This is an optimization exercise on Yosys and OpenROAD, whose aim is small area and a short achievable clock period, not a production implementation.
Function was checked by simulation only, so behaviour that the tests miss may differ from the original.
Not every run is shown, and edits may drop behaviour that the tests do not exercise.
Power and IR drop assume default switching activity.

--- flow/design.v: outline only ---
// module fir: 2140 lines
// module fa: 4 lines
module fir(
    input clk,
    input signed [15:0] noisy_signal,
    output signed [15:0] filtered_signal
);
  // ...
==> flow/run.sh <==
#!/bin/bash
# synth_recipe.tcl (not shown) runs the flow's synth.tcl, then flattens the netlist and writes it again
# the make line also repeats each setting of config.mk as NAME=value (left out here)
make -C /OpenROAD-flow-scripts/flow DESIGN_CONFIG=/design/flow/config.mk WORK_HOME=/design/flow/orfs CLKGATE_MAP_FILE= SYNTH_SCRIPT=/design/flow/synth_recipe.tcl finish
==> flow/config.mk <==
export PLATFORM = sky130hd
export DESIGN_NAME = fir
export DESIGN_NICKNAME = fir
export VERILOG_FILES = /design/flow/design.v
export SDC_FILE = /design/flow/constraint.sdc
export NUM_CORES = 4
export LEC_CHECK = 0
export CAP_MARGIN = 20
export CORE_MARGIN = 2
export CORE_UTILIZATION = 65
export CTS_CLUSTER_DIAMETER = 100
export CTS_CLUSTER_SIZE = 20
export SETUP_SLACK_MARGIN = 3.9
export SLEW_MARGIN = 20
export SYNTH_HIERARCHICAL = 1
export SYNTH_MINIMUM_KEEP_SIZE = 0
==> flow/constraint.sdc <==
create_clock -name core_clock -period 6.0 [get_ports {clk}]
set_input_delay 1.2000 -clock core_clock [delete_from_list [all_inputs] [get_ports {clk}]]
set_output_delay 1.2000 -clock core_clock [all_outputs]
set_load 0.01 [all_outputs]
**Run 1: wiring by layer**

Two of the layers only.
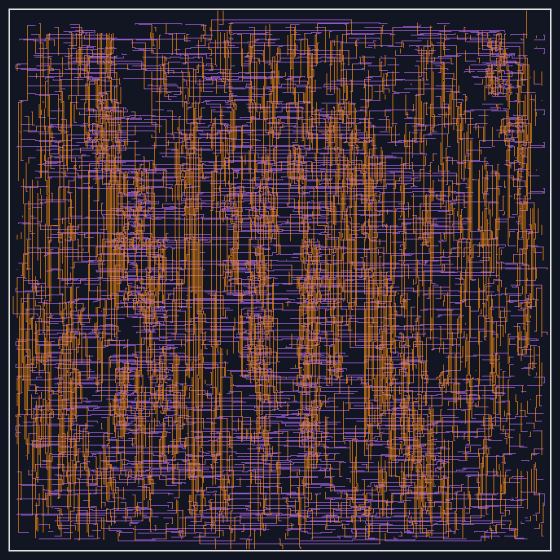
colour	layer	wire length
orange	metal 2	24.5 mm
purple	metal 1	21.2 mm
WL per Instance: 23.4 um
overall routing resource usage: 0.287
Routed WL: 49500 um

**Run 1: cell placement**

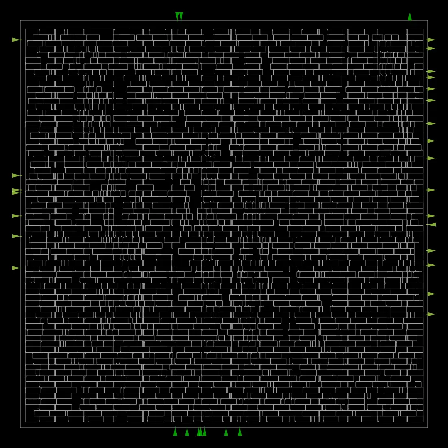
Core Area: 0.0346 mm2
sequential cell count: 525
Well-Tap Cells: 455

**Run 1: nets reached from selected ports**

The bar under the picture is 50 um long.
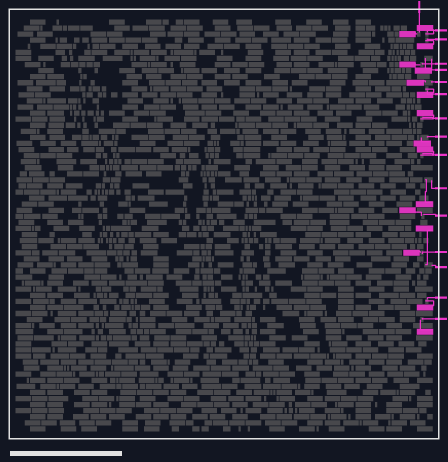
colour	port	direction	edge	end cells	buffers	wire
magenta	filtered_signal	output	15 east, 1 north	16	16	197 um

**Run 1: the routed nets**

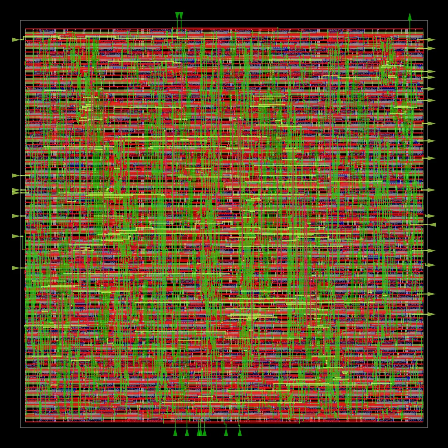
DR top layer: met4
routed length on met3: 2430 um
met2 WL post-DR: 24500 um

==> impl_metrics.yaml, run 1 <==
sta:
  tightest_slew_ns: 0.539
  hold_viol_final: 0
  slew_viol_final: 0
  period_needed_ns: 2.22
  grt_setup_unrepaired: "true"
cts:
  cts_hold_buf: 0
  htreeDepth: 1
  numClockSinks: 525
  cts_buffers: 30
  clock_path_buffers: 3
setup_path:
  cp_num_buf_inv: 1
  critical_path_depth: 1
  arrival_ns: 1.02
  cp_top_family: "flip-flops"
  reg2reg_slack_ns: 3.84
  critPathSlowestCell: "dfxtp_2"
  crit_type: "flip-flop to output pin"
  critPathCaptureType: "output pin"
  cp_max_fo: 1
  path_cells: "buf_6"
  max_stage_delay_ns: 0.33
drt:
  drc: 0
  viasPerCell: 5.53
  vias: 11700
logic_synthesis:
  ys_warn_count: 7
  synthDistinctLibCells: 63
  post_synth.cell_area_avg_um2: 14.6
  synth_ff_type: "dfxtp_1"
  ys_seq_elements: 525
  synthCells: 1564
  synth_area_mm2: 0.0229
finish:
  area_delta_synth_final_pct: 11.0
  layout.cells.most_common: "dfxtp_1"
  final_cell_mix: "431 x dfxtp_1, 407 x fa_1, 116 x inv_1"
floorplan:
  start_util: 0.661
  io_pins: 33
  dieArea_mm2: 0.0367
job:
  drv_cap: 0
run_status:
  outcome: "timing/DRC/antenna clean"
placed_design:
  dpl_cell_area_mm2: 0.0238
-- run 1: per-layer routing --
| layer | wire length (um) | track usage |
|---|---|---|
| met1 | 21200 | 0.394 |
| met2 | 24500 | 0.489 |
| met3 | 2430 | 0.0398 |
| met4 | 1420 | 0.0719 |
| met5 | 0 | 0 |
-- run 1: cell type report --
class	instances	area [um2]
Multi-Input combinational cell	910	12300
Fill cell	2199	9200
Inverter	117	439
Sequential cell	525	10700
Clock buffer	31	776
Clock inverter	1	16.3
Tap cell	455	569
Timing Repair Buffer	76	606
Antenna cell	2	5.00
-- run 1: stage by stage --
step           instances  worst slack, ns  hold WS [ns]  total power [mW]
6_report            2117             3.78         0.326              14.5
4_1_cts             2090             3.75         0.329              14.4
3_5_place_dp        2039             3.36         0.312              12.3
5_1_grt             2115             3.73         0.332              15.8
2_1_floorplan       1564             3.88         0.310              9.88
3_3_place_gp        2039             3.36         0.310              11.9
-- run 1: cell families after synthesis --
group / after synthesis / share of synthesized area
flops: 525 / 0.459
fa+ha+maj: 496 / 0.406
compound gates: 206 / 0.0596
simple gates: 148 / 0.0308
buf+inv: 129 / 0.0214
xor+xnor: 58 / 0.0222
other cells: 1 / 0.000164
mux: 1 / 0.000437
-- run 1: cells in the mapped netlist (12+ instances only) --
master    number  area share
nor3_1        15      0.0033
fa_1         414        0.36
nor2_1        45      0.0074
inv_1        117       0.019
ha_1          79       0.043
dfxtp_1      525        0.46
a21o_1        15      0.0049
o21a_1        13      0.0043
a21oi_1       52       0.011
nand2_1       39      0.0064
a211oi_1      12      0.0039
xor2_1        18      0.0069
o21ai_0       45      0.0098
xnor2_1       40       0.015
-- run 1: power by group --
part	leakage, nW	switching, mW	internal, mW
clock network	0.389	1.09	0.918
logic	5.50	3.46	3.17
registers	4.44	0.902	4.95
total	10.3	5.46	9.03
-- run 1: timing repair --
item | in CTS | in global routing
setup endpoints to repair | 128 | 72
buffers inserted | 19 | 25
pin swaps | 33 | 54
resized for setup | 181 | 91
==> run 2: too many edits to list; what changed since run 1 <==
flow/design.v: 2144 -> 2360 lines; modules unchanged: 1
  fir: edited, 2140 -> 2356 lines
--- a/flow/config.mk
+++ b/flow/config.mk
@@ -11,5 +11,5 @@
 export CTS_CLUSTER_DIAMETER = 100
 export CTS_CLUSTER_SIZE = 20
-export SETUP_SLACK_MARGIN = 3.9
+export SETUP_SLACK_MARGIN = 4.0
 export SLEW_MARGIN = 20
 export SYNTH_HIERARCHICAL = 1
**Run 2: nets reached from selected ports**

The bar under the picture is 50 um long.
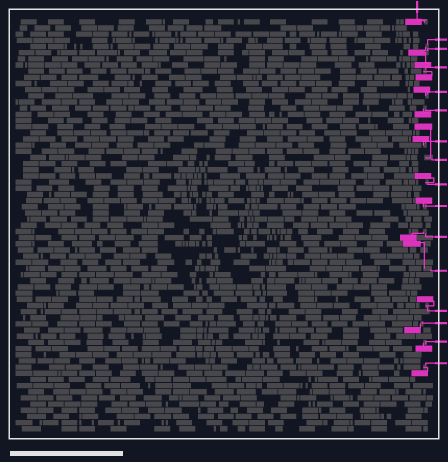
colour	port	direction	edge	end cells	buffers	wire
magenta	filtered_signal	output	15 east, 1 north	16	16	183 um
Port Buffers: 32
# IOs: 33

**Run 2: cell placement**

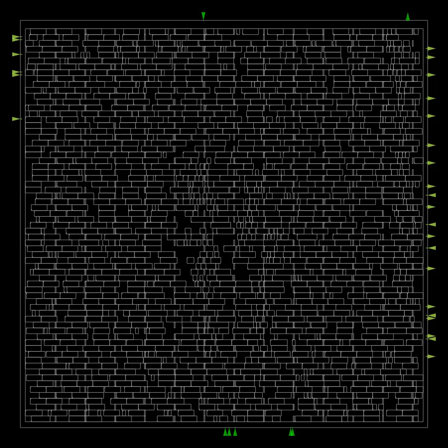
row count: 67
Core Area: 0.0336 mm2
Well-Tap Cells: 448

**Run 2: layout detail**

Region (127, 127) to (157, 157) um. Cells in grey, sequential cells in the stronger grey; small squares are vias.
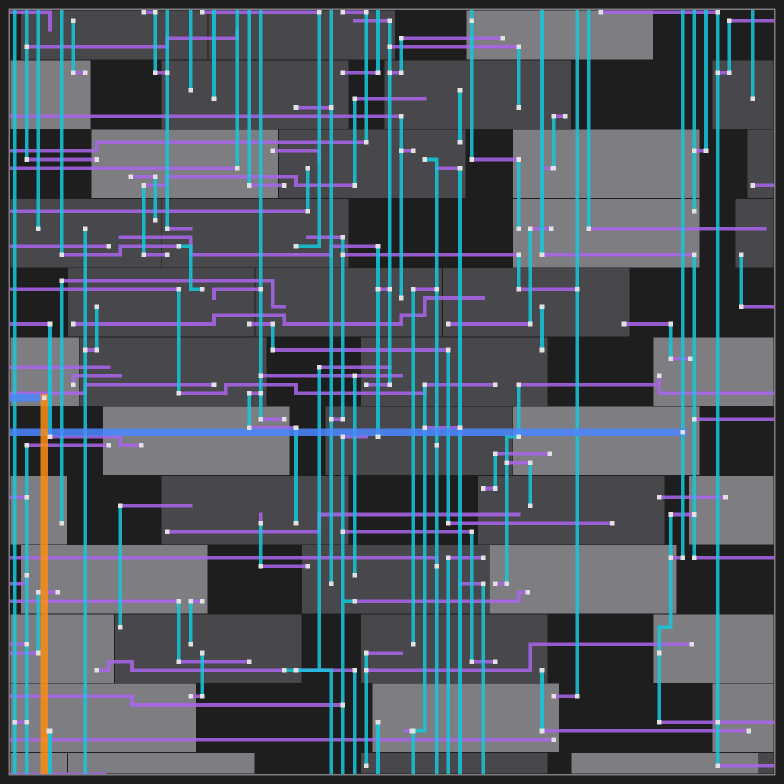
colour	layer
orange	metal 4
blue	metal 3
cyan	metal 2
purple	metal 1
most frequent	fa_1 (18), dfxtp_1 (12)
cells with their middle in the window	30
sequential cells in the window	12

**Run 2: the routed nets**

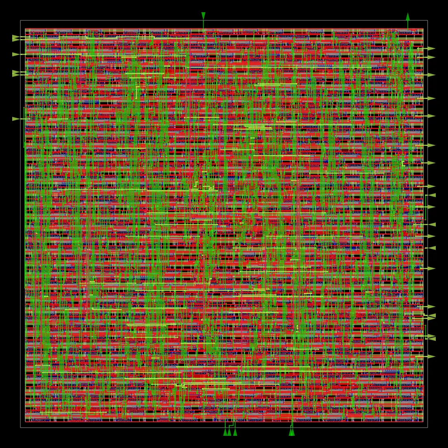
WL met1: 20200 um
via count: 10300

==> run 2 against run 1 <==
Compared with the run above:
- still clean on timing, DRC and antenna
- cell area shrank 2.3%
- clock-buffer cell count did not move
- largest cell class unchanged
- fmax is 0.17% higher
- register-to-register slack hardly changed
- synthesized cell count down 11%
- first-iteration DRC count is 28% lower
- critical path type unchanged
- non-clock buffer count down 3
- combinational power about the same
- clock skew is 0.0089 ns lower
==> impl_metrics.yaml, run 2 <==
logic_synthesis:
  synth_area_leader_cell: "dfxtp_1"
  synthCells: 1392
  yosysMostFrequentCell: "dfxtp_1"
  ys_seq_elements: 536
  ys_warn_count: 7
  netlist_top_cells_count: "536 x dfxtp_1, 442 x fa_1, 123 x inv_1"
  post_synth.cell_area_avg_um2: 16.0
  synth_top_area_share: 0.483
  synthTopCellsByArea: "dfxtp_1 48%, fa_1 40%, ha_1 2.8%"
finish:
  regArea_mm2: 0.0110
  final_cell_mix: "429 x dfxtp_1, 424 x fa_1, 123 x inv_1"
  stdcell_count: 1945
  layout.cells.most_common: "dfxtp_1"
  multi_input_area_mm2: 0.0115
floorplan:
  start_util: 0.660
drt:
  drc: 0
  wire_per_inst_um: 23.6
  wl_met2_um: 23100
  met3WireLength_um: 1800
  finalWirelength_um: 45800
setup_path:
  crit_type: "flip-flop to output pin"
  critPathCaptureType: "output pin"
  arrival_ns: 1.01
  max_stage_delay_ns: 0.32
  cp_num_buf_inv: 1
  reg2reg_slack_ns: 3.84
  cp_max_fo: 1
  path_cells: "buf_2"
cts:
  cts_buffers: 30
  cts_hold_buf: 0
  clock_path_buffers: 3
  numClockSinks: 536
sta:
  grt_setup_unrepaired: "true"
  slew_viol_final: 0
  hold_viol_final: 0
  period_needed_ns: 2.21
placed_design:
  dp.cells: 1872
job:
  drv_cap: 0
run_status:
  outcome: "timing/DRC/antenna clean"
run 2: metrics by stage:
stage	total power [mW]	area (um2)	hold WS (ns)	utilization	worst slack (ns)
floorplan	10.0	22300	0.310	-	3.89
global placement	12.0	23100	0.310	0.688	3.71
detailed placement	12.4	23100	0.312	0.688	3.70
CTS	14.6	24300	0.330	0.723	3.76
global route	16.0	24800	0.334	0.739	3.72
finish	14.7	24800	0.329	0.739	3.79
run 2: logic make-up (layout without fill, tap and decap cells):
group / Yosys count / in the layout / share of synthesized area
fa+ha+maj: 491 / 491 / 0.426
compound gates: 110 / 110 / 0.0338
mux: 1 / 1 / 0.000451
xor+xnor: 41 / 41 / 0.0162
buf+inv: 123 / 228 / 0.0208
flops: 536 / 536 / 0.483
simple gates: 89 / 89 / 0.0192
other cells: 1 / 1 / 0.000169
run 2: where the power goes:
part / switching (mW) / internal (mW) / total, mW / leakage (nW)
Sequential: 0.918 / 5.07 / 5.98 / 4.54
Combinational: 3.41 / 3.23 / 6.64 / 5.24
Clock: 1.09 / 0.955 / 2.05 / 0.396
Total: 5.42 / 9.26 / 14.7 / 10.2
run 2: what timing repair did:
item                                   CTS  global route
endpoints found under the hold margin    0             0
pin swaps                               32            37
gates cloned                             0             0
setup buffers                           18            23
resized for setup                      189            95
setup endpoints to repair              121            79
run 2: layer usage:
layer,up-vias,GRT usage
li1,4560,-
met1,5533,0.391
met2,195,0.464
met3,46,0.0304
met4,0,0.0499
met5,-,0
run 2: layout make-up:
cell class / instances / share of cell area
Multi-Input combinational cell: 733 / 0.462
Tap cell: 448 / 0.0226
Sequential cell: 536 / 0.441
Timing Repair Buffer: 73 / 0.0234
Clock inverter: 1 / 0.00121
Inverter: 123 / 0.0186
Clock buffer: 31 / 0.0312
==> run 3, diff against run 2 <==
--- a/flow/config.mk
+++ b/flow/config.mk
@@ -10,7 +10,7 @@
 export CORE_UTILIZATION = 65
 export CTS_CLUSTER_DIAMETER = 100
 export CTS_CLUSTER_SIZE = 20
-export SETUP_SLACK_MARGIN = 4.0
+export SETUP_SLACK_MARGIN = 3.8
 export SLEW_MARGIN = 20
 export SYNTH_HIERARCHICAL = 1
 export SYNTH_MINIMUM_KEEP_SIZE = 0
**Run 3: placement density heat map**

The die is cut into 19 by 19 equal tiles; white is low, dark blue is high, 0 to 100% covered.
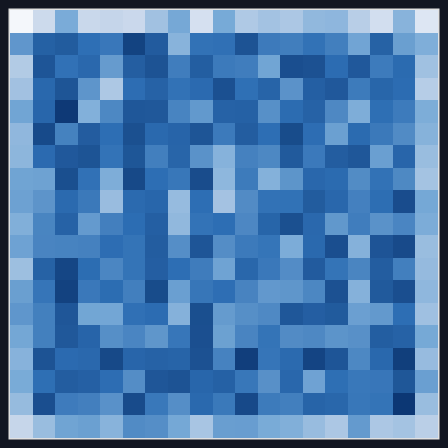
mean over tiles	66%
fullest tile	97%
tiles over 75% full	38%

**Run 3: layout detail**

Region (127, 127) to (157, 157) um. Cells in grey, sequential cells in the stronger grey; small squares are vias.
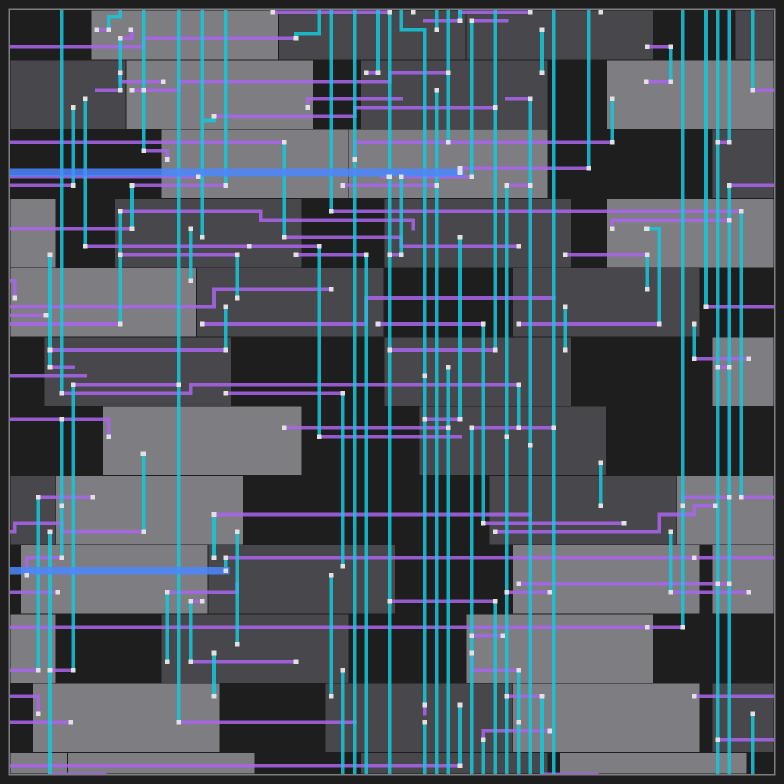
colour	layer
blue	metal 3
purple	metal 1
cyan	metal 2
sequential cells in the window	15
most frequent	fa_1 (15), dfxtp_1 (13), dfxtp_2 (2)
cells with their middle in the window	30

**Run 3: cell placement**

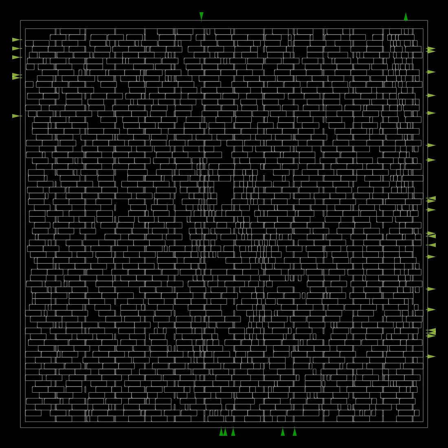
fin cells: 1920
Fill cells: 2244
final core utilization: 0.720

**Run 3: nets reached from selected ports**

The bar under the picture is 50 um long.
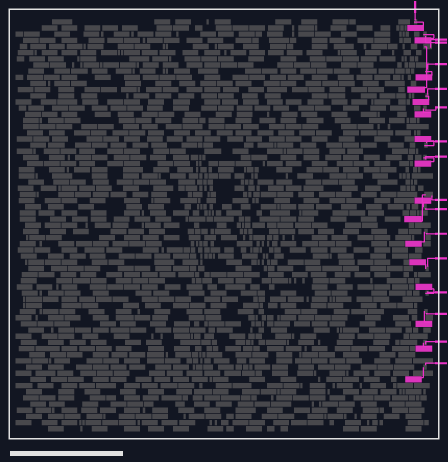
colour	port	direction	edge	end cells	buffers	wire
magenta	filtered_signal	output	15 east, 1 north	16	16	203 um

==> run 3 against run 2 <==
Compared with the run above:
- synthesized cell count unchanged
- critical path type unchanged
- sequential power barely moved
- register-to-register slack got worse by 0.02 ns
- sequential share of layout area grew 0.40 points
- non-clock buffer count decreased by 25
- largest power group unchanged
- worst setup slack got worse by 0.0092 ns
- global-route usage is 0.58 points lower
- hold slack lost 0.0063 ns
- critical path depth unchanged
- fmax is 0.42% lower
- cell area down 2.6%
- clock skew is 0.010 ns higher
==> impl_metrics.yaml, run 3 <==
logic_synthesis:
  synth_top_area_share: 0.483
  synth_ff_type: "dfxtp_1"
  post_synth.cell_area_avg_um2: 16.0
  ys_seq_elements: 536
  synth_area_leader_cell: "dfxtp_1"
  synth_area_mm2: 0.0222
  yosysMostFrequentCell: "dfxtp_1"
  netlist_top_cells_count: "536 x dfxtp_1, 442 x fa_1, 123 x inv_1"
  synthCells: 1392
  synthTopCellsByArea: "dfxtp_1 48%, fa_1 40%, ha_1 2.8%"
  synthDistinctLibCells: 51
setup_path:
  max_stage_delay_ns: 0.33
  path_cells: "buf_6"
  cp_num_buf_inv: 1
  crit_type: "flip-flop to output pin"
  critPathSlowestCell: "dfxtp_2"
  cp_top_family: "flip-flops"
  critPathCaptureType: "output pin"
  arrival_ns: 1.02
  reg2reg_slack_ns: 3.82
pwr:
  seqPwrFrac: 0.413
  power_frac_comb: 0.444
  power_frac_clock: 0.143
  internal-power_mw: 9.09
  p_switching_mw: 5.32
  switching_share: 0.369
  p_total_mw: 14.4
drt:
  viasPerCell: 5.35
  wl_met2_um: 22100
  drc: 0
  met3WireLength_um: 1670
  dr.max_layer_used: "met4"
cts:
  clock_path_buffers: 3
  cts_buffers: 30
  numClockSinks: 536
  cts_tree: "done"
sta:
  slew_viol_final: 0
  tightest_slew_ns: 0.532
  fin_ws_ns: 3.78
  period_needed_ns: 2.22
  hold_viol_final: 0
  grt_setup_unrepaired: "true"
floorplan:
  num_rows: 67
  io_pins: 33
  core_area_mm2: 0.0336
  dieArea_mm2: 0.0357
  start_util: 0.660
global_routing:
  track_usage: 0.267
  antenna_found_initial: 1
finish:
  diodes: 0
  final_cell_mix: "506 x dfxtp_1, 438 x fa_1, 123 x inv_1"
  area_delta_synth_final_pct: 9.02
run_status:
  outcome: "timing/DRC/antenna clean"
placed_design:
  io_buffers: 32
  pre_cts_ws_ns: 3.48
  place_congestion: 0.896
## run 3: cell counts after synthesis
No cell type changed its count.
## run 3: logic make-up (layout without fill, tap and decap cells)
kind of cell | after synthesis | after routing | share of synthesized area
compound gates | 110 | 110 | 0.0338
xor+xnor | 41 | 41 | 0.0162
fa+ha+maj | 491 | 491 | 0.426
buf+inv | 123 | 203 | 0.0208
flops | 536 | 536 | 0.483
mux | 1 | 1 | 0.000451
other cells | 1 | 1 | 0.000169
simple gates | 89 | 89 | 0.0192
## run 3: final cells by class
type                       count  area, um2
multi-input combinational    733      11200
clock buffer                  31        776
fill                        2244       9410
tap                          448        561
timing repair buffer          48        373
clock inverter                 1       30.0
sequential                   536      10800
inverter                     123        462
## run 3: routing by layer
layer / vias to the layer above / track usage
met3: 64 / 0.0225
met2: 226 / 0.456
met5: - / 0
met4: 0 / 0.0589
li1: 4492 / -
met1: 5482 / 0.381
## run 3: metrics by stage
stage | utilization | cells | hold WS (ns) | instance area (um2)
3_3_place_gp | 0.687 | 1872 | 0.310 | 23100
4_1_cts | 0.714 | 1914 | 0.327 | 24000
5_1_grt | 0.720 | 1920 | 0.332 | 24200
2_1_floorplan | - | 1392 | 0.310 | 22200
6_report | 0.720 | 1920 | 0.322 | 24200
3_5_place_dp | 0.687 | 1872 | 0.312 | 23100
## run 3: timing repair
item                       in CTS  in global routing
pin swaps                      15                 23
setup buffers                  10                  6
resized for setup              93                 44
setup endpoints to repair      35                 52
## run 3: power by group through the flow
stage | logic (mW) | clock network [mW] | registers (mW)
global placement | 6.00 | 0 | 6.01
global route | 7.42 | 2.21 | 6.09
CTS | 6.34 | 2.09 | 5.96
floorplan | 4.24 | 0 | 5.76
detailed placement | 6.29 | 0 | 6.04
finish | 6.40 | 2.06 | 5.95
==> run 4, diff against run 3 <==
--- a/flow/config.mk
+++ b/flow/config.mk
@@ -10,7 +10,7 @@
 export CORE_UTILIZATION = 65
 export CTS_CLUSTER_DIAMETER = 100
 export CTS_CLUSTER_SIZE = 20
-export SETUP_SLACK_MARGIN = 3.8
+export SETUP_SLACK_MARGIN = 3.7
 export SLEW_MARGIN = 20
 export SYNTH_HIERARCHICAL = 1
 export SYNTH_MINIMUM_KEEP_SIZE = 0
**Run 4: layout detail**

Region (127, 127) to (157, 157) um. Cells in grey, sequential cells in the stronger grey; small squares are vias.
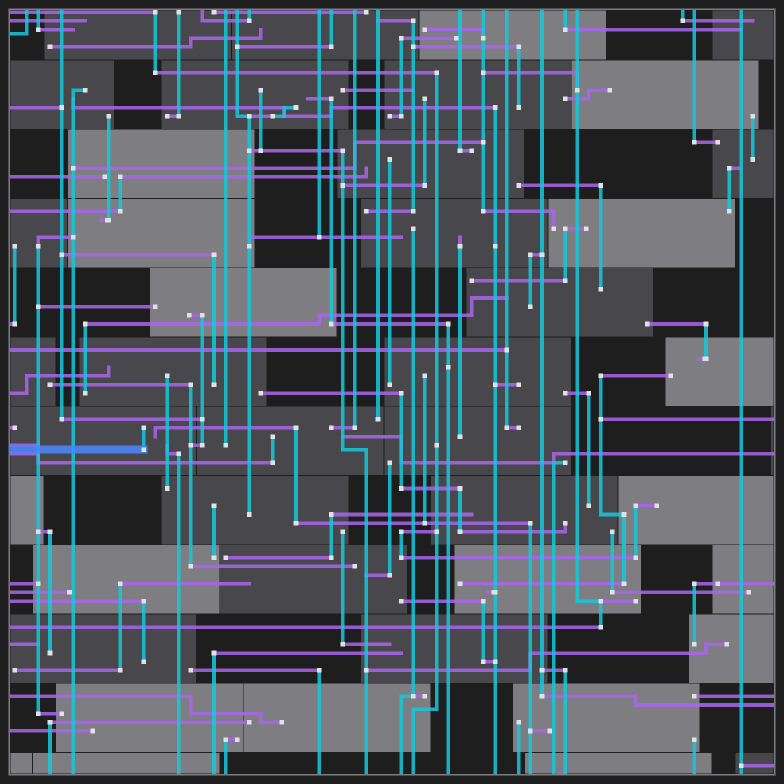
colour	layer
purple	metal 1
blue	metal 3
cyan	metal 2
sequential cells in the window	13
cells with their middle in the window	31
most frequent	fa_1 (18), dfxtp_1 (13)

**Run 4: nets reached from selected ports**

The bar under the picture is 50 um long.
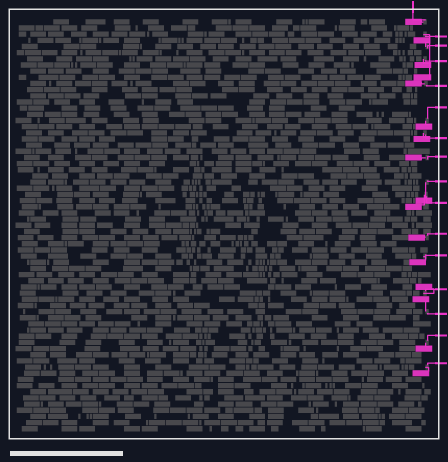
colour	port	direction	edge	end cells	buffers	wire
magenta	filtered_signal	output	15 east, 1 north	16	16	178 um

**Run 4: the routed nets**

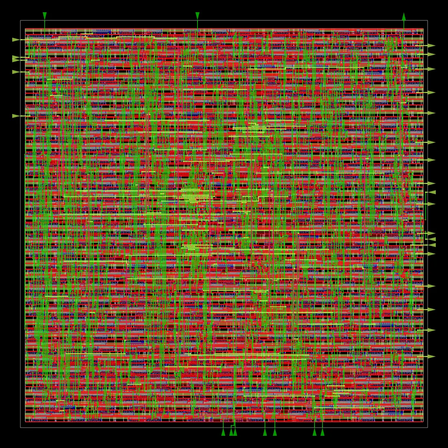
met2 WL post-DR: 21400 um
routed length on met3: 1880 um

**Run 4: placement density heat map**

The die is cut into 19 by 19 equal tiles; white is low, dark blue is high, 0 to 100% covered.
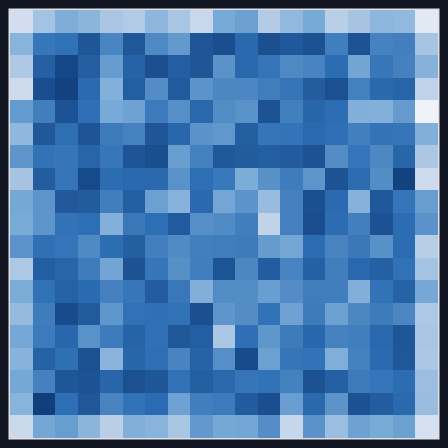
tiles over 75% full	34%
mean over tiles	66%
fullest tile	94%
Initial Util: 0.660
final core utilization: 0.713

==> run 4 against run 3 <==
Compared with the run above:
- critical endpoint is now p1_m1[16]
- area after synthesis unchanged
- sequential power is essentially flat
- hold slack gained 0.0048 ns
- non-clock buffer count decreased by 10
- first-iteration DRC count shrank 11%
- cell area fell by 1.0%
- sequential share of layout area up 0.31 points
- clock skew decreased by 0.0071 ns
==> impl_metrics.yaml, run 4 <==
run_status:
  outcome: "timing/DRC/antenna clean"
sta:
  tightest_slew_ns: 0.579
  period_needed_ns: 2.25
  slew_viol_final: 0
  grt_setup_unrepaired: "true"
  hold_viol_final: 0
setup_path:
  cp_max_fo: 3
  max_stage_delay_ns: 0.58
  critPathSlowestCell: "or4_1"
  critPathCaptureType: "flip-flop"
  arrival_ns: 2.72
logic_synthesis:
  yosysMostFrequentCell: "dfxtp_1"
  netlist_top_cells_count: "536 x dfxtp_1, 442 x fa_1, 123 x inv_1"
  synth_area_mm2: 0.0222
  synthDistinctLibCells: 51
  synthCells: 1392
  post_synth.cell_area_avg_um2: 16.0
cts:
  cts_tree: "done"
  clock_path_buffers: 3
drt:
  vias: 10100
  viasPerCell: 5.28
floorplan:
  core_area_mm2: 0.0336
  dieArea_mm2: 0.0357
finish:
  fillCellCount: 2252
global_routing:
  antenna_found_initial: 2
  track_usage: 0.261
[run 4: cells by family after synthesis]
| family | Yosys count | share of synthesized area |
|---|---|---|
| flip-flops | 536 | 0.483 |
| AND/OR/NAND/NOR | 89 | 0.0192 |
| buffers and inverters | 123 | 0.0208 |
| adder cells (fa/ha/maj) | 491 | 0.426 |
| other | 1 | 0.000169 |
| AO/OA/AOI/OAI | 110 | 0.0338 |
| XOR/XNOR | 41 | 0.0162 |
| multiplexers | 1 | 0.000451 |
[run 4: where the power goes]
part	total, mW	switching, mW	internal [mW]	leakage, nW
clock network	2.04	1.08	0.955	0.396
logic	6.30	3.28	3.02	5.05
registers	5.92	0.887	5.03	4.52
total	14.3	5.25	9.01	9.97
[run 4: worst max-delay path, delay by kind of cell (launching register included)]
family,cells,cell delay [ns]
and+or+nand+nor,1,0.58
adders and majority gates,2,0.42
DFF,1,0.38
AOI/OAI and AO/OA,4,0.76
[run 4: final cells by class]
class,instances,area (um2),area share
inverters,123,462,0.0193
clock inverters,1,30.0,0.00125
repair buffers,38,285,0.0119
clock buffers,31,776,0.0324
multi-input cells,733,11100,0.464
well taps,448,561,0.0234
flip-flops and latches,536,10700,0.448
[run 4: what timing repair did]
action / 4_1_cts / 5_1_grt
pin swaps: 8 / 4
gates resized for setup: 80 / 12
buffers inserted: 5 / 1
cloned: 0 / 0
setup endpoints to repair: 26 / 10
[run 4: routing by layer]
metal / vias up / track usage / part of all wire
met3: 69 / 0.0365 / 0.043
met1: 5326 / 0.358 / 0.44
met5: - / 0 / 0
met4: 0 / 0.0682 / 0.028
met2: 205 / 0.447 / 0.49
li1: 4482 / - / -
[run 4: through the flow]
stage          std cells  setup slack, ns  area, um2  total power [mW]  hold WS (ns)
4_1_cts             1909             3.72      23900              14.4         0.329
5_1_grt             1910             3.67      24000              15.5         0.335
3_3_place_gp        1872             3.46      23100              12.0         0.310
6_report            1910             3.75      24000              14.3         0.327
3_5_place_dp        1872             3.40      23100              12.4         0.312
2_1_floorplan       1392             3.70      22200              10.0         0.310
==> run 5, diff against run 4 <==
--- a/flow/config.mk
+++ b/flow/config.mk
@@ -10,7 +10,7 @@
 export CORE_UTILIZATION = 65
 export CTS_CLUSTER_DIAMETER = 100
 export CTS_CLUSTER_SIZE = 20
-export SETUP_SLACK_MARGIN = 3.7
+export SETUP_SLACK_MARGIN = 3.9
 export SLEW_MARGIN = 20
 export SYNTH_HIERARCHICAL = 1
 export SYNTH_MINIMUM_KEEP_SIZE = 0
**Run 5: placement density heat map**

The die is cut into 19 by 19 equal tiles; white is low, dark blue is high, 0 to 100% covered.
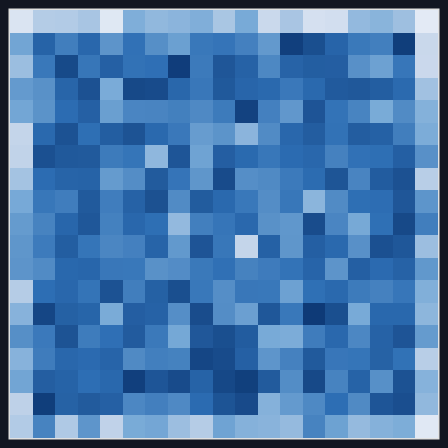
fullest tile	96%
mean over tiles	67%
tiles over 75% full	39%

**Run 5: cell placement**

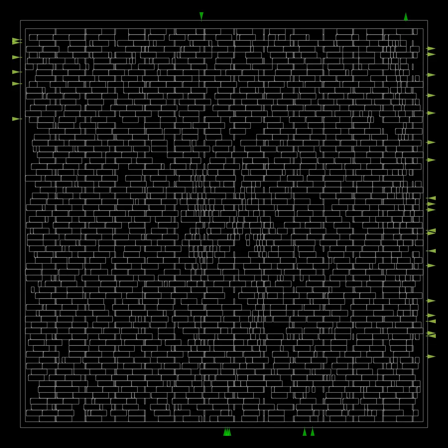
sequential cell count: 536
Fill cells: 2183
final core utilization: 0.728

**Run 5: the routed nets**

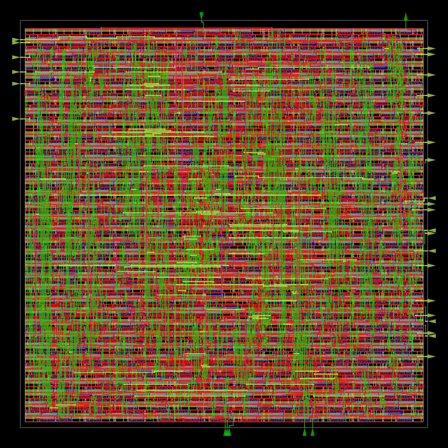
WL met1: 19400 um
via count: 10300
met2 WL post-DR: 22300 um

**Run 5: layout detail**

Region (127, 127) to (157, 157) um. Cells in grey, sequential cells in the stronger grey; small squares are vias.
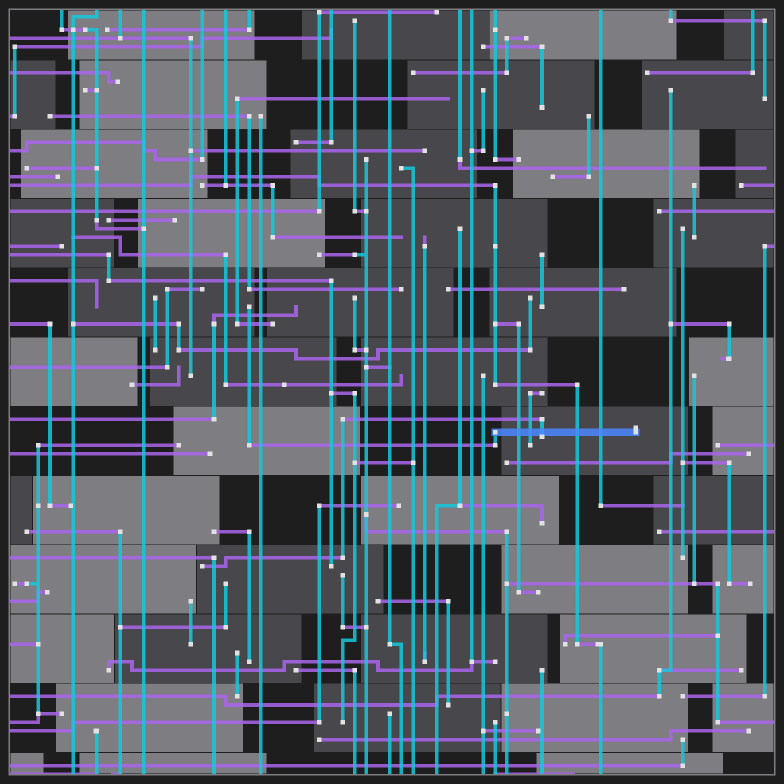
colour	layer
blue	metal 3
purple	metal 1
cyan	metal 2
sequential cells in the window	16
cells with their middle in the window	34
most frequent	fa_1 (18), dfxtp_1 (15), dfxtp_2 (1)

==> run 5 against run 4 <==
Compared with the run above:
- core utilization is 1.6 points higher
- synthesized cell count stayed put
- cell area rose by 2.2%
- global-route usage grew 0.42 points
- sequential share of layout area is 0.65 points lower
- critical endpoint is now filtered_signal[10]
- highest routed layer unchanged
==> impl_metrics.yaml, run 5 <==
run_status:
  outcome: "timing/DRC/antenna clean"
logic_synthesis:
  synthDistinctLibCells: 51
  ys_seq_elements: 536
  synthCells: 1392
  ys_warn_count: 7
  synth_area_leader_cell: "dfxtp_1"
  synth_top_area_share: 0.483
  synthTopCellsByArea: "dfxtp_1 48%, fa_1 40%, ha_1 2.8%"
  synth_ff_type: "dfxtp_1"
  synth_area_mm2: 0.0222
  post_synth.cell_area_avg_um2: 16.0
setup_path:
  reg2reg_slack_ns: 3.81
  path_cells: "buf_6"
  arrival_ns: 1.01
  critPathSlowestCell: "dfxtp_2"
  critical_path_depth: 1
  crit_type: "flip-flop to output pin"
  critPathCaptureType: "output pin"
  worstSetupStartpointType: "flip-flop"
  cp_top_family: "flip-flops"
  max_stage_delay_ns: 0.33
  cp_num_buf_inv: 1
sta:
  slew_viol_final: 0
  whs_ns: 0.322
  tightest_slew_ns: 0.607
  grt_setup_unrepaired: "true"
  hold_viol_final: 0
finish:
  diodes: 0
  regArea_mm2: 0.0108
  final_cell_mix: "478 x dfxtp_1, 436 x fa_1, 123 x inv_1"
  multi_input_area_mm2: 0.0114
  area_delta_synth_final_pct: 10.3
cts:
  clock_path_buffers: 3
  cts_buffers: 30
  htreeDepth: 1
  cts_tree: "done"
  cts_hold_buf: 0
  numClockSinks: 536
pwr:
  seqPwrFrac: 0.409
  power_frac_comb: 0.451
  internal-power_mw: 9.22
  p_switching_mw: 5.33
  p_total_mw: 14.6
  switching_share: 0.366
  power_frac_clock: 0.140
floorplan:
  num_rows: 67
  start_util: 0.660
  core_area_mm2: 0.0336
  dieArea_mm2: 0.0357
  io_pins: 33
global_routing:
  track_usage: 0.265
  grt_pass1_wl_um: 68400
drt:
  viasPerCell: 5.32
  met3WireLength_um: 1980
  drc: 0
  finalWirelength_um: 44400
min_path:
  min_path_cells: 0
placed_design:
  io_buffers: 32
  place_congestion: 0.894
job:
  drv_cap: 0
## run 5: cell counts after synthesis
Identical to the previous run, type by type.
## run 5: area by class of cell
cell class                 instances  area share
timing repair buffer              60      0.0195
inverter                         123      0.0189
sequential                       536       0.442
clock inverter                     1     0.00123
clock buffer                      31      0.0317
multi-input combinational        733       0.464
tap                              448      0.0229
## run 5: power by group through the flow
stage	sequential, mW	combinational, mW	clock [mW]
global route	6.09	7.57	2.22
detailed placement	6.03	6.25	0
global placement	6.01	6.03	0
finish	5.95	6.57	2.04
CTS	5.97	6.40	2.10
floorplan	5.76	4.25	0
## run 5: routing by layer
layer	vias up	track usage
met1	5475	0.376
met4	0	0.0550
met3	57	0.0341
met5	-	0
li1	4521	-
met2	219	0.450
## run 5: stage by stage
step	cells	cell area, um2	setup slack, ns
2_1_floorplan	1392	22200	3.89
3_3_place_gp	1872	23100	3.61
3_5_place_dp	1872	23100	3.53
4_1_cts	1927	24200	3.75
5_1_grt	1932	24500	3.72
6_report	1932	24500	3.79
## run 5: repair_timing
action,CTS,global route
endpoints found under the setup margin,73,53
pin swaps,20,26
gates resized for setup,124,65
setup buffers,23,5
endpoints found under the hold margin,0,0
## run 5: logic make-up (layout without fill, tap and decap cells)
logic type	Yosys count	count (layout)	synth area share
xor gates and xnor gates	41	41	0.0162
buffers and inverters	123	215	0.0208
and+or+nand+nor	89	89	0.0192
other	1	1	0.000169
DFF	536	536	0.483
muxes	1	1	0.000451
AOI/OAI and AO/OA	110	110	0.0338
adders and majority gates	491	491	0.426
==> run 6, diff against run 5 <==
--- a/flow/config.mk
+++ b/flow/config.mk
@@ -7,7 +7,7 @@
 export LEC_CHECK = 0
 export CAP_MARGIN = 20
 export CORE_MARGIN = 2
-export CORE_UTILIZATION = 65
+export CORE_UTILIZATION = 72
 export CTS_CLUSTER_DIAMETER = 100
 export CTS_CLUSTER_SIZE = 20
 export SETUP_SLACK_MARGIN = 3.9
**Run 6: layout detail**

Region (120, 120) to (150, 150) um. Cells in grey, sequential cells in the stronger grey; small squares are vias.
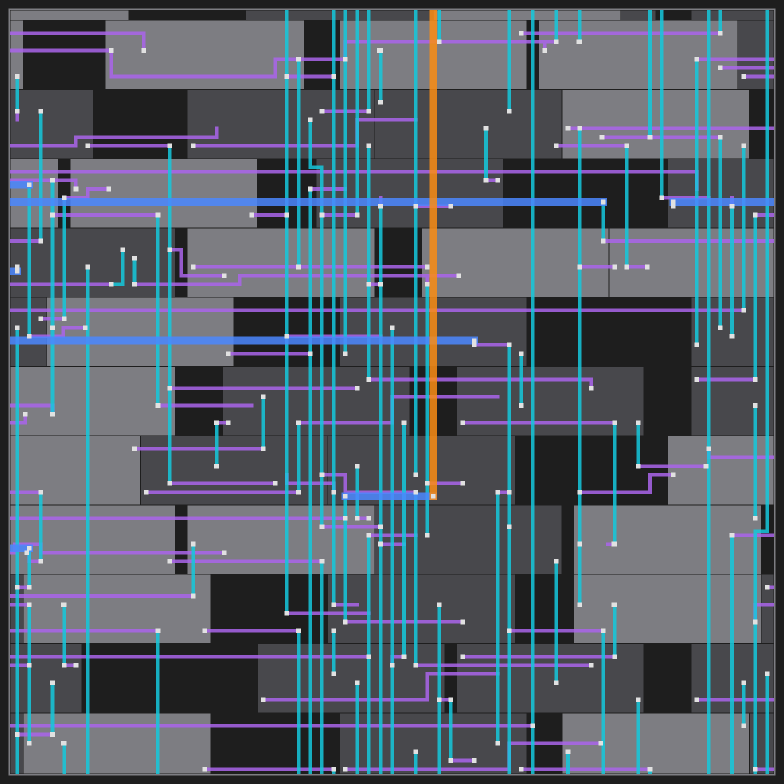
colour	layer
orange	metal 4
cyan	metal 2
purple	metal 1
blue	metal 3
sequential cells in the window	19
most frequent	dfxtp_1 (17), fa_1 (15), dfxtp_2 (2)
cells with their middle in the window	34

**Run 6: placement density heat map**

The die is cut into 18 by 18 equal tiles; white is low, dark blue is high, 0 to 100% covered.
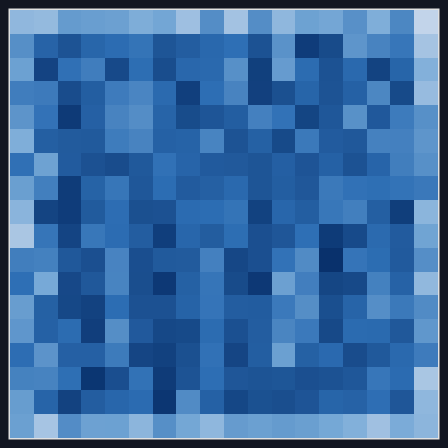
mean over tiles	74%
fullest tile	100%
tiles over 75% full	57%

**Run 6: wiring by layer**

Two of the layers only.
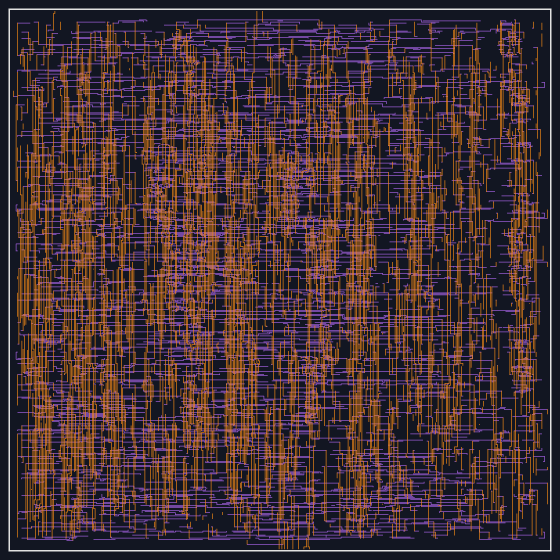
colour	layer	wire length
purple	metal 1	18800 um
orange	metal 2	24.4 mm
overall routing resource usage: 0.303
via count: 10500

**Run 6: cell placement**

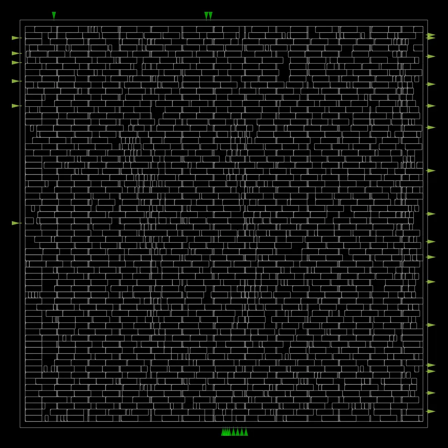
Core Area: 0.0305 mm2
Well-Tap Cells: 396
Seq/total area: 0.444
fin cells: 1877
Fill cells: 1601

==> run 6 against run 5 <==
Compared with the run above:
- area after synthesis did not move
- combinational power rose by 0.9%
- sequential share of layout area rose by 0.27 points
- core utilization rose by 7.1 points
- via count rose by 2.6%
- still clean on timing, DRC and antenna
- largest power group unchanged
- clock power barely moved
- critical endpoint is now p0_0[14]
- register-to-register slack got worse by 0.06 ns
- total power rose by 0.70%
==> impl_metrics.yaml, run 6 <==
floorplan:
  dieArea_mm2: 0.0323
  num_rows: 64
  start_util: 0.728
  io_pins: 33
placed_design:
  dp.cells: 1820
  place_congestion: 0.919
run_status:
  outcome: "timing/DRC/antenna clean"
drt:
  drc: 0
  finalWirelength_um: 47000
  viasPerCell: 5.62
  wire_per_inst_um: 25.0
cts:
  clock_path_buffers: 3
  htreeDepth: 1
  cts_hold_buf: 0
sta:
  whs_ns: 0.329
  period_needed_ns: 2.25
  slew_viol_final: 0
logic_synthesis:
  synthTopCellsByArea: "dfxtp_1 48%, fa_1 40%, ha_1 2.8%"
  synth_top_family_by_area: "adder cells"
  synth-compound-area-share: 0.0338
  synth-simple-area-share: 0.0192
  synth_xor_area_frac: 0.0162
  synth_area_mm2: 0.0222
  synth_top_area_share: 0.483
  netlist_top_cells_count: "536 x dfxtp_1, 442 x fa_1, 123 x inv_1"
  synth_ff_type: "dfxtp_1"
  yosysMostFrequentCell: "dfxtp_1"
global_routing:
  grt_pass1_wl_um: 72000
  antenna_found_initial: 0
min_path:
  min_path_cells: 0
finish:
  layout.cells.most_common: "dfxtp_1"
  area_delta_synth_final_pct: 9.79
  diodes: 0
setup_path:
  crit_type: "flip-flop to flip-flop"
  worstSetupStartpointType: "flip-flop"
job:
  drv_cap: 0
-- run 6: worst max-delay path, cell delays in order, from the launching register on --
cell and delay, ns:
dfxtp_4 0.37, ha_4 0.16, fa_2 0.37, a21oi_4 0.16, o21ai_2 0.09, a221o_1 0.37
a221oi_2 0.37, o21ai_2 0.11, xor2_1 0.14
-- run 6: cell type report --
class / instances / area (um2)
Sequential cell: 536 / 10800
Multi-Input combinational cell: 733 / 11300
Clock buffer: 31 / 776
Fill cell: 1601 / 6130
Clock inverter: 1 / 30.0
Tap cell: 396 / 495
Inverter: 123 / 462
Timing Repair Buffer: 57 / 480
-- run 6: cells by family after synthesis --
kind of cell | count (synthesis)
AOI/OAI and AO/OA | 110
xor gates and xnor gates | 41
adders and majority gates | 491
buffers and inverters | 123
DFF | 536
muxes | 1
other | 1
and+or+nand+nor | 89
-- run 6: power by group --
part	total [mW]	switching (mW)	internal, mW
clock	2.05	1.10	0.954
sequential	5.98	0.924	5.05
combinational	6.63	3.42	3.21
-- run 6: repair_timing --
item | CTS | global route
endpoints found under the setup margin | 86 | 50
pin swaps | 20 | 28
buffers inserted | 12 | 13
resized for setup | 129 | 65
gates cloned | 0 | 0
-- run 6: metrics by stage --
step / utilization / instance area [um2]
after floorplan: - / 22200
after global placement: 0.755 / 23000
after detailed placement: 0.755 / 23000
after CTS: 0.787 / 24000
after global routing: 0.799 / 24400
final: 0.799 / 24400
-- run 6: metal layers --
layer / up-vias / GRT usage / wire length [um]
met5: - / 0 / 0
met4: 0 / 0.0924 / 1640
met3: 114 / 0.0316 / 2120
met2: 288 / 0.535 / 24400
met1: 5628 / 0.406 / 18800
li1: 4511 / - / -
==> run 7, diff against run 6 <==
--- a/flow/config.mk
+++ b/flow/config.mk
@@ -7,10 +7,10 @@
 export LEC_CHECK = 0
 export CAP_MARGIN = 20
 export CORE_MARGIN = 2
-export CORE_UTILIZATION = 72
+export CORE_UTILIZATION = 65
 export CTS_CLUSTER_DIAMETER = 100
-export CTS_CLUSTER_SIZE = 20
-export SETUP_SLACK_MARGIN = 3.9
+export CTS_CLUSTER_SIZE = 25
+export SETUP_SLACK_MARGIN = 3.8
 export SLEW_MARGIN = 20
 export SYNTH_HIERARCHICAL = 1
 export SYNTH_MINIMUM_KEEP_SIZE = 0
**Run 7: layout detail**

Region (127, 127) to (157, 157) um. Cells in grey, sequential cells in the stronger grey; small squares are vias.
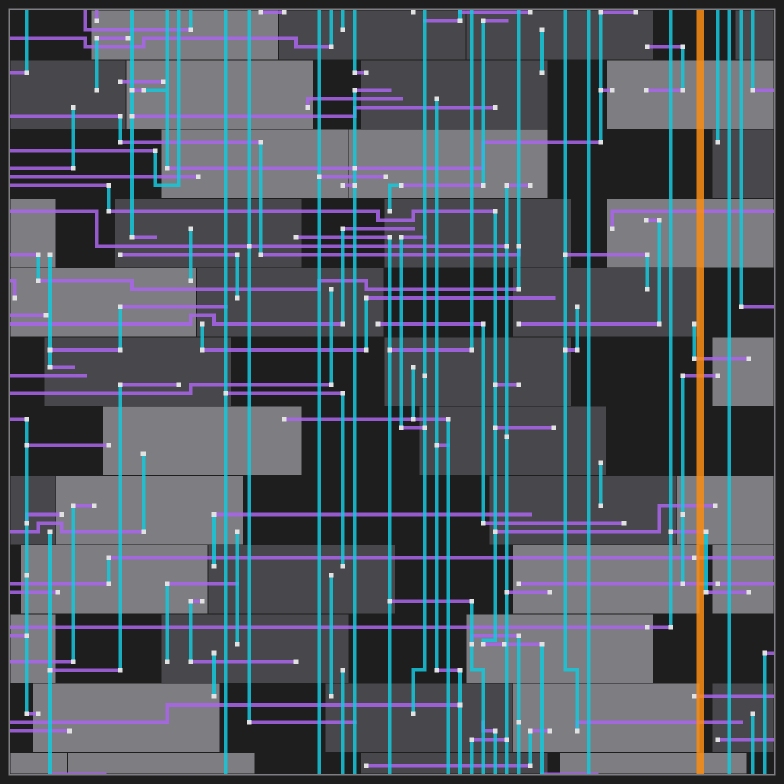
colour	layer
orange	metal 4
cyan	metal 2
purple	metal 1
most frequent	fa_1 (15), dfxtp_1 (13), dfxtp_2 (2)
sequential cells in the window	15
cells with their middle in the window	30

**Run 7: nets reached from selected ports**

The bar under the picture is 50 um long.
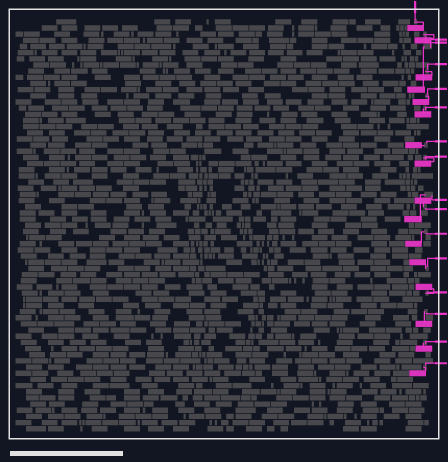
colour	port	direction	edge	end cells	buffers	wire
magenta	filtered_signal	output	15 east, 1 north	16	16	194 um

**Run 7: the routed nets**

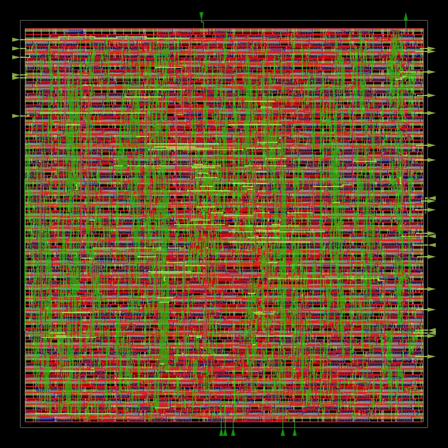
routed length on met3: 1340 um
WL met1: 19500 um
overall routing resource usage: 0.265
Routed WL: 44000 um
met2 WL post-DR: 22100 um

**Run 7: cell placement**

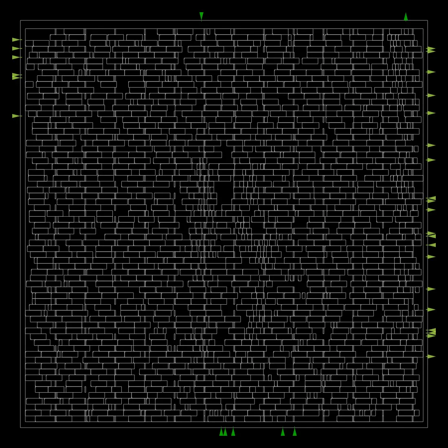
final core utilization: 0.715
fin cells: 1912

==> run 7 against run 6 <==
Compared with the run above:
- hold slack improved by 0.0039 ns
- sequential share of layout area rose by 0.40 points
- critical endpoint is now filtered_signal[14]
- sequential power fell by 0.7%
- still clean
- critical path depth fell by 7
- largest cell class unchanged
- cell area fell by 1.4%
- total power fell by 3.2%
- highest routed layer unchanged
==> impl_metrics.yaml, run 7 <==
cts:
  clock_path_buffers: 3
  numClockSinks: 536
  cts_tree: "done"
  cts_buffers: 25
  htreeDepth: 1
finish:
  final_area_mm2: 0.0240
  layout.cells.most_common: "dfxtp_1"
  fillCellCount: 2249
  diodes: 0
  multi_input_area_mm2: 0.0112
logic_synthesis:
  synth_area_leader_cell: "dfxtp_1"
  synthTopCellsByArea: "dfxtp_1 48%, fa_1 40%, ha_1 2.8%"
  ys_warn_count: 7
  synth_area_mm2: 0.0222
  synthDistinctLibCells: 51
  yosysMostFrequentCell: "dfxtp_1"
  synth_ff_type: "dfxtp_1"
  netlist_top_cells_count: "536 x dfxtp_1, 442 x fa_1, 123 x inv_1"
global_routing:
  antenna_found_initial: 1
  grt_pass1_wl_um: 68600
sta:
  hold_viol_final: 0
  period_needed_ns: 2.20
  grt_setup_unrepaired: "true"
  tightest_slew_ns: 0.530
placed_design:
  io_buffers: 32
  dp.cells: 1872
  place_congestion: 0.896
  dpl_cell_area_mm2: 0.0231
setup_path:
  reg2reg_slack_ns: 3.81
  cp_max_fo: 1
  arrival_ns: 1.00
  crit_type: "flip-flop to output pin"
  critical_path_depth: 1
  critPathCaptureType: "output pin"
  path_cells: "buf_6"
floorplan:
  dieArea_mm2: 0.0357
  num_rows: 67
run_status:
  outcome: "timing/DRC/antenna clean"
pwr:
  p_total_mw: 14.2
drt:
  wire_per_inst_um: 23.0
job:
  drv_cap: 0
[run 7: cell count changes in the layout (fill, tap and decap cells not counted), sizes merged]
cell	change
inv	+2
clkbuf	-6
buf	-12
bufinv	-1
[run 7: cells by family (layout without fill, tap and decap cells)]
kind of cell | after synthesis | after routing | share of synthesized area
flops | 536 | 536 | 0.483
xor+xnor | 41 | 41 | 0.0162
buf+inv | 123 | 195 | 0.0208
simple gates | 89 | 89 | 0.0192
other cells | 1 | 1 | 0.000169
compound gates | 110 | 110 | 0.0338
fa+ha+maj | 491 | 491 | 0.426
mux | 1 | 1 | 0.000451
[run 7: repair_timing]
| action | CTS | global route |
|---|---|---|
| hold buffers | 0 | 0 |
| gates resized for setup | 94 | 47 |
| setup buffers | 10 | 3 |
| setup endpoints to repair | 36 | 48 |
| pin swaps | 15 | 21 |
[run 7: power by group]
group / total, mW / internal (mW) / switching, mW
Clock: 1.83 / 0.756 / 1.07
Combinational: 6.42 / 3.10 / 3.31
Sequential: 5.94 / 5.04 / 0.906
[run 7: cell type report]
cell class	instances	area share
multi-input combinational	733	0.467
sequential	536	0.448
clock buffer	25	0.0260
tap	448	0.0233
inverter	123	0.0192
timing repair buffer	45	0.0146
clock inverter	2	0.00104
[run 7: layer usage]
metal / global-route usage / vias up / routed length [um] / part of all wire
li1: - / 4474 / - / -
met4: 0.0607 / 0 / 1110 / 0.025
met1: 0.376 / 5440 / 19500 / 0.44
met3: 0.0235 / 63 / 1340 / 0.031
met5: 0 / - / 0 / 0
met2: 0.453 / 207 / 22100 / 0.50
[run 7: per-stage QoR]
stage               hold WS [ns]  utilization  setup WS [ns]
detailed placement         0.312        0.687           3.48
global route               0.339        0.715           3.71
finish                     0.333        0.715           3.80
floorplan                  0.310            -           3.81
CTS                        0.332        0.709           3.75
global placement           0.310        0.687           3.55
==> run 8, diff against run 7 <==
--- a/flow/config.mk
+++ b/flow/config.mk
@@ -7,7 +7,7 @@
 export LEC_CHECK = 0
 export CAP_MARGIN = 20
 export CORE_MARGIN = 2
-export CORE_UTILIZATION = 65
+export CORE_UTILIZATION = 58
 export CTS_CLUSTER_DIAMETER = 100
 export CTS_CLUSTER_SIZE = 25
 export SETUP_SLACK_MARGIN = 3.8
**Run 8: layout detail**

Region (135, 135) to (165, 165) um. Cells in grey, sequential cells in the stronger grey; small squares are vias.
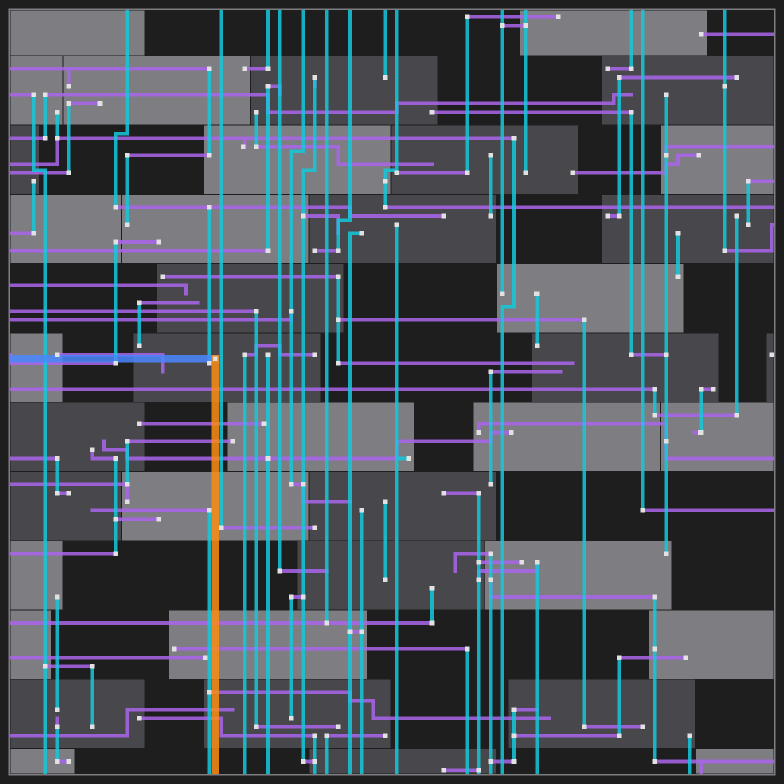
colour	layer
purple	metal 1
blue	metal 3
cyan	metal 2
orange	metal 4
most frequent	fa_1 (15), dfxtp_1 (14), dfxtp_2 (1)
cells with their middle in the window	30
sequential cells in the window	15

**Run 8: cell placement**

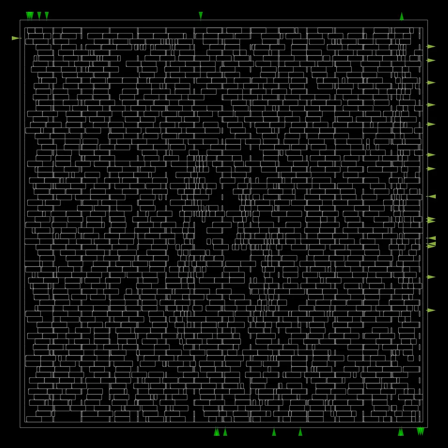
Core Area: 0.0377 mm2
fin cells: 1977
final core utilization: 0.640
Seq/total area: 0.448
Well-Tap Cells: 511

**Run 8: placement density heat map**

The die is cut into 20 by 20 equal tiles; white is low, dark blue is high, 0 to 100% covered.
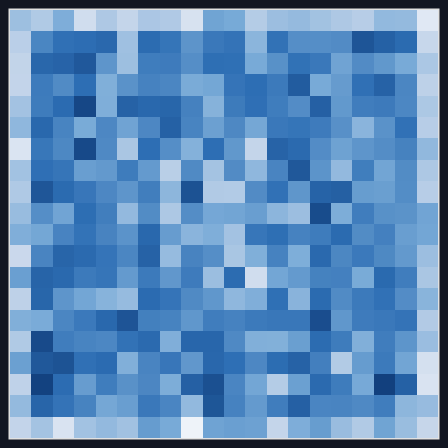
mean over tiles	59%
tiles over 75% full	17%
fullest tile	94%

**Run 8: the routed nets**

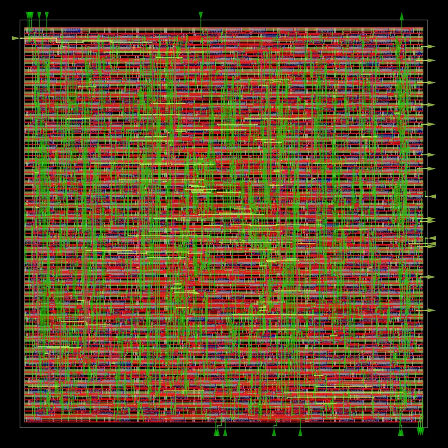
routed length on met3: 1480 um
WL per Instance: 22.9 um

==> run 8 against run 7 <==
Compared with the run above:
- sequential cell count is the same
- wire length increased by 2.9%
- largest cell class unchanged
- highest routed layer unchanged
- cell area rose by 0.29%
- clock-buffer cell count unchanged
- global-route usage decreased by 1.9 points
- cell count grew 3.4%
- critical endpoint is now filtered_signal[7]
- worst setup slack got worse by 0.0098 ns
- first-iteration DRC count is 26% lower
- area after synthesis is the same
- still clean on timing, DRC and antenna
- total power about the same
==> impl_metrics.yaml, run 8 <==
setup_path:
  cp_max_fo: 1
  worstSetupStartpointType: "flip-flop"
  critPathCaptureType: "output pin"
  critical_path_depth: 1
  reg2reg_slack_ns: 3.82
logic_synthesis:
  synth_top_area_share: 0.483
  synth_area_leader_cell: "dfxtp_1"
  synthDistinctLibCells: 51
  synth_area_mm2: 0.0222
  ys_warn_count: 7
min_path:
  min_path_cells: 0
floorplan:
  start_util: 0.589
  dieArea_mm2: 0.0399
finish:
  layout.cells.most_common: "dfxtp_1"
  regArea_mm2: 0.0108
  final_cell_mix: "495 x dfxtp_1, 439 x fa_1, 123 x inv_1"
  final_area_mm2: 0.0241
placed_design:
  pre_cts_ws_ns: 3.53
  place_congestion: 0.859
  io_buffers: 32
cts:
  cts_tree: "done"
  htreeDepth: 1
  clock_path_buffers: 3
global_routing:
  track_usage: 0.246
  grt_pass1_wl_um: 68700
run_status:
  outcome: "timing/DRC/antenna clean"
sta:
  grt_setup_unrepaired: "true"
  tightest_slew_ns: 0.581
  whs_ns: 0.329
drt:
  viasPerCell: 5.05
  drc: 0
pwr:
  p_total_mw: 14.2
-- run 8: changes by cell type in the layout (fill, tap and decap cells not counted), moves of 4 or more --
cell and delta:
dfxtp_1 -9, ha_1 +5, buf_6 +7, dfxtp_2 +9
ha_4 -4, buf_2 -7
-- run 8: area by class of cell --
type                       instances  area share
clock inverter                     2     0.00104
inverter                         123      0.0192
multi-input combinational        733       0.463
timing repair buffer              47      0.0170
clock buffer                      25      0.0260
tap                              511      0.0265
sequential                       536       0.448
-- run 8: per-stage QoR --
| stage | instances | utilization |
|---|---|---|
| final | 1977 | 0.640 |
| after global routing | 1977 | 0.640 |
| after CTS | 1972 | 0.635 |
| after detailed placement | 1935 | 0.615 |
| after global placement | 1935 | 0.615 |
| after floorplan | 1392 | - |
-- run 8: report_power, final --
group	internal, mW	switching [mW]
clock network	0.757	1.08
registers	5.04	0.900
logic	3.11	3.30
-- run 8: what timing repair did --
item                       in CTS  in global routing
hold buffers                    0                  0
pin swaps                      16                 15
buffers inserted               10                  5
gates cloned                    0                  0
hold endpoints to repair        0                  0
resized for setup              94                 53
setup endpoints to repair      42                 51
-- run 8: cell families after synthesis --
| group | count (synthesis) | synth area share |
|---|---|---|
| other | 1 | 0.000169 |
| buffers and inverters | 123 | 0.0208 |
| and+or+nand+nor | 89 | 0.0192 |
| xor gates and xnor gates | 41 | 0.0162 |
| DFF | 536 | 0.483 |
| AOI/OAI and AO/OA | 110 | 0.0338 |
| muxes | 1 | 0.000451 |
| adders and majority gates | 491 | 0.426 |
-- run 8: layer usage --
metal	global-route usage	part of all wire	routed length, um	up-vias
li1	-	-	-	4474
met1	0.337	0.43	19600	5260
met2	0.422	0.51	22900	184
met3	0.0282	0.033	1480	75
met4	0.0678	0.029	1290	0
met5	0	0	0	-
==> run 9: too many edits to list; what changed since run 8 <==
flow/design.v: 2360 -> 2266 lines; modules unchanged: 1
  fir: edited, 2356 -> 2262 lines
--- a/flow/config.mk
+++ b/flow/config.mk
@@ -8,5 +8,5 @@
 export CAP_MARGIN = 20
 export CORE_MARGIN = 2
-export CORE_UTILIZATION = 58
+export CORE_UTILIZATION = 65
 export CTS_CLUSTER_DIAMETER = 100
 export CTS_CLUSTER_SIZE = 25
**Run 9: wiring by layer**

Two of the layers only.
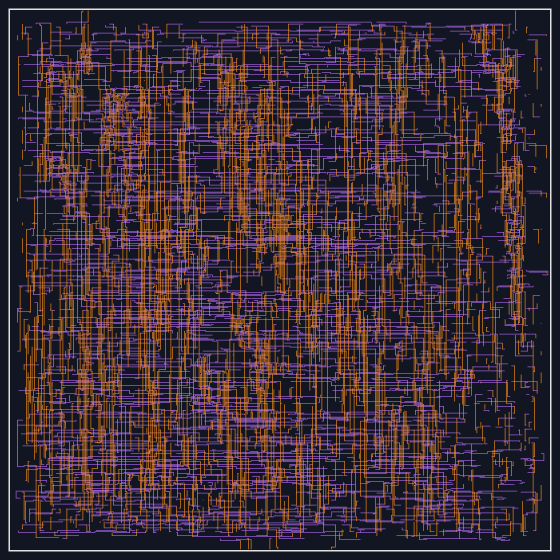
colour	layer	wire length
orange	metal 2	19900 um
purple	metal 1	19900 um

**Run 9: placement density heat map**

The die is cut into 19 by 19 equal tiles; white is low, dark blue is high, 0 to 100% covered.
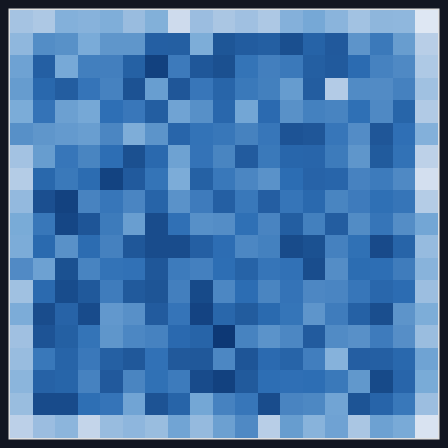
fullest tile	97%
mean over tiles	67%
tiles over 75% full	35%
Core Area: 0.0325 mm2
Initial Util: 0.661

**Run 9: cell placement**

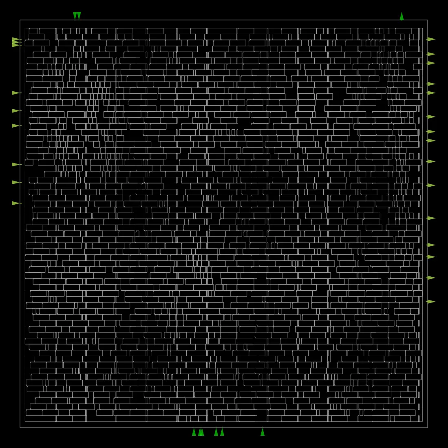
fin cells: 1865
Seq/total area: 0.435
Well-Tap Cells: 442
row count: 66

**Run 9: the routed nets**

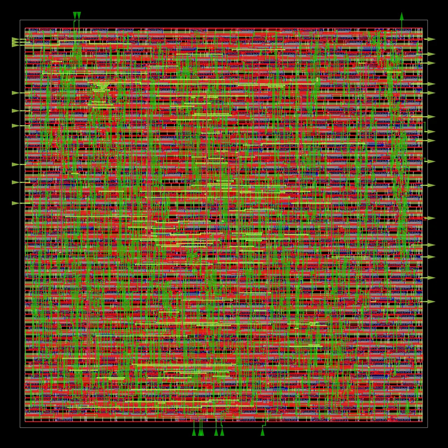
WL met1: 19900 um
overall routing resource usage: 0.267

==> run 9 against run 8 <==
Compared with the run above:
- critical path type unchanged
- still clean on timing, DRC and antenna
- clock skew fell by 0.0014 ns
- die area shrank 13%
- highest routed layer unchanged
- largest cell class unchanged
- via count decreased by 1.5%
==> impl_metrics.yaml, run 9 <==
setup_path:
  path_cells: "buf_2"
  critical_path_depth: 1
  critPathSlowestCell: "dfxtp_1"
  worstSetupStartpointType: "flip-flop"
  arrival_ns: 1.00
  reg2reg_slack_ns: 3.84
  critPathCaptureType: "output pin"
  cp_top_family: "flip-flops"
  cp_num_buf_inv: 1
sta:
  grt_setup_unrepaired: "true"
  tightest_slew_ns: 0.571
  whs_ns: 0.329
cts:
  cts_tree: "done"
  cts_hold_buf: 0
  htreeDepth: 1
run_status:
  outcome: "timing/DRC/antenna clean"
global_routing:
  grt_pass1_wl_um: 65500
logic_synthesis:
  synthTopCellsByArea: "dfxtp_1 47%, fa_1 41%, ha_1 2.9%"
  synthAdderAreaFrac: 0.442
  synthCells: 1350
  yosysMostFrequentCell: "dfxtp_1"
  post_synth.cell_area_avg_um2: 15.9
  synthMuxAreaShare: 0.000465
  synth_top_area_share: 0.470
  ys_warn_count: 7
  synth_area_mm2: 0.0215
  ys_seq_elements: 505
  synth_area_leader_cell: "dfxtp_1"
  synthDistinctLibCells: 41
drt:
  vias: 9839
  viasPerCell: 5.28
floorplan:
  io_pins: 33
  dieArea_mm2: 0.0346
job:
  drv_cap: 0
placed_design:
  dpl_cell_area_mm2: 0.0224
  place_congestion: 0.931
finish:
  diodes: 0
[run 9: changes by cell type after synthesis, moves of 3 or more]
cell / delta
clkbuf_1: +4
maj3_1: +4
dfxtp_1: -31
xor2_1: +3
a21oi_1: +3
nor2_1: -4
a21o_1: -3
o21ai_0: +3
inv_1: -12
[run 9: cell type report]
class / instances / area, um2
sequential: 505 / 10200
fill: 2185 / 9000
clock buffer: 25 / 626
timing repair buffer: 51 / 433
tap: 442 / 553
inverter: 111 / 417
clock inverter: 1 / 20.0
multi-input combinational: 730 / 11300
[run 9: where the power goes]
part	internal, mW	switching (mW)	leakage, nW
Sequential	4.77	0.889	4.27
Clock	0.753	1.01	0.318
Combinational	3.15	3.24	5.03
Total	8.67	5.14	9.61
[run 9: logic make-up (layout without fill, tap and decap cells)]
family / count (synthesis) / in the layout
fa+ha+maj: 495 / 495
compound gates: 105 / 105
buf+inv: 115 / 188
xor+xnor: 43 / 43
mux: 1 / 1
simple gates: 85 / 85
other cells: 1 / 1
flops: 505 / 505
[run 9: what timing repair did]
item,CTS,global route
setup buffers,7,11
endpoints found under the setup margin,75,61
hold endpoints to repair,0,0
gates resized for setup,135,86
cloned,0,0
pin swaps,11,24
[run 9: metal layers]
layer  vias to the layer above  share of wire  track usage
met1                      5206           0.47        0.407
li1                       4347              -            -
met5                         -              0            0
met4                         0          0.022       0.0561
met3                        50          0.047       0.0368
met2                       236           0.47        0.421
[run 9: through the flow]
stage	total power, mW	setup slack (ns)	std cells
floorplan	9.80	3.82	1350
global placement	11.8	2.94	1821
detailed placement	12.0	3.25	1821
CTS	13.8	3.77	1854
global route	15.1	3.76	1865
finish	13.8	3.80	1865
==> run 10, diff against run 9 <==
--- a/flow/config.mk
+++ b/flow/config.mk
@@ -7,9 +7,10 @@
 export LEC_CHECK = 0
 export CAP_MARGIN = 20
 export CORE_MARGIN = 2
-export CORE_UTILIZATION = 65
+export CORE_UTILIZATION = 58
 export CTS_CLUSTER_DIAMETER = 100
 export CTS_CLUSTER_SIZE = 25
+export PLACE_DENSITY = 0.75
 export SETUP_SLACK_MARGIN = 3.8
 export SLEW_MARGIN = 20
 export SYNTH_HIERARCHICAL = 1
**Run 10: nets reached from selected ports**

The bar under the picture is 50 um long.
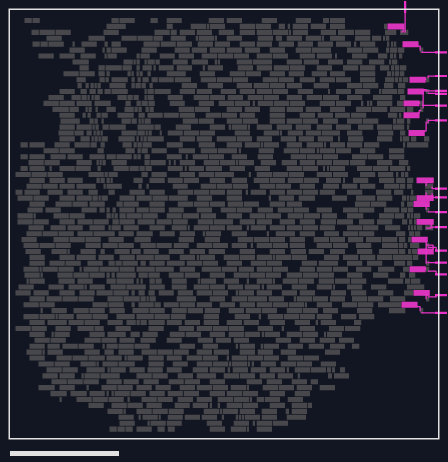
colour	port	direction	edge	end cells	buffers	wire
magenta	filtered_signal	output	15 east, 1 north	16	16	157 um

**Run 10: wiring by layer**

Two of the layers only.
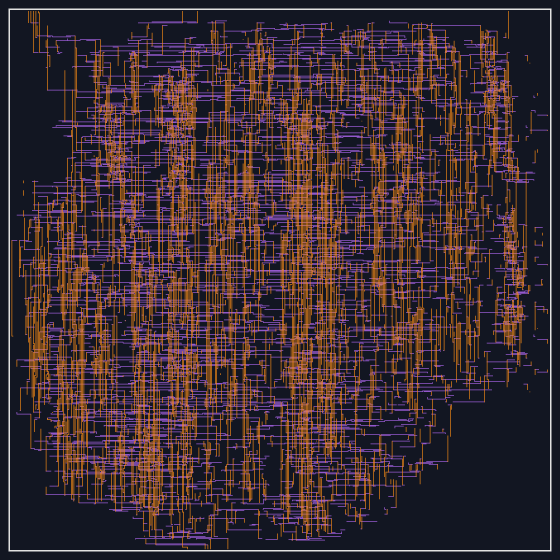
colour	layer	wire length
orange	metal 2	21.4 mm
purple	metal 1	17800 um

**Run 10: layout detail**

Region (132, 132) to (162, 162) um. Cells in grey, sequential cells in the stronger grey; small squares are vias.
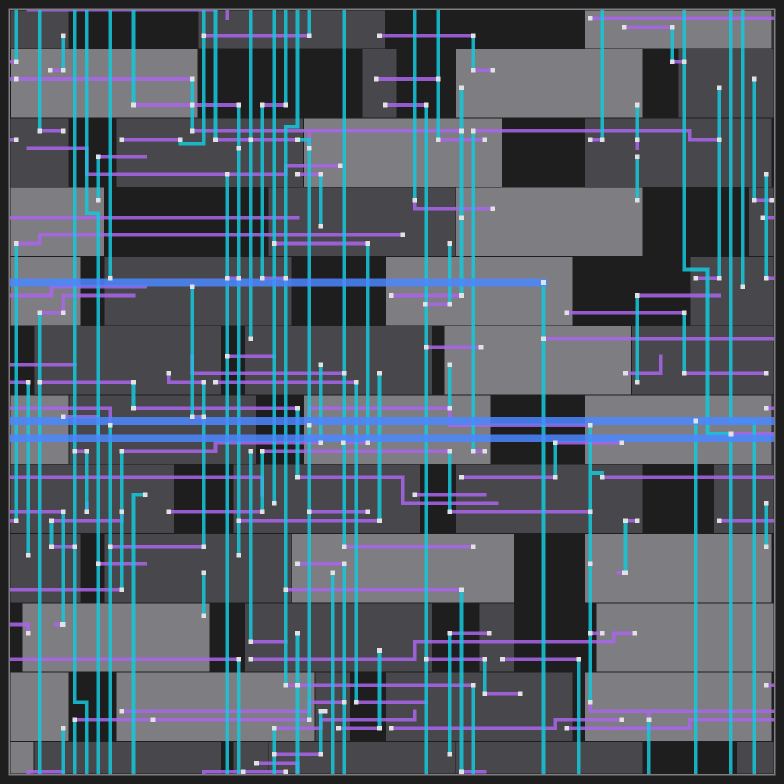
colour	layer
cyan	metal 2
blue	metal 3
purple	metal 1
most frequent	fa_1 (16), dfxtp_1 (13), inv_1 (4)
sequential cells in the window	16
cells with their middle in the window	36

**Run 10: placement density heat map**

The die is cut into 20 by 20 equal tiles; white is low, dark blue is high, 0 to 100% covered.
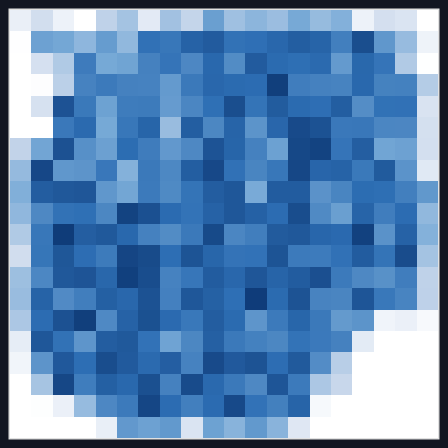
tiles over 75% full	34%
emptiest ninth of the die	south-east
nearly empty tiles	9.8%
mean over tiles	59%

==> run 10 against run 9 <==
Compared with the run above:
- wire length up 0.44%
- core utilization down 8.6 points
- combinational power down 1%
- hold slack worse by 0.014 ns
- critical path type unchanged
- critical path depth unchanged
- clock-buffer cell count unchanged
==> impl_metrics.yaml, run 10 <==
run_status:
  outcome: "timing/DRC/antenna clean"
cts:
  cts_tree: "done"
finish:
  stdcell_count: 1883
  layout.cells.most_common: "dfxtp_1"
  area_delta_synth_final_pct: 8.51
logic_synthesis:
  ys_seq_elements: 505
  synthDistinctLibCells: 41
  synthTopCellsByArea: "dfxtp_1 47%, fa_1 41%, ha_1 2.9%"
  post_synth.cell_area_avg_um2: 15.9
  ys_warn_count: 7
  synthCells: 1350
  synth_top_area_share: 0.470
  synth_ff_type: "dfxtp_1"
placed_design:
  dp.cells: 1846
  io_buffers: 32
pwr:
  p_switching_mw: 5.10
  internal-power_mw: 8.65
  seqPwrFrac: 0.410
  power_frac_comb: 0.458
sta:
  period_needed_ns: 2.20
  slew_viol_final: 0
  grt_setup_unrepaired: "true"
floorplan:
  dieArea_mm2: 0.0386
  num_rows: 70
  io_pins: 33
  start_util: 0.588
min_path:
  min_path_cells: 0
drt:
  vias: 9972
  drc: 0
  wire_per_inst_um: 22.8
setup_path:
  arrival_ns: 1.00
  critPathCaptureType: "output pin"
  critical_path_depth: 1
  critPathSlowestCell: "dfxtp_1"
  max_stage_delay_ns: 0.32
  cp_num_buf_inv: 1
  cp_top_family: "flip-flops"
  path_cells: "clkbuf_2"
job:
  drv_cap: 0
## run 10: cell counts after synthesis
Identical to the previous run, type by type.
## run 10: final cells by class
type	count	area, um2	area share
multi-input cells	730	11100	0.477
clock inverters	2	46.3	0.00198
diodes	1	2.50	0.000107
inverters	111	417	0.0179
clock buffers	25	626	0.0268
repair buffers	41	333	0.0143
flip-flops and latches	505	10200	0.437
well taps	468	586	0.0251
## run 10: logic make-up (layout without fill, tap and decap cells)
group / count (synthesis) / after routing / synth area share
other: 1 / 2 / 0.000174
multiplexers: 1 / 1 / 0.000465
AND/OR/NAND/NOR: 85 / 85 / 0.0183
buffers and inverters: 115 / 179 / 0.0201
AO/OA/AOI/OAI: 105 / 105 / 0.0318
flip-flops: 505 / 505 / 0.470
XOR/XNOR: 43 / 43 / 0.0175
adder cells (fa/ha/maj): 495 / 495 / 0.442
## run 10: power groups by stage
stage          registers [mW]  clock network (mW)  logic, mW
6_report                 5.64                1.81       6.30
5_1_grt                  5.78                1.98       7.31
4_1_cts                  5.66                1.86       6.29
3_5_place_dp             5.72                   0       6.28
3_3_place_gp             5.68                   0       5.89
2_1_floorplan            5.46                   0       4.34
## run 10: what timing repair did
action	4_1_cts	5_1_grt
hold buffers	0	0
pin swaps	9	14
endpoints found under the setup margin	75	52
resized for setup	117	54
buffers inserted	4	5
## run 10: metrics by stage
| step | area, um2 | worst slack (ns) | util | hold slack [ns] | total power, mW |
|---|---|---|---|---|---|
| 2_1_floorplan | 21500 | 3.82 | - | 0.310 | 9.80 |
| 3_3_place_gp | 22400 | 3.49 | 0.612 | 0.310 | 11.6 |
| 3_5_place_dp | 22400 | 3.41 | 0.612 | 0.312 | 12.0 |
| 4_1_cts | 23100 | 3.66 | 0.632 | 0.317 | 13.8 |
| 5_1_grt | 23300 | 3.71 | 0.637 | 0.322 | 15.1 |
| 6_report | 23300 | 3.80 | 0.638 | 0.315 | 13.7 |
## run 10: layer usage
| metal | vias to the layer above | share of wire | track usage |
|---|---|---|---|
| li1 | 4319 | - | - |
| met4 | 0 | 0.030 | 0.0677 |
| met5 | - | 0 | 0 |
| met1 | 5304 | 0.42 | 0.311 |
| met2 | 274 | 0.50 | 0.402 |
| met3 | 75 | 0.056 | 0.0436 |
==> run 11, diff against run 10 <==
--- a/flow/config.mk
+++ b/flow/config.mk
@@ -7,10 +7,9 @@
 export LEC_CHECK = 0
 export CAP_MARGIN = 20
 export CORE_MARGIN = 2
-export CORE_UTILIZATION = 58
+export CORE_UTILIZATION = 52
 export CTS_CLUSTER_DIAMETER = 100
 export CTS_CLUSTER_SIZE = 25
-export PLACE_DENSITY = 0.75
 export SETUP_SLACK_MARGIN = 3.8
 export SLEW_MARGIN = 20
 export SYNTH_HIERARCHICAL = 1
**Run 11: wiring by layer**

Two of the layers only.
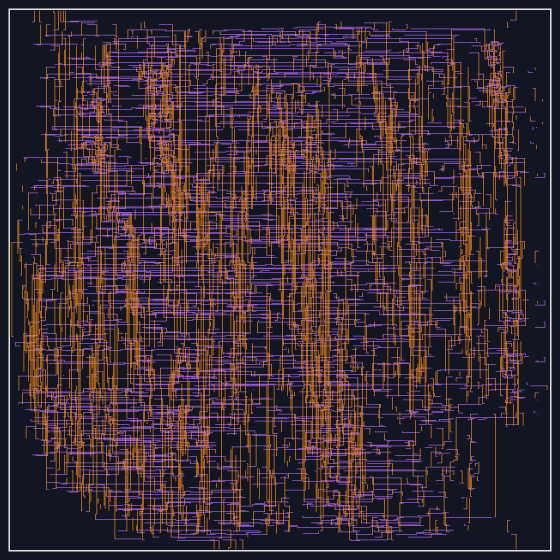
colour	layer	wire length
orange	metal 2	20.9 mm
purple	metal 1	20.0 mm
via count: 9643
overall routing resource usage: 0.214

**Run 11: nets reached from selected ports**

The bar under the picture is 50 um long.
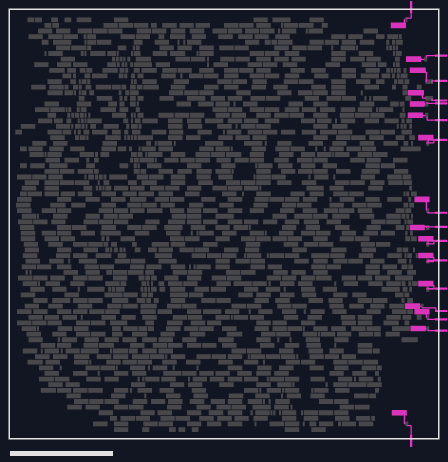
colour	port	direction	edge	end cells	buffers	wire
magenta	filtered_signal	output	14 east, 1 south, 1 north	16	16	144 um

**Run 11: the routed nets**

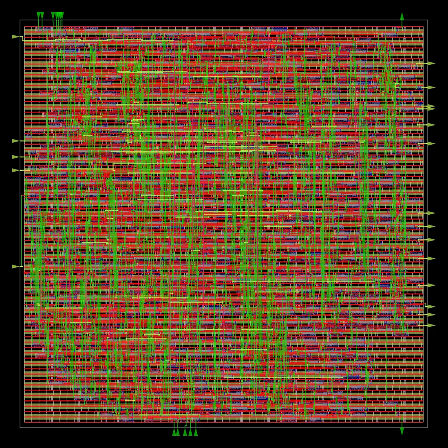
Routed WL: 43700 um
WL met1: 20000 um
routed length on met3: 1660 um
met2 WL post-DR: 20900 um
WL per Instance: 22.4 um

**Run 11: placement density heat map**

The die is cut into 21 by 21 equal tiles; white is low, dark blue is high, 0 to 100% covered.
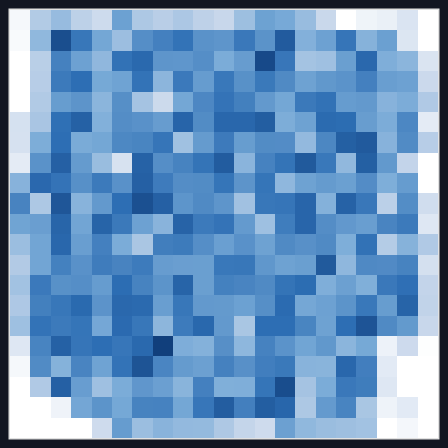
mean over tiles	53%
tiles over 75% full	13%
fullest tile	94%
nearly empty tiles	5.2%
emptiest ninth of the die	south-east

==> run 11 against run 10 <==
Compared with the run above:
- critical endpoint is now filtered_signal[13]
- fmax decreased by 0.17%
- critical path type unchanged
- register-to-register slack improved by 0.02 ns
- sequential power about the same
- total power increased by 0.13%
- clock-buffer cell count unchanged
==> impl_metrics.yaml, run 11 <==
run_status:
  outcome: "timing/DRC/antenna clean"
min_path:
  min_path_cells: 0
logic_synthesis:
  synth_xor_area_frac: 0.0175
  syn_nets: 1858
  synthTopCellsByArea: "dfxtp_1 47%, fa_1 41%, ha_1 2.9%"
  synth_area_mm2: 0.0215
  synthMuxAreaShare: 0.000465
  synth_top_area_share: 0.470
  synth_ff_type: "dfxtp_1"
  synthAdderAreaFrac: 0.442
  ys_warn_count: 7
  synth-simple-area-share: 0.0183
  yosysMostFrequentCell: "dfxtp_1"
  synth_top_family_by_area: "adder cells"
  post_synth.cell_area_avg_um2: 15.9
setup_path:
  critPathSlowestCell: "dfxtp_2"
  reg2reg_slack_ns: 3.85
  critPathCaptureType: "output pin"
  crit_type: "flip-flop to output pin"
  max_stage_delay_ns: 0.33
  cp_max_fo: 1
  path_cells: "buf_6"
  arrival_ns: 1.00
  rr_worst_depth: 4
  worstSetupStartpointType: "flip-flop"
  cp_num_buf_inv: 1
  critical_path_depth: 1
  cp_top_family: "flip-flops"
job:
  drv_cap: 0
finish:
  final_cell_mix: "438 x fa_1, 431 x dfxtp_1, 111 x inv_1"
  layout.cells.most_common: "fa_1"
  diodes: 0
sta:
  tightest_slew_ns: 0.556
  period_needed_ns: 2.20
  grt_setup_unrepaired: "true"
  slew_viol_final: 0
floorplan:
  dieArea_mm2: 0.0430
  core_area_mm2: 0.0408
  io_pins: 33
  num_rows: 74
cts:
  clock_path_buffers: 3
  cts_tree: "done"
  numClockSinks: 505
  cts_buffers: 24
  htreeDepth: 1
drt:
  viasPerCell: 4.95
global_routing:
  grt_pass1_wl_um: 67100
  antenna_found_initial: 3
placed_design:
  place_congestion: 0.842
  io_buffers: 32
==> run 11: cells by family after synthesis <==
logic type,count (synthesis)
flops,505
fa+ha+maj,495
xor+xnor,43
buf+inv,115
compound gates,105
other cells,1
mux,1
simple gates,85
==> run 11: through the flow <==
stage	instances	cell area, um2	setup WS, ns	utilization	power (mW)
floorplan	1350	21500	3.82	-	9.80
global placement	1910	22500	3.43	0.551	12.0
detailed placement	1910	22500	3.36	0.551	12.1
CTS	1940	23200	3.70	0.568	13.9
global route	1948	23400	3.72	0.574	15.2
finish	1948	23400	3.80	0.574	13.8
==> run 11: area by class of cell <==
cell class	instances	area (um2)
Fill cell	3216	17400
Multi-Input combinational cell	730	11100
Sequential cell	505	10200
Tap cell	532	666
Clock buffer	25	626
Inverter	111	417
Timing Repair Buffer	44	343
Clock inverter	1	20.0
==> run 11: repair_timing <==
action / in CTS / in global routing
gates resized for setup: 132 / 55
pin swaps: 9 / 16
hold buffers: 0 / 0
setup buffers: 4 / 8
endpoints found under the setup margin: 88 / 52
==> run 11: layer usage <==
layer	share of wire	track usage	routed length, um
met1	0.46	0.309	20000
met2	0.48	0.348	20900
met3	0.038	0.0263	1660
met4	0.025	0.0567	1110
met5	0	0	0
==> run 11: power breakdown <==
group | switching, mW | leakage (nW) | total, mW | internal [mW]
logic | 3.24 | 4.97 | 6.35 | 3.11
registers | 0.873 | 4.26 | 5.64 | 4.77
clock network | 1.02 | 0.318 | 1.77 | 0.753
==> run 12, diff against run 11 <==
--- a/flow/config.mk
+++ b/flow/config.mk
@@ -7,10 +7,10 @@
 export LEC_CHECK = 0
 export CAP_MARGIN = 20
 export CORE_MARGIN = 2
-export CORE_UTILIZATION = 52
+export CORE_UTILIZATION = 58
 export CTS_CLUSTER_DIAMETER = 100
 export CTS_CLUSTER_SIZE = 25
-export SETUP_SLACK_MARGIN = 3.8
+export SETUP_SLACK_MARGIN = 3.85
 export SLEW_MARGIN = 20
 export SYNTH_HIERARCHICAL = 1
 export SYNTH_MINIMUM_KEEP_SIZE = 0
**Run 12: the routed nets**

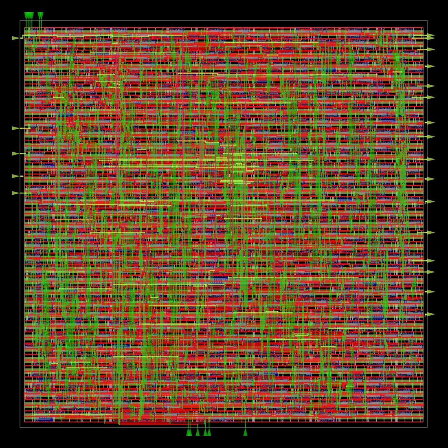
WL met1: 21200 um
Routed WL: 44300 um
routed length on met3: 1680 um
overall routing resource usage: 0.247
met2 WL post-DR: 20300 um

**Run 12: nets reached from selected ports**

The bar under the picture is 50 um long.
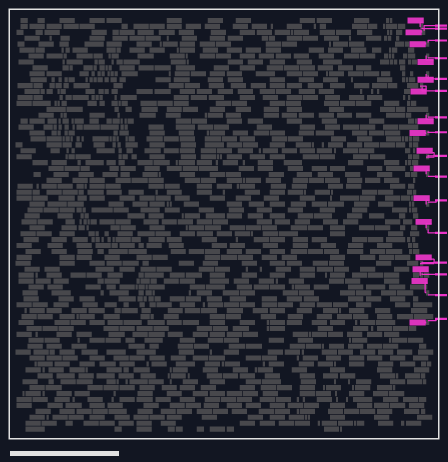
colour	port	direction	edge	end cells	buffers	wire
magenta	filtered_signal	output	east	16	16	160 um

**Run 12: wiring by layer**

Two of the layers only.
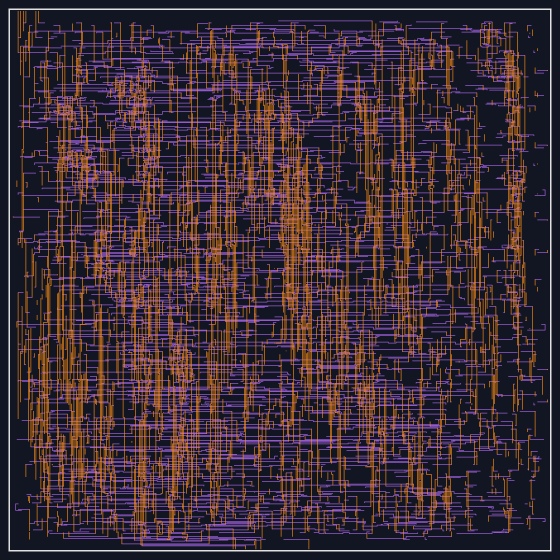
colour	layer	wire length
orange	metal 2	20.3 mm
purple	metal 1	21.2 mm
WL per Instance: 23.5 um
via count: 9729

**Run 12: layout detail**

Region (132, 132) to (162, 162) um. Cells in grey, sequential cells in the stronger grey; small squares are vias.
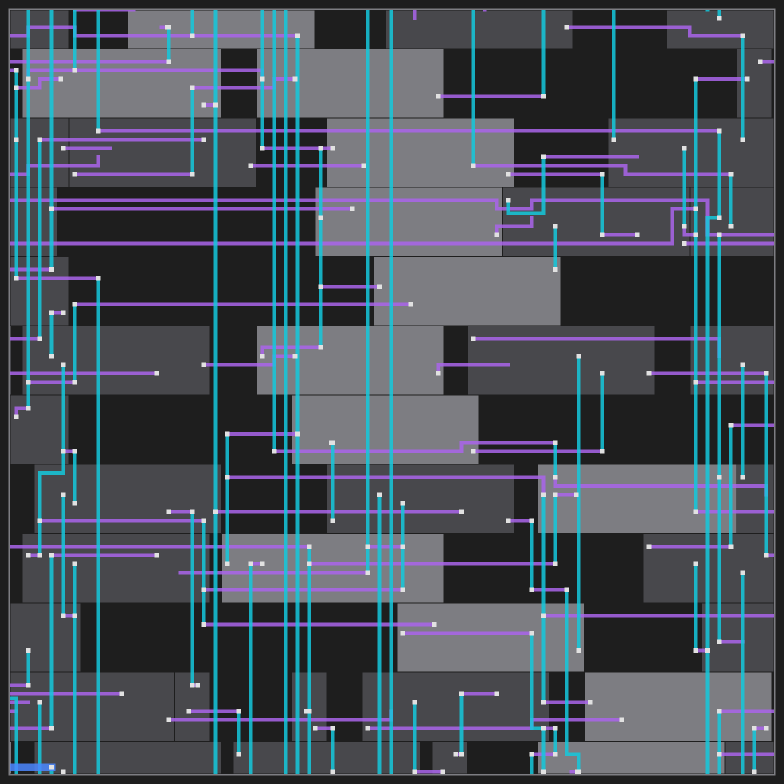
colour	layer
blue	metal 3
purple	metal 1
cyan	metal 2
sequential cells in the window	12
cells with their middle in the window	28
most frequent	fa_1 (13), dfxtp_1 (9), inv_1 (3)

==> run 12 against run 11 <==
Compared with the run above:
- register-to-register slack about the same
- wire length increased by 1.3%
- critical path depth unchanged
- synthesized cell count unchanged
- via count rose by 0.89%
- global-route usage increased by 3.3 points
- highest routed layer unchanged
- fmax increased by 0.31%
- combinational power down 1%
- first-iteration DRC count rose by 0.84%
- largest power group unchanged
- core utilization is 6.7 points higher
- non-clock buffer count rose by 1
- sequential cell count stayed put
==> impl_metrics.yaml, run 12 <==
logic_synthesis:
  ys_seq_elements: 505
  synthDistinctLibCells: 41
  synth_area_leader_cell: "dfxtp_1"
  synthCells: 1350
  yosysMostFrequentCell: "dfxtp_1"
  synth_area_mm2: 0.0215
  netlist_top_cells_count: "505 x dfxtp_1, 442 x fa_1, 111 x inv_1"
  post_synth.cell_area_avg_um2: 15.9
  ys_warn_count: 7
sta:
  tightest_slew_ns: 0.588
  hold_viol_final: 0
  whs_ns: 0.330
  slew_viol_final: 0
  period_needed_ns: 2.20
  grt_setup_unrepaired: "true"
setup_path:
  critical_path_depth: 1
  cp_top_family: "flip-flops"
  crit_type: "flip-flop to output pin"
  cp_num_buf_inv: 1
  worstSetupStartpointType: "flip-flop"
  cp_max_fo: 1
  rr_worst_depth: 3
  max_stage_delay_ns: 0.32
cts:
  cts_buffers: 24
  cts_hold_buf: 0
  clock_path_buffers: 3
  numClockSinks: 505
floorplan:
  start_util: 0.588
  num_rows: 70
  core_area_mm2: 0.0366
  io_pins: 33
  dieArea_mm2: 0.0386
finish:
  final_cell_mix: "437 x fa_1, 415 x dfxtp_1, 111 x inv_1"
  final_area_mm2: 0.0235
  post-route-util: 0.641
  layout.cells.most_common: "fa_1"
  stdcell_count: 1886
placed_design:
  dpl_cell_area_mm2: 0.0224
  dp.cells: 1847
global_routing:
  antenna_found_initial: 2
  grt_pass1_wl_um: 68500
run_status:
  outcome: "timing/DRC/antenna clean"
job:
  drv_cap: 0
==> run 12: layer usage <==
layer  vias to the layer above  global-route usage  routed length [um]
li1                       4331                   -                   -
met1                      5179               0.369               21200
met2                       163               0.393               20300
met3                        56              0.0346                1680
met4                         0              0.0549                1060
met5                         -                   0                   0
==> run 12: logic make-up (layout without fill, tap and decap cells) <==
group	after synthesis	in the layout	share of synthesized area
AND/OR/NAND/NOR	85	85	0.0183
XOR/XNOR	43	43	0.0175
multiplexers	1	1	0.000465
flip-flops	505	505	0.470
AO/OA/AOI/OAI	105	105	0.0318
buffers and inverters	115	182	0.0201
adder cells (fa/ha/maj)	495	495	0.442
other	1	2	0.000174
==> run 12: final cells by class <==
cell class / count / area, um2 / share of cell area
Timing Repair Buffer: 45 / 350 / 0.0149
Sequential cell: 505 / 10300 / 0.437
Tap cell: 468 / 586 / 0.0249
Clock inverter: 1 / 20.0 / 0.000853
Antenna cell: 1 / 2.50 / 0.000107
Inverter: 111 / 417 / 0.0178
Multi-Input combinational cell: 730 / 11200 / 0.478
Clock buffer: 25 / 626 / 0.0267
==> run 12: timing repair <==
action,in CTS,in global routing
pin swaps,16,12
gates resized for setup,161,60
setup endpoints to repair,116,60
buffers inserted,3,9
==> run 12: power breakdown <==
group / leakage, nW / switching [mW] / internal [mW]
combinational: 4.98 / 3.20 / 3.08
clock: 0.318 / 1.03 / 0.753
sequential: 4.27 / 0.902 / 4.77
==> run 12: stage by stage <==
step	power, mW	setup WS, ns
CTS	13.8	3.76
floorplan	9.81	3.87
global route	15.2	3.73
finish	13.7	3.80
detailed placement	12.0	3.35
global placement	11.8	3.42
==> run 13, diff against run 12 <==
--- a/flow/config.mk
+++ b/flow/config.mk
@@ -10,7 +10,8 @@
 export CORE_UTILIZATION = 58
 export CTS_CLUSTER_DIAMETER = 100
 export CTS_CLUSTER_SIZE = 25
-export SETUP_SLACK_MARGIN = 3.85
+export GPL_ROUTABILITY_DRIVEN = 0
+export SETUP_SLACK_MARGIN = 3.8
 export SLEW_MARGIN = 20
 export SYNTH_HIERARCHICAL = 1
 export SYNTH_MINIMUM_KEEP_SIZE = 0
**Run 13: wiring by layer**

Two of the layers only.
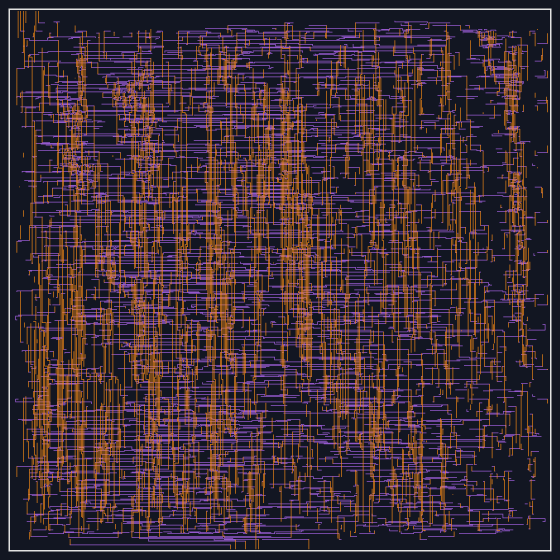
colour	layer	wire length
purple	metal 1	21.0 mm
orange	metal 2	20.6 mm
WL per Instance: 23.5 um
overall routing resource usage: 0.248
via count: 9699
Routed WL: 44300 um

**Run 13: nets reached from selected ports**

The bar under the picture is 50 um long.
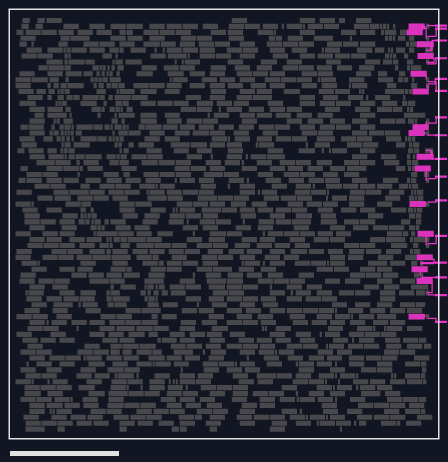
colour	port	direction	edge	end cells	buffers	wire
magenta	filtered_signal	output	east	16	16	175 um

**Run 13: cell placement**

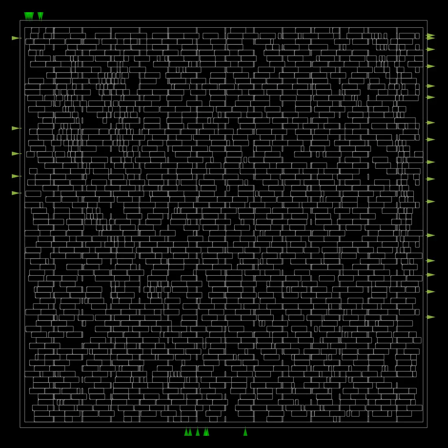
Well-Tap Cells: 468
Fill cells: 2726
row count: 70
fin cells: 1882

**Run 13: layout detail**

Region (132, 132) to (162, 162) um. Cells in grey, sequential cells in the stronger grey; small squares are vias.
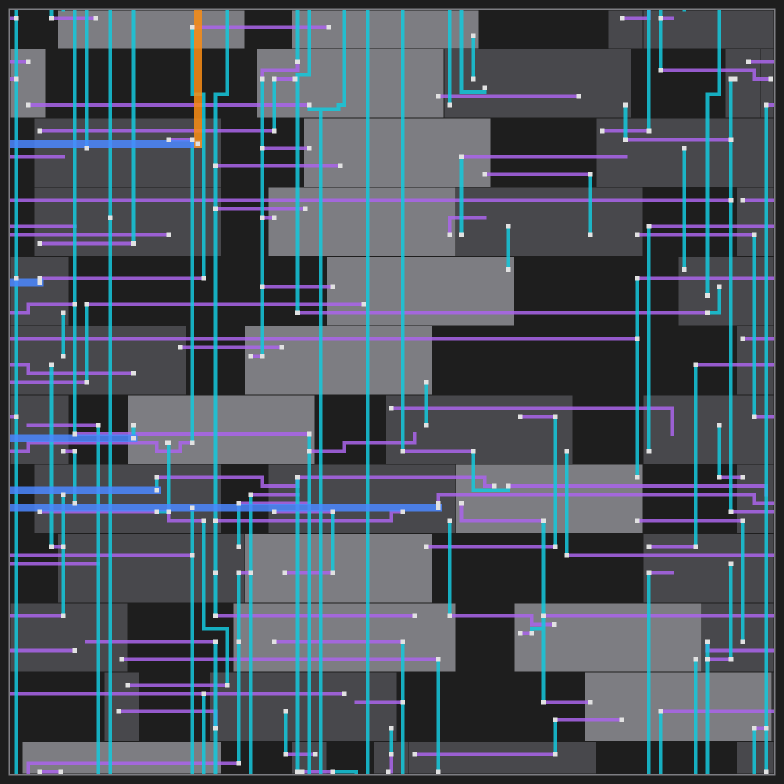
colour	layer
blue	metal 3
cyan	metal 2
orange	metal 4
purple	metal 1
sequential cells in the window	13
most frequent	fa_1 (16), dfxtp_1 (12), inv_1 (3)
cells with their middle in the window	32

==> run 13 against run 12 <==
Compared with the run above:
- hold slack about the same
- clock skew up 0.0031 ns
- via count down 0.31%
- global-route usage increased by 0.094 points
- register-to-register slack about the same
- sequential power barely moved
==> impl_metrics.yaml, run 13 <==
setup_path:
  cp_top_family: "flip-flops"
  rr_worst_depth: 3
  arrival_ns: 1.00
  critPathSlowestCell: "dfxtp_2"
  crit_type: "flip-flop to output pin"
  cp_max_fo: 1
  critical_path_depth: 1
  cp_num_buf_inv: 1
  critPathCaptureType: "output pin"
  worstSetupStartpointType: "flip-flop"
  path_cells: "buf_6"
  max_stage_delay_ns: 0.33
logic_synthesis:
  ys_seq_elements: 505
  ys_warn_count: 7
  synthTopCellsByArea: "dfxtp_1 47%, fa_1 41%, ha_1 2.9%"
  post_synth.cell_area_avg_um2: 15.9
  netlist_top_cells_count: "505 x dfxtp_1, 442 x fa_1, 111 x inv_1"
  synthCells: 1350
  synth_top_area_share: 0.470
  syn_nets: 1858
  yosysMostFrequentCell: "dfxtp_1"
  synth_area_mm2: 0.0215
  synth_area_leader_cell: "dfxtp_1"
finish:
  area_delta_synth_final_pct: 8.57
  drive_gt1_frac: 0.107
  final_cell_mix: "439 x fa_1, 436 x dfxtp_1, 111 x inv_1"
  final_area_mm2: 0.0234
  diodes: 0
  layout.cells.most_common: "fa_1"
pwr:
  p_switching_mw: 5.12
  seqPwrFrac: 0.412
  internal-power_mw: 8.61
  switching_share: 0.373
  power_frac_clock: 0.130
cts:
  numClockSinks: 505
  cts_buffers: 24
  cts_hold_buf: 0
  clock_path_buffers: 3
  htreeDepth: 1
  cts_tree: "done"
drt:
  viasPerCell: 5.15
  drc: 0
floorplan:
  dieArea_mm2: 0.0386
  start_util: 0.588
  io_pins: 33
  core_area_mm2: 0.0366
placed_design:
  dpl_cell_area_mm2: 0.0224
sta:
  grt_setup_unrepaired: "true"
  hold_viol_final: 0
  tightest_slew_ns: 0.613
  period_needed_ns: 2.20
  slew_viol_final: 0
job:
  drv_cap: 0
run_status:
  outcome: "timing/DRC/antenna clean"
global_routing:
  antenna_found_initial: 1
  grt_pass1_wl_um: 68600
min_path:
  min_path_cells: 0
-- run 13: layout make-up --
class	instances	area (um2)
Inverter	111	417
Clock buffer	25	626
Multi-Input combinational cell	730	11200
Tap cell	468	586
Fill cell	2726	13300
Timing Repair Buffer	42	328
Sequential cell	505	10200
Clock inverter	1	20.0
-- run 13: through the flow --
step                worst slack (ns)  instances  hold WS (ns)  utilization  total power [mW]
floorplan                       3.82       1350         0.310            -              9.80
global placement                3.42       1846         0.310        0.612              11.8
detailed placement              3.38       1846         0.312        0.612              12.0
CTS                             3.77       1879         0.331        0.633              13.8
global route                    3.74       1882         0.337        0.638              15.2
finish                          3.80       1882         0.330        0.638              13.7
-- run 13: layer usage --
| layer | GRT usage | part of all wire | vias to the layer above |
|---|---|---|---|
| met1 | 0.370 | 0.47 | 5132 |
| met2 | 0.402 | 0.47 | 193 |
| li1 | - | - | 4326 |
| met5 | 0 | 0 | - |
| met4 | 0.0418 | 0.017 | 0 |
| met3 | 0.0346 | 0.043 | 48 |
-- run 13: power by group through the flow --
stage | Sequential [mW] | Combinational [mW] | Clock, mW
floorplan | 5.46 | 4.34 | 0
global placement | 5.73 | 6.11 | 0
detailed placement | 5.75 | 6.26 | 0
CTS | 5.68 | 6.29 | 1.83
global route | 5.81 | 7.39 | 1.96
finish | 5.65 | 6.30 | 1.79
-- run 13: cell families (layout without fill, tap and decap cells) --
group                      count (synthesis)  count (layout)  synth area share
DFF                                      505             505             0.470
and+or+nand+nor                           85              85            0.0183
other                                      1               1          0.000174
muxes                                      1               1          0.000465
AOI/OAI and AO/OA                        105             105            0.0318
xor gates and xnor gates                  43              43            0.0175
adders and majority gates                495             495             0.442
buffers and inverters                    115             179            0.0201
-- run 13: what timing repair did --
item                                    CTS  global route
pin swaps                                10            12
setup buffers                             7             3
resized for setup                       128            55
endpoints found under the setup margin   92            62
==> run 14, diff against run 13 <==
--- a/flow/config.mk
+++ b/flow/config.mk
@@ -7,10 +7,9 @@
 export LEC_CHECK = 0
 export CAP_MARGIN = 20
 export CORE_MARGIN = 2
-export CORE_UTILIZATION = 58
+export CORE_UTILIZATION = 62
 export CTS_CLUSTER_DIAMETER = 100
 export CTS_CLUSTER_SIZE = 25
-export GPL_ROUTABILITY_DRIVEN = 0
 export SETUP_SLACK_MARGIN = 3.8
 export SLEW_MARGIN = 20
 export SYNTH_HIERARCHICAL = 1
**Run 14: the routed nets**

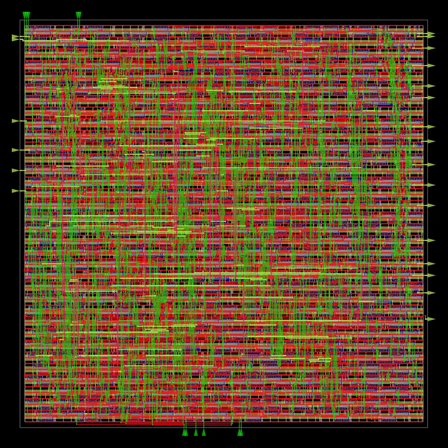
met2 WL post-DR: 20000 um
Routed WL: 43200 um
overall routing resource usage: 0.259

**Run 14: nets reached from selected ports**

The bar under the picture is 50 um long.
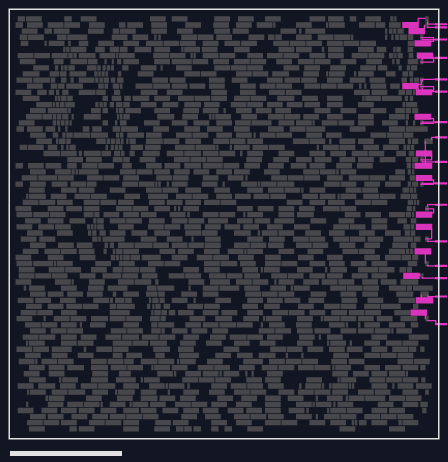
colour	port	direction	edge	end cells	buffers	wire
magenta	filtered_signal	output	east	16	16	202 um

**Run 14: wiring by layer**

Two of the layers only.
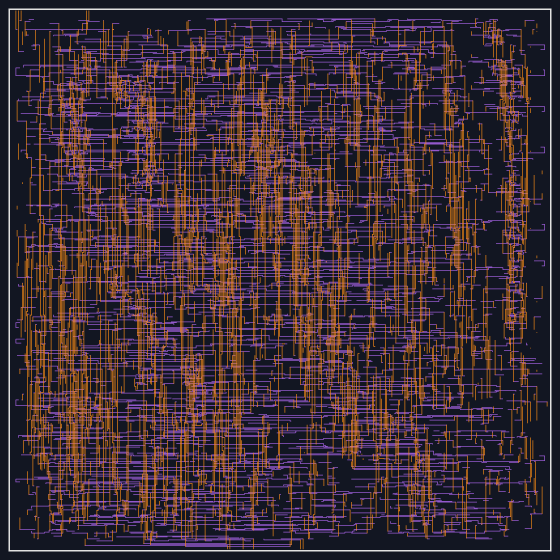
colour	layer	wire length
orange	metal 2	20000 um
purple	metal 1	20.1 mm
via count: 9667
WL per Instance: 23.1 um

**Run 14: layout detail**

Region (128, 128) to (158, 158) um. Cells in grey, sequential cells in the stronger grey; small squares are vias.
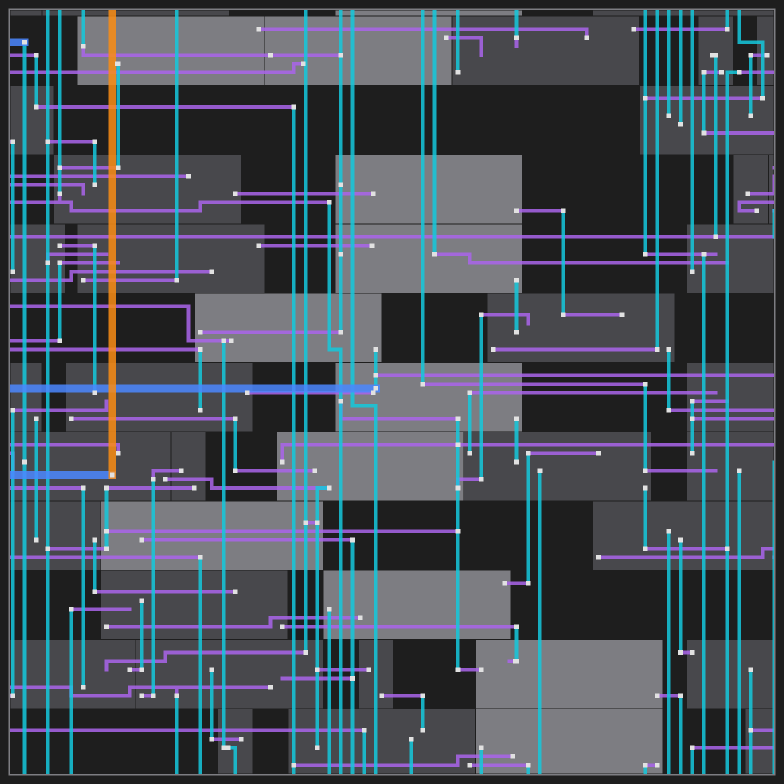
colour	layer
cyan	metal 2
orange	metal 4
blue	metal 3
purple	metal 1
sequential cells in the window	11
most frequent	fa_1 (13), dfxtp_1 (10), inv_1 (5)
cells with their middle in the window	29

==> run 14 against run 13 <==
Compared with the run above:
- sequential share of layout area is 0.13 points higher
- core utilization increased by 4.0 points
- sequential power barely moved
- critical path type unchanged
- global-route usage is 1.1 points higher
- total power about the same
- wire length is 2.4% lower
- largest power group unchanged
==> impl_metrics.yaml, run 14 <==
run_status:
  outcome: "timing/DRC/antenna clean"
global_routing:
  antenna_found_initial: 1
  grt_pass1_wl_um: 66600
sta:
  grt_setup_unrepaired: "true"
  slew_viol_final: 0
  hold_viol_final: 0
setup_path:
  arrival_ns: 1.00
  critical_path_depth: 1
  reg2reg_slack_ns: 3.86
  critPathSlowestCell: "dfxtp_2"
  rr_worst_depth: 8
  cp_num_buf_inv: 1
floorplan:
  core_area_mm2: 0.0344
  num_rows: 68
finish:
  fillCellCount: 2468
  stdcell_count: 1869
  multi_input_area_mm2: 0.0111
logic_synthesis:
  synthCells: 1350
  synth_ff_type: "dfxtp_1"
  synthDistinctLibCells: 41
  syn_nets: 1858
  ys_seq_elements: 505
  synth_area_leader_cell: "dfxtp_1"
  synth_top_family_by_area: "adder cells"
  yosysMostFrequentCell: "dfxtp_1"
  synth-compound-area-share: 0.0318
  synth-simple-area-share: 0.0183
placed_design:
  place_congestion: 0.863
  io_buffers: 32
pwr:
  p_total_mw: 13.7
drt:
  drc: 0
  viasPerCell: 5.17
cts:
  cts_hold_buf: 0
  numClockSinks: 505
  clock_path_buffers: 3
## run 14: final cells by class
class                   count  area share
diodes                      1    0.000107
clock buffers              25      0.0269
clock inverters             1    0.000859
inverters                 111      0.0179
multi-input cells         730       0.478
flip-flops and latches    505       0.438
well taps                 455      0.0244
repair buffers             41      0.0138
## run 14: layer usage
layer | vias to the layer above | routed length, um | GRT usage | part of all wire
met3 | 59 | 1970 | 0.0412 | 0.046
met5 | - | 0 | 0 | 0
met1 | 5096 | 20100 | 0.382 | 0.47
met2 | 194 | 20000 | 0.410 | 0.46
met4 | 0 | 1160 | 0.0671 | 0.027
li1 | 4318 | - | - | -
## run 14: through the flow
stage / setup slack (ns) / cell area (um2) / util / hold WS, ns
after floorplan: 3.82 / 21500 / - / 0.310
after global placement: 3.39 / 22400 / 0.651 / 0.310
after detailed placement: 3.33 / 22400 / 0.651 / 0.312
after CTS: 3.76 / 23100 / 0.673 / 0.330
after global routing: 3.72 / 23300 / 0.678 / 0.333
final: 3.80 / 23300 / 0.678 / 0.326
## run 14: where the power goes
part           total, mW  leakage, nW  internal (mW)  switching (mW)
clock               1.77        0.318          0.754            1.02
sequential          5.66         4.26           4.77           0.884
combinational       6.31         4.95           3.10            3.21
## run 14: cell families (layout without fill, tap and decap cells)
| kind of cell | after synthesis | count (layout) |
|---|---|---|
| compound gates | 105 | 105 |
| xor+xnor | 43 | 43 |
| fa+ha+maj | 495 | 495 |
| buf+inv | 115 | 178 |
| flops | 505 | 505 |
| mux | 1 | 1 |
| other cells | 1 | 2 |
| simple gates | 85 | 85 |
## run 14: timing repair
item,in CTS,in global routing
setup buffers,5,4
resized for setup,132,45
setup endpoints to repair,88,52
pin swaps,8,18
==> run 15, diff against run 14 <==
--- a/flow/config.mk
+++ b/flow/config.mk
@@ -6,8 +6,9 @@
 export NUM_CORES = 4
 export LEC_CHECK = 0
 export CAP_MARGIN = 20
+export CORE_ASPECT_RATIO = 0.5
 export CORE_MARGIN = 2
-export CORE_UTILIZATION = 62
+export CORE_UTILIZATION = 58
 export CTS_CLUSTER_DIAMETER = 100
 export CTS_CLUSTER_SIZE = 25
 export SETUP_SLACK_MARGIN = 3.8
**Run 15: cell placement**

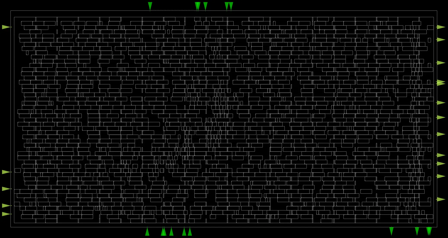
fin cells: 1903
sequential cell count: 505
final core utilization: 0.647

**Run 15: nets reached from selected ports**

The bar under the picture is 100 um long.
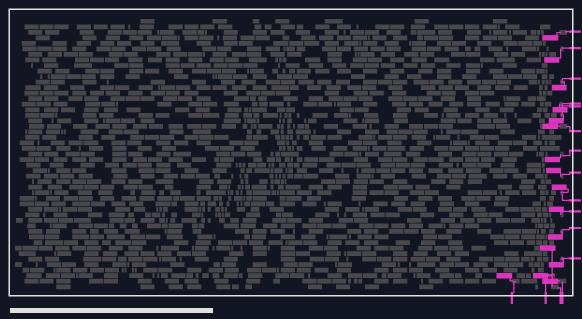
colour	port	direction	edge	end cells	buffers	wire
magenta	filtered_signal	output	12 east, 4 south	16	16	172 um

**Run 15: the routed nets**

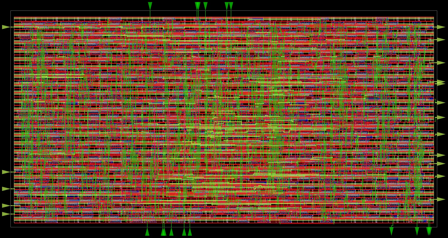
WL per Instance: 24.0 um
routed length on met3: 3340 um
met2 WL post-DR: 20000 um
WL met1: 21400 um

**Run 15: placement density heat map**

The die is cut into 28 by 14 equal tiles; white is low, dark blue is high, 0 to 100% covered.
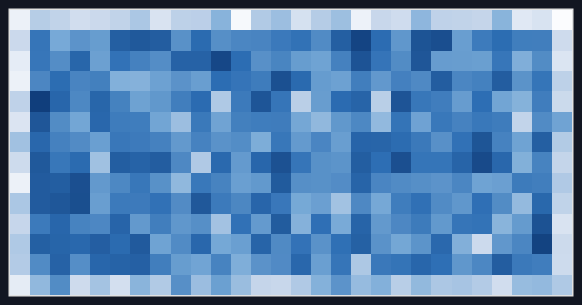
tiles over 75% full	22%
fullest tile	94%
nearly empty tiles	0.30%
mean over tiles	59%
Initial Util: 0.594
Core Area: 0.0362 mm2

==> run 15 against run 14 <==
Compared with the run above:
- largest power group unchanged
- combinational power increased by 7.9%
- cell area is 0.63% higher
- synthesized cell count is the same
- cell count up 1.8%
- non-clock buffer count is 6 higher
- area after synthesis stayed put
- sequential cell count stayed put
- critical path type unchanged
- core utilization is 3.1 points lower
- wire length grew 5.5%
- largest cell class unchanged
- register-to-register slack lost 0.04 ns
==> impl_metrics.yaml, run 15 <==
global_routing:
  grt_pass1_wl_um: 69500
  track_usage: 0.248
  antenna_found_initial: 5
logic_synthesis:
  post_synth.cell_area_avg_um2: 15.9
  ys_seq_elements: 505
  synthTopCellsByArea: "dfxtp_1 47%, fa_1 41%, ha_1 2.9%"
  synth_top_area_share: 0.470
  synth_ff_type: "dfxtp_1"
  netlist_top_cells_count: "505 x dfxtp_1, 442 x fa_1, 111 x inv_1"
  yosysMostFrequentCell: "dfxtp_1"
  synthCells: 1350
  synth_area_mm2: 0.0215
  synthDistinctLibCells: 41
  ys_warn_count: 7
cts:
  htreeDepth: 1
  cts_buffers: 24
  clock_path_buffers: 3
  numClockSinks: 505
  cts_tree: "done"
setup_path:
  reg2reg_slack_ns: 3.82
  path_cells: "buf_6"
  worstSetupStartpointType: "flip-flop"
  critPathSlowestCell: "dfxtp_2"
  arrival_ns: 1.00
  cp_top_family: "flip-flops"
  cp_max_fo: 1
  rr_worst_depth: 3
  cp_num_buf_inv: 1
  critPathCaptureType: "output pin"
  max_stage_delay_ns: 0.33
floorplan:
  io_pins: 33
sta:
  whs_ns: 0.333
  period_needed_ns: 2.20
  slew-limit-headroom: 0.551
  grt_setup_unrepaired: "true"
  hold_viol_final: 0
  slew_viol_final: 0
job:
  drv_cap: 0
drt:
  drc: 0
  finalWirelength_um: 45600
  viasPerCell: 5.18
  dr.max_layer_used: "met4"
run_status:
  outcome: "timing/DRC/antenna clean"
placed_design:
  place_congestion: 0.948
min_path:
  min_path_cells: 0
finish:
  diodes: 0
  layout.cells.most_common: "dfxtp_1"
  drive_gt1_frac: 0.115
  final_cell_mix: "439 x dfxtp_1, 436 x fa_1, 111 x inv_1"
==> run 15: stage by stage <==
| step | std cells | instance area [um2] | setup slack, ns | util | power, mW |
|---|---|---|---|---|---|
| 6_report | 1903 | 23400 | 3.80 | 0.647 | 14.3 |
| 5_1_grt | 1903 | 23400 | 3.74 | 0.647 | 15.6 |
| 4_1_cts | 1895 | 23200 | 3.61 | 0.640 | 14.3 |
| 3_5_place_dp | 1862 | 22400 | 3.29 | 0.619 | 12.5 |
| 3_3_place_gp | 1862 | 22400 | 3.33 | 0.619 | 12.2 |
| 2_1_floorplan | 1350 | 21500 | 3.82 | - | 9.80 |
==> run 15: timing repair <==
action,CTS,global route
endpoints found under the setup margin,75,69
resized for setup,120,72
hold buffers,0,0
setup buffers,7,8
pin swaps,12,14
==> run 15: cell type report <==
type	count	area (um2)
fillers	2625	12800
multi-input cells	730	11200
flip-flops and latches	505	10200
well taps	484	606
clock buffers	24	601
inverters	111	417
repair buffers	47	384
clock inverters	2	36.3
==> run 15: where the power goes <==
| part | leakage (nW) | switching, mW | internal [mW] |
|---|---|---|---|
| clock network | 0.312 | 1.05 | 0.732 |
| registers | 4.26 | 0.897 | 4.77 |
| logic | 5.00 | 3.54 | 3.27 |
| total | 9.58 | 5.48 | 8.77 |
==> run 15: kinds of logic after synthesis <==
| logic type | after synthesis | synth area share |
|---|---|---|
| compound gates | 105 | 0.0318 |
| other cells | 1 | 0.000174 |
| xor+xnor | 43 | 0.0175 |
| mux | 1 | 0.000465 |
| buf+inv | 115 | 0.0201 |
| flops | 505 | 0.470 |
| simple gates | 85 | 0.0183 |
| fa+ha+maj | 495 | 0.442 |
==> run 15: layer usage <==
layer	up-vias	GRT usage
met5	-	0
met2	244	0.376
met4	0	0.0489
met1	5221	0.367
met3	51	0.0661
li1	4345	-

==> notes/layouts.md <==
Pictures saved along the way, in no particular order.

Wiring by layer.
Two of the layers only.
picture 1
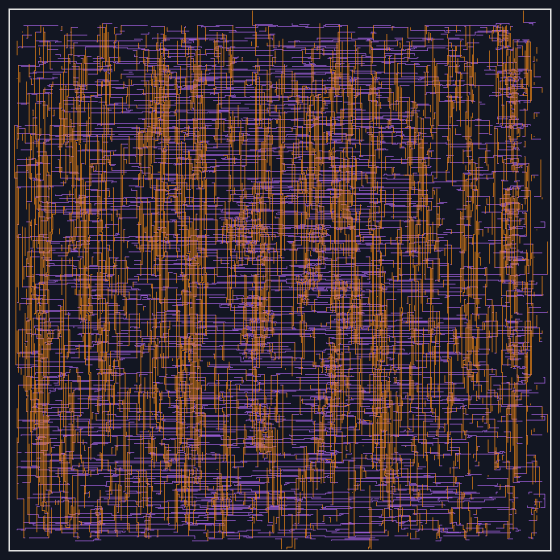
picture 2
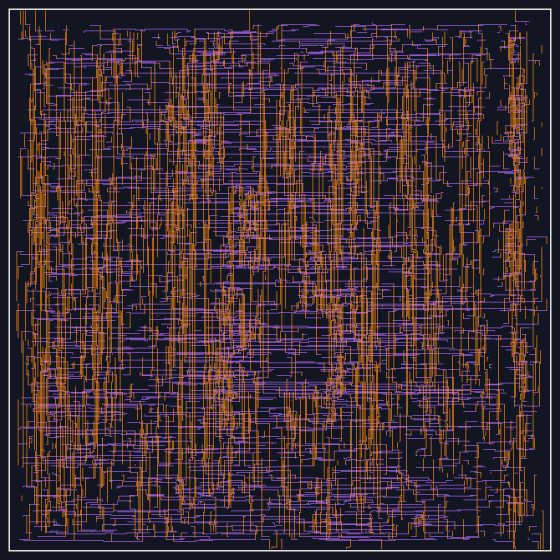
picture 3
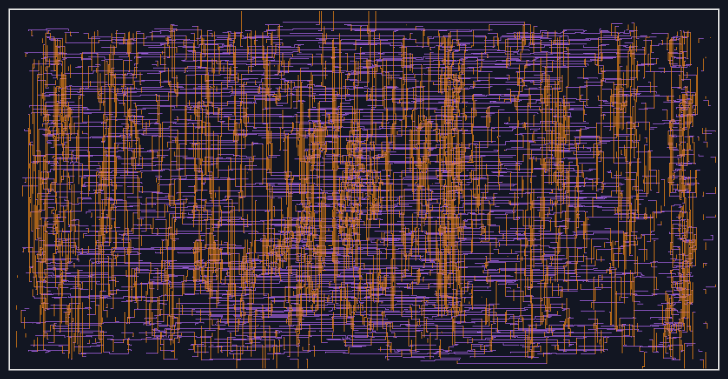
picture 4
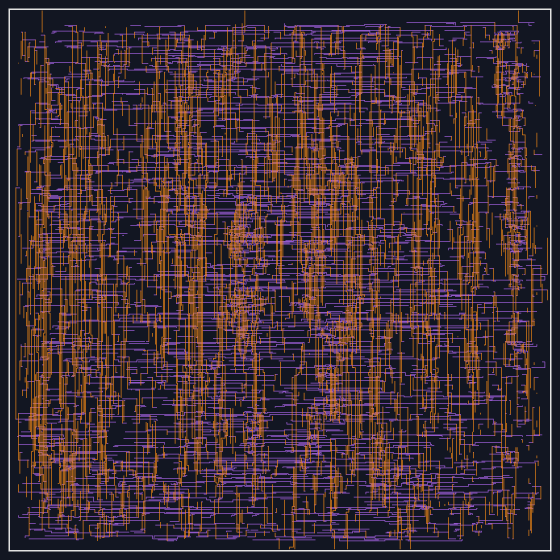
Picture 4 comes from run 4.
Picture 2 comes from run 8.
Picture 3 comes from run 15.
Picture 1 comes from run 2.

Key to picture 3:
colour	layer	wire length
orange	metal 2	20.0 mm
purple	metal 1	21.4 mm


## Gallery

The routed nets.
image #1
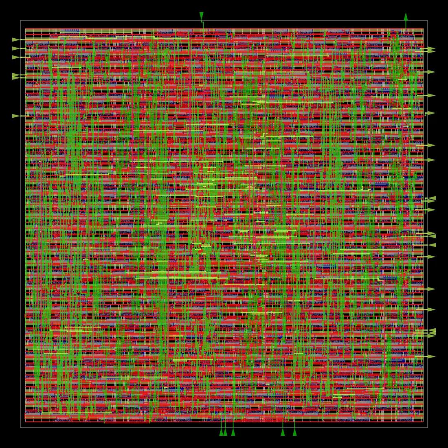
image #2
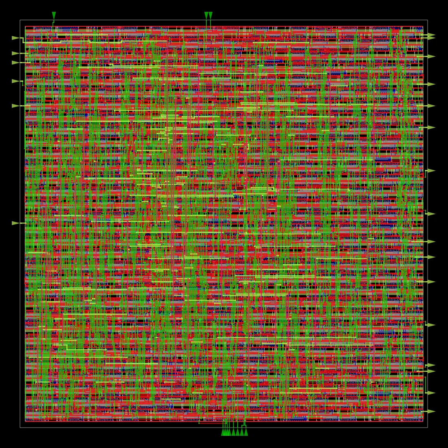
image #3
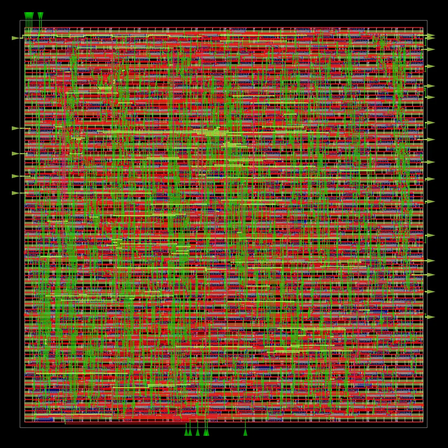
image #4
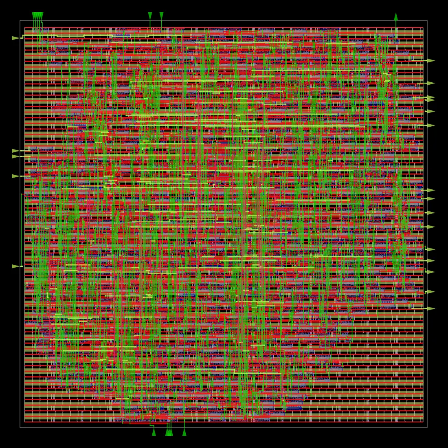
Run 10 is image #4.
Run 6 is image #2.
Run 3 is image #1.
Run 13 is image #3.

[separate check: timing with driven ports]
The results above use ideal ports. As a check the final layouts listed here were re-extracted and re-timed, cells and wires unchanged. Step 1, drivers: a clkbuf_16 drives clk and a buf_2 each remaining input, both assumed. Step 2 adds t to the input delays and takes it off the output delays; t is the mean of the earliest and latest rising clock arrival at the registers after step 1. Input paths then give back, and output paths get back, about the clock's delay inside the block. a / b / c = ideal ports / drivers / drivers and shift; a / b = the first two.
| run | t (ns) | setup WS [ns] | worst slew at a driven data input, ns |
|---|---|---|---|
| run 1 | 0.639 | 3.784 / 3.730 / 3.843 | 0.04 |
| run 2 | 0.621 | 3.788 / 3.736 / 3.835 | 0.04 |
| run 3 | 0.632 | 3.778 / 3.726 / 3.819 | 0.04 |
| run 4 | 0.623 | 3.754 / 3.735 / 3.754 | 0.04 |
| run 5 | 0.623 | 3.790 / 3.738 / 3.811 | 0.04 |
| run 6 | 0.633 | 3.753 / 3.723 / 3.753 | 0.03 |
| run 7 | 0.619 | 3.797 / 3.746 / 3.812 | 0.04 |
| run 8 | 0.627 | 3.787 / 3.732 / 3.823 | 0.04 |
| run 9 | 0.599 | 3.804 / 3.752 / 3.841 | 0.04 |
| run 10 | 0.603 | 3.800 / 3.747 / 3.833 | 0.05 |
| run 11 | 0.609 | 3.796 / 3.742 / 3.848 | 0.06 |
| run 12 | 0.606 | 3.803 / 3.751 / 3.855 | 0.07 |
| run 13 | 0.601 | 3.804 / 3.752 / 3.846 | 0.06 |
| run 14 | 0.603 | 3.801 / 3.747 / 3.860 | 0.06 |
| run 15 | 0.630 | 3.796 / 3.737 / 3.820 | 0.04 |
After both steps setup and hold are still met in every run listed.
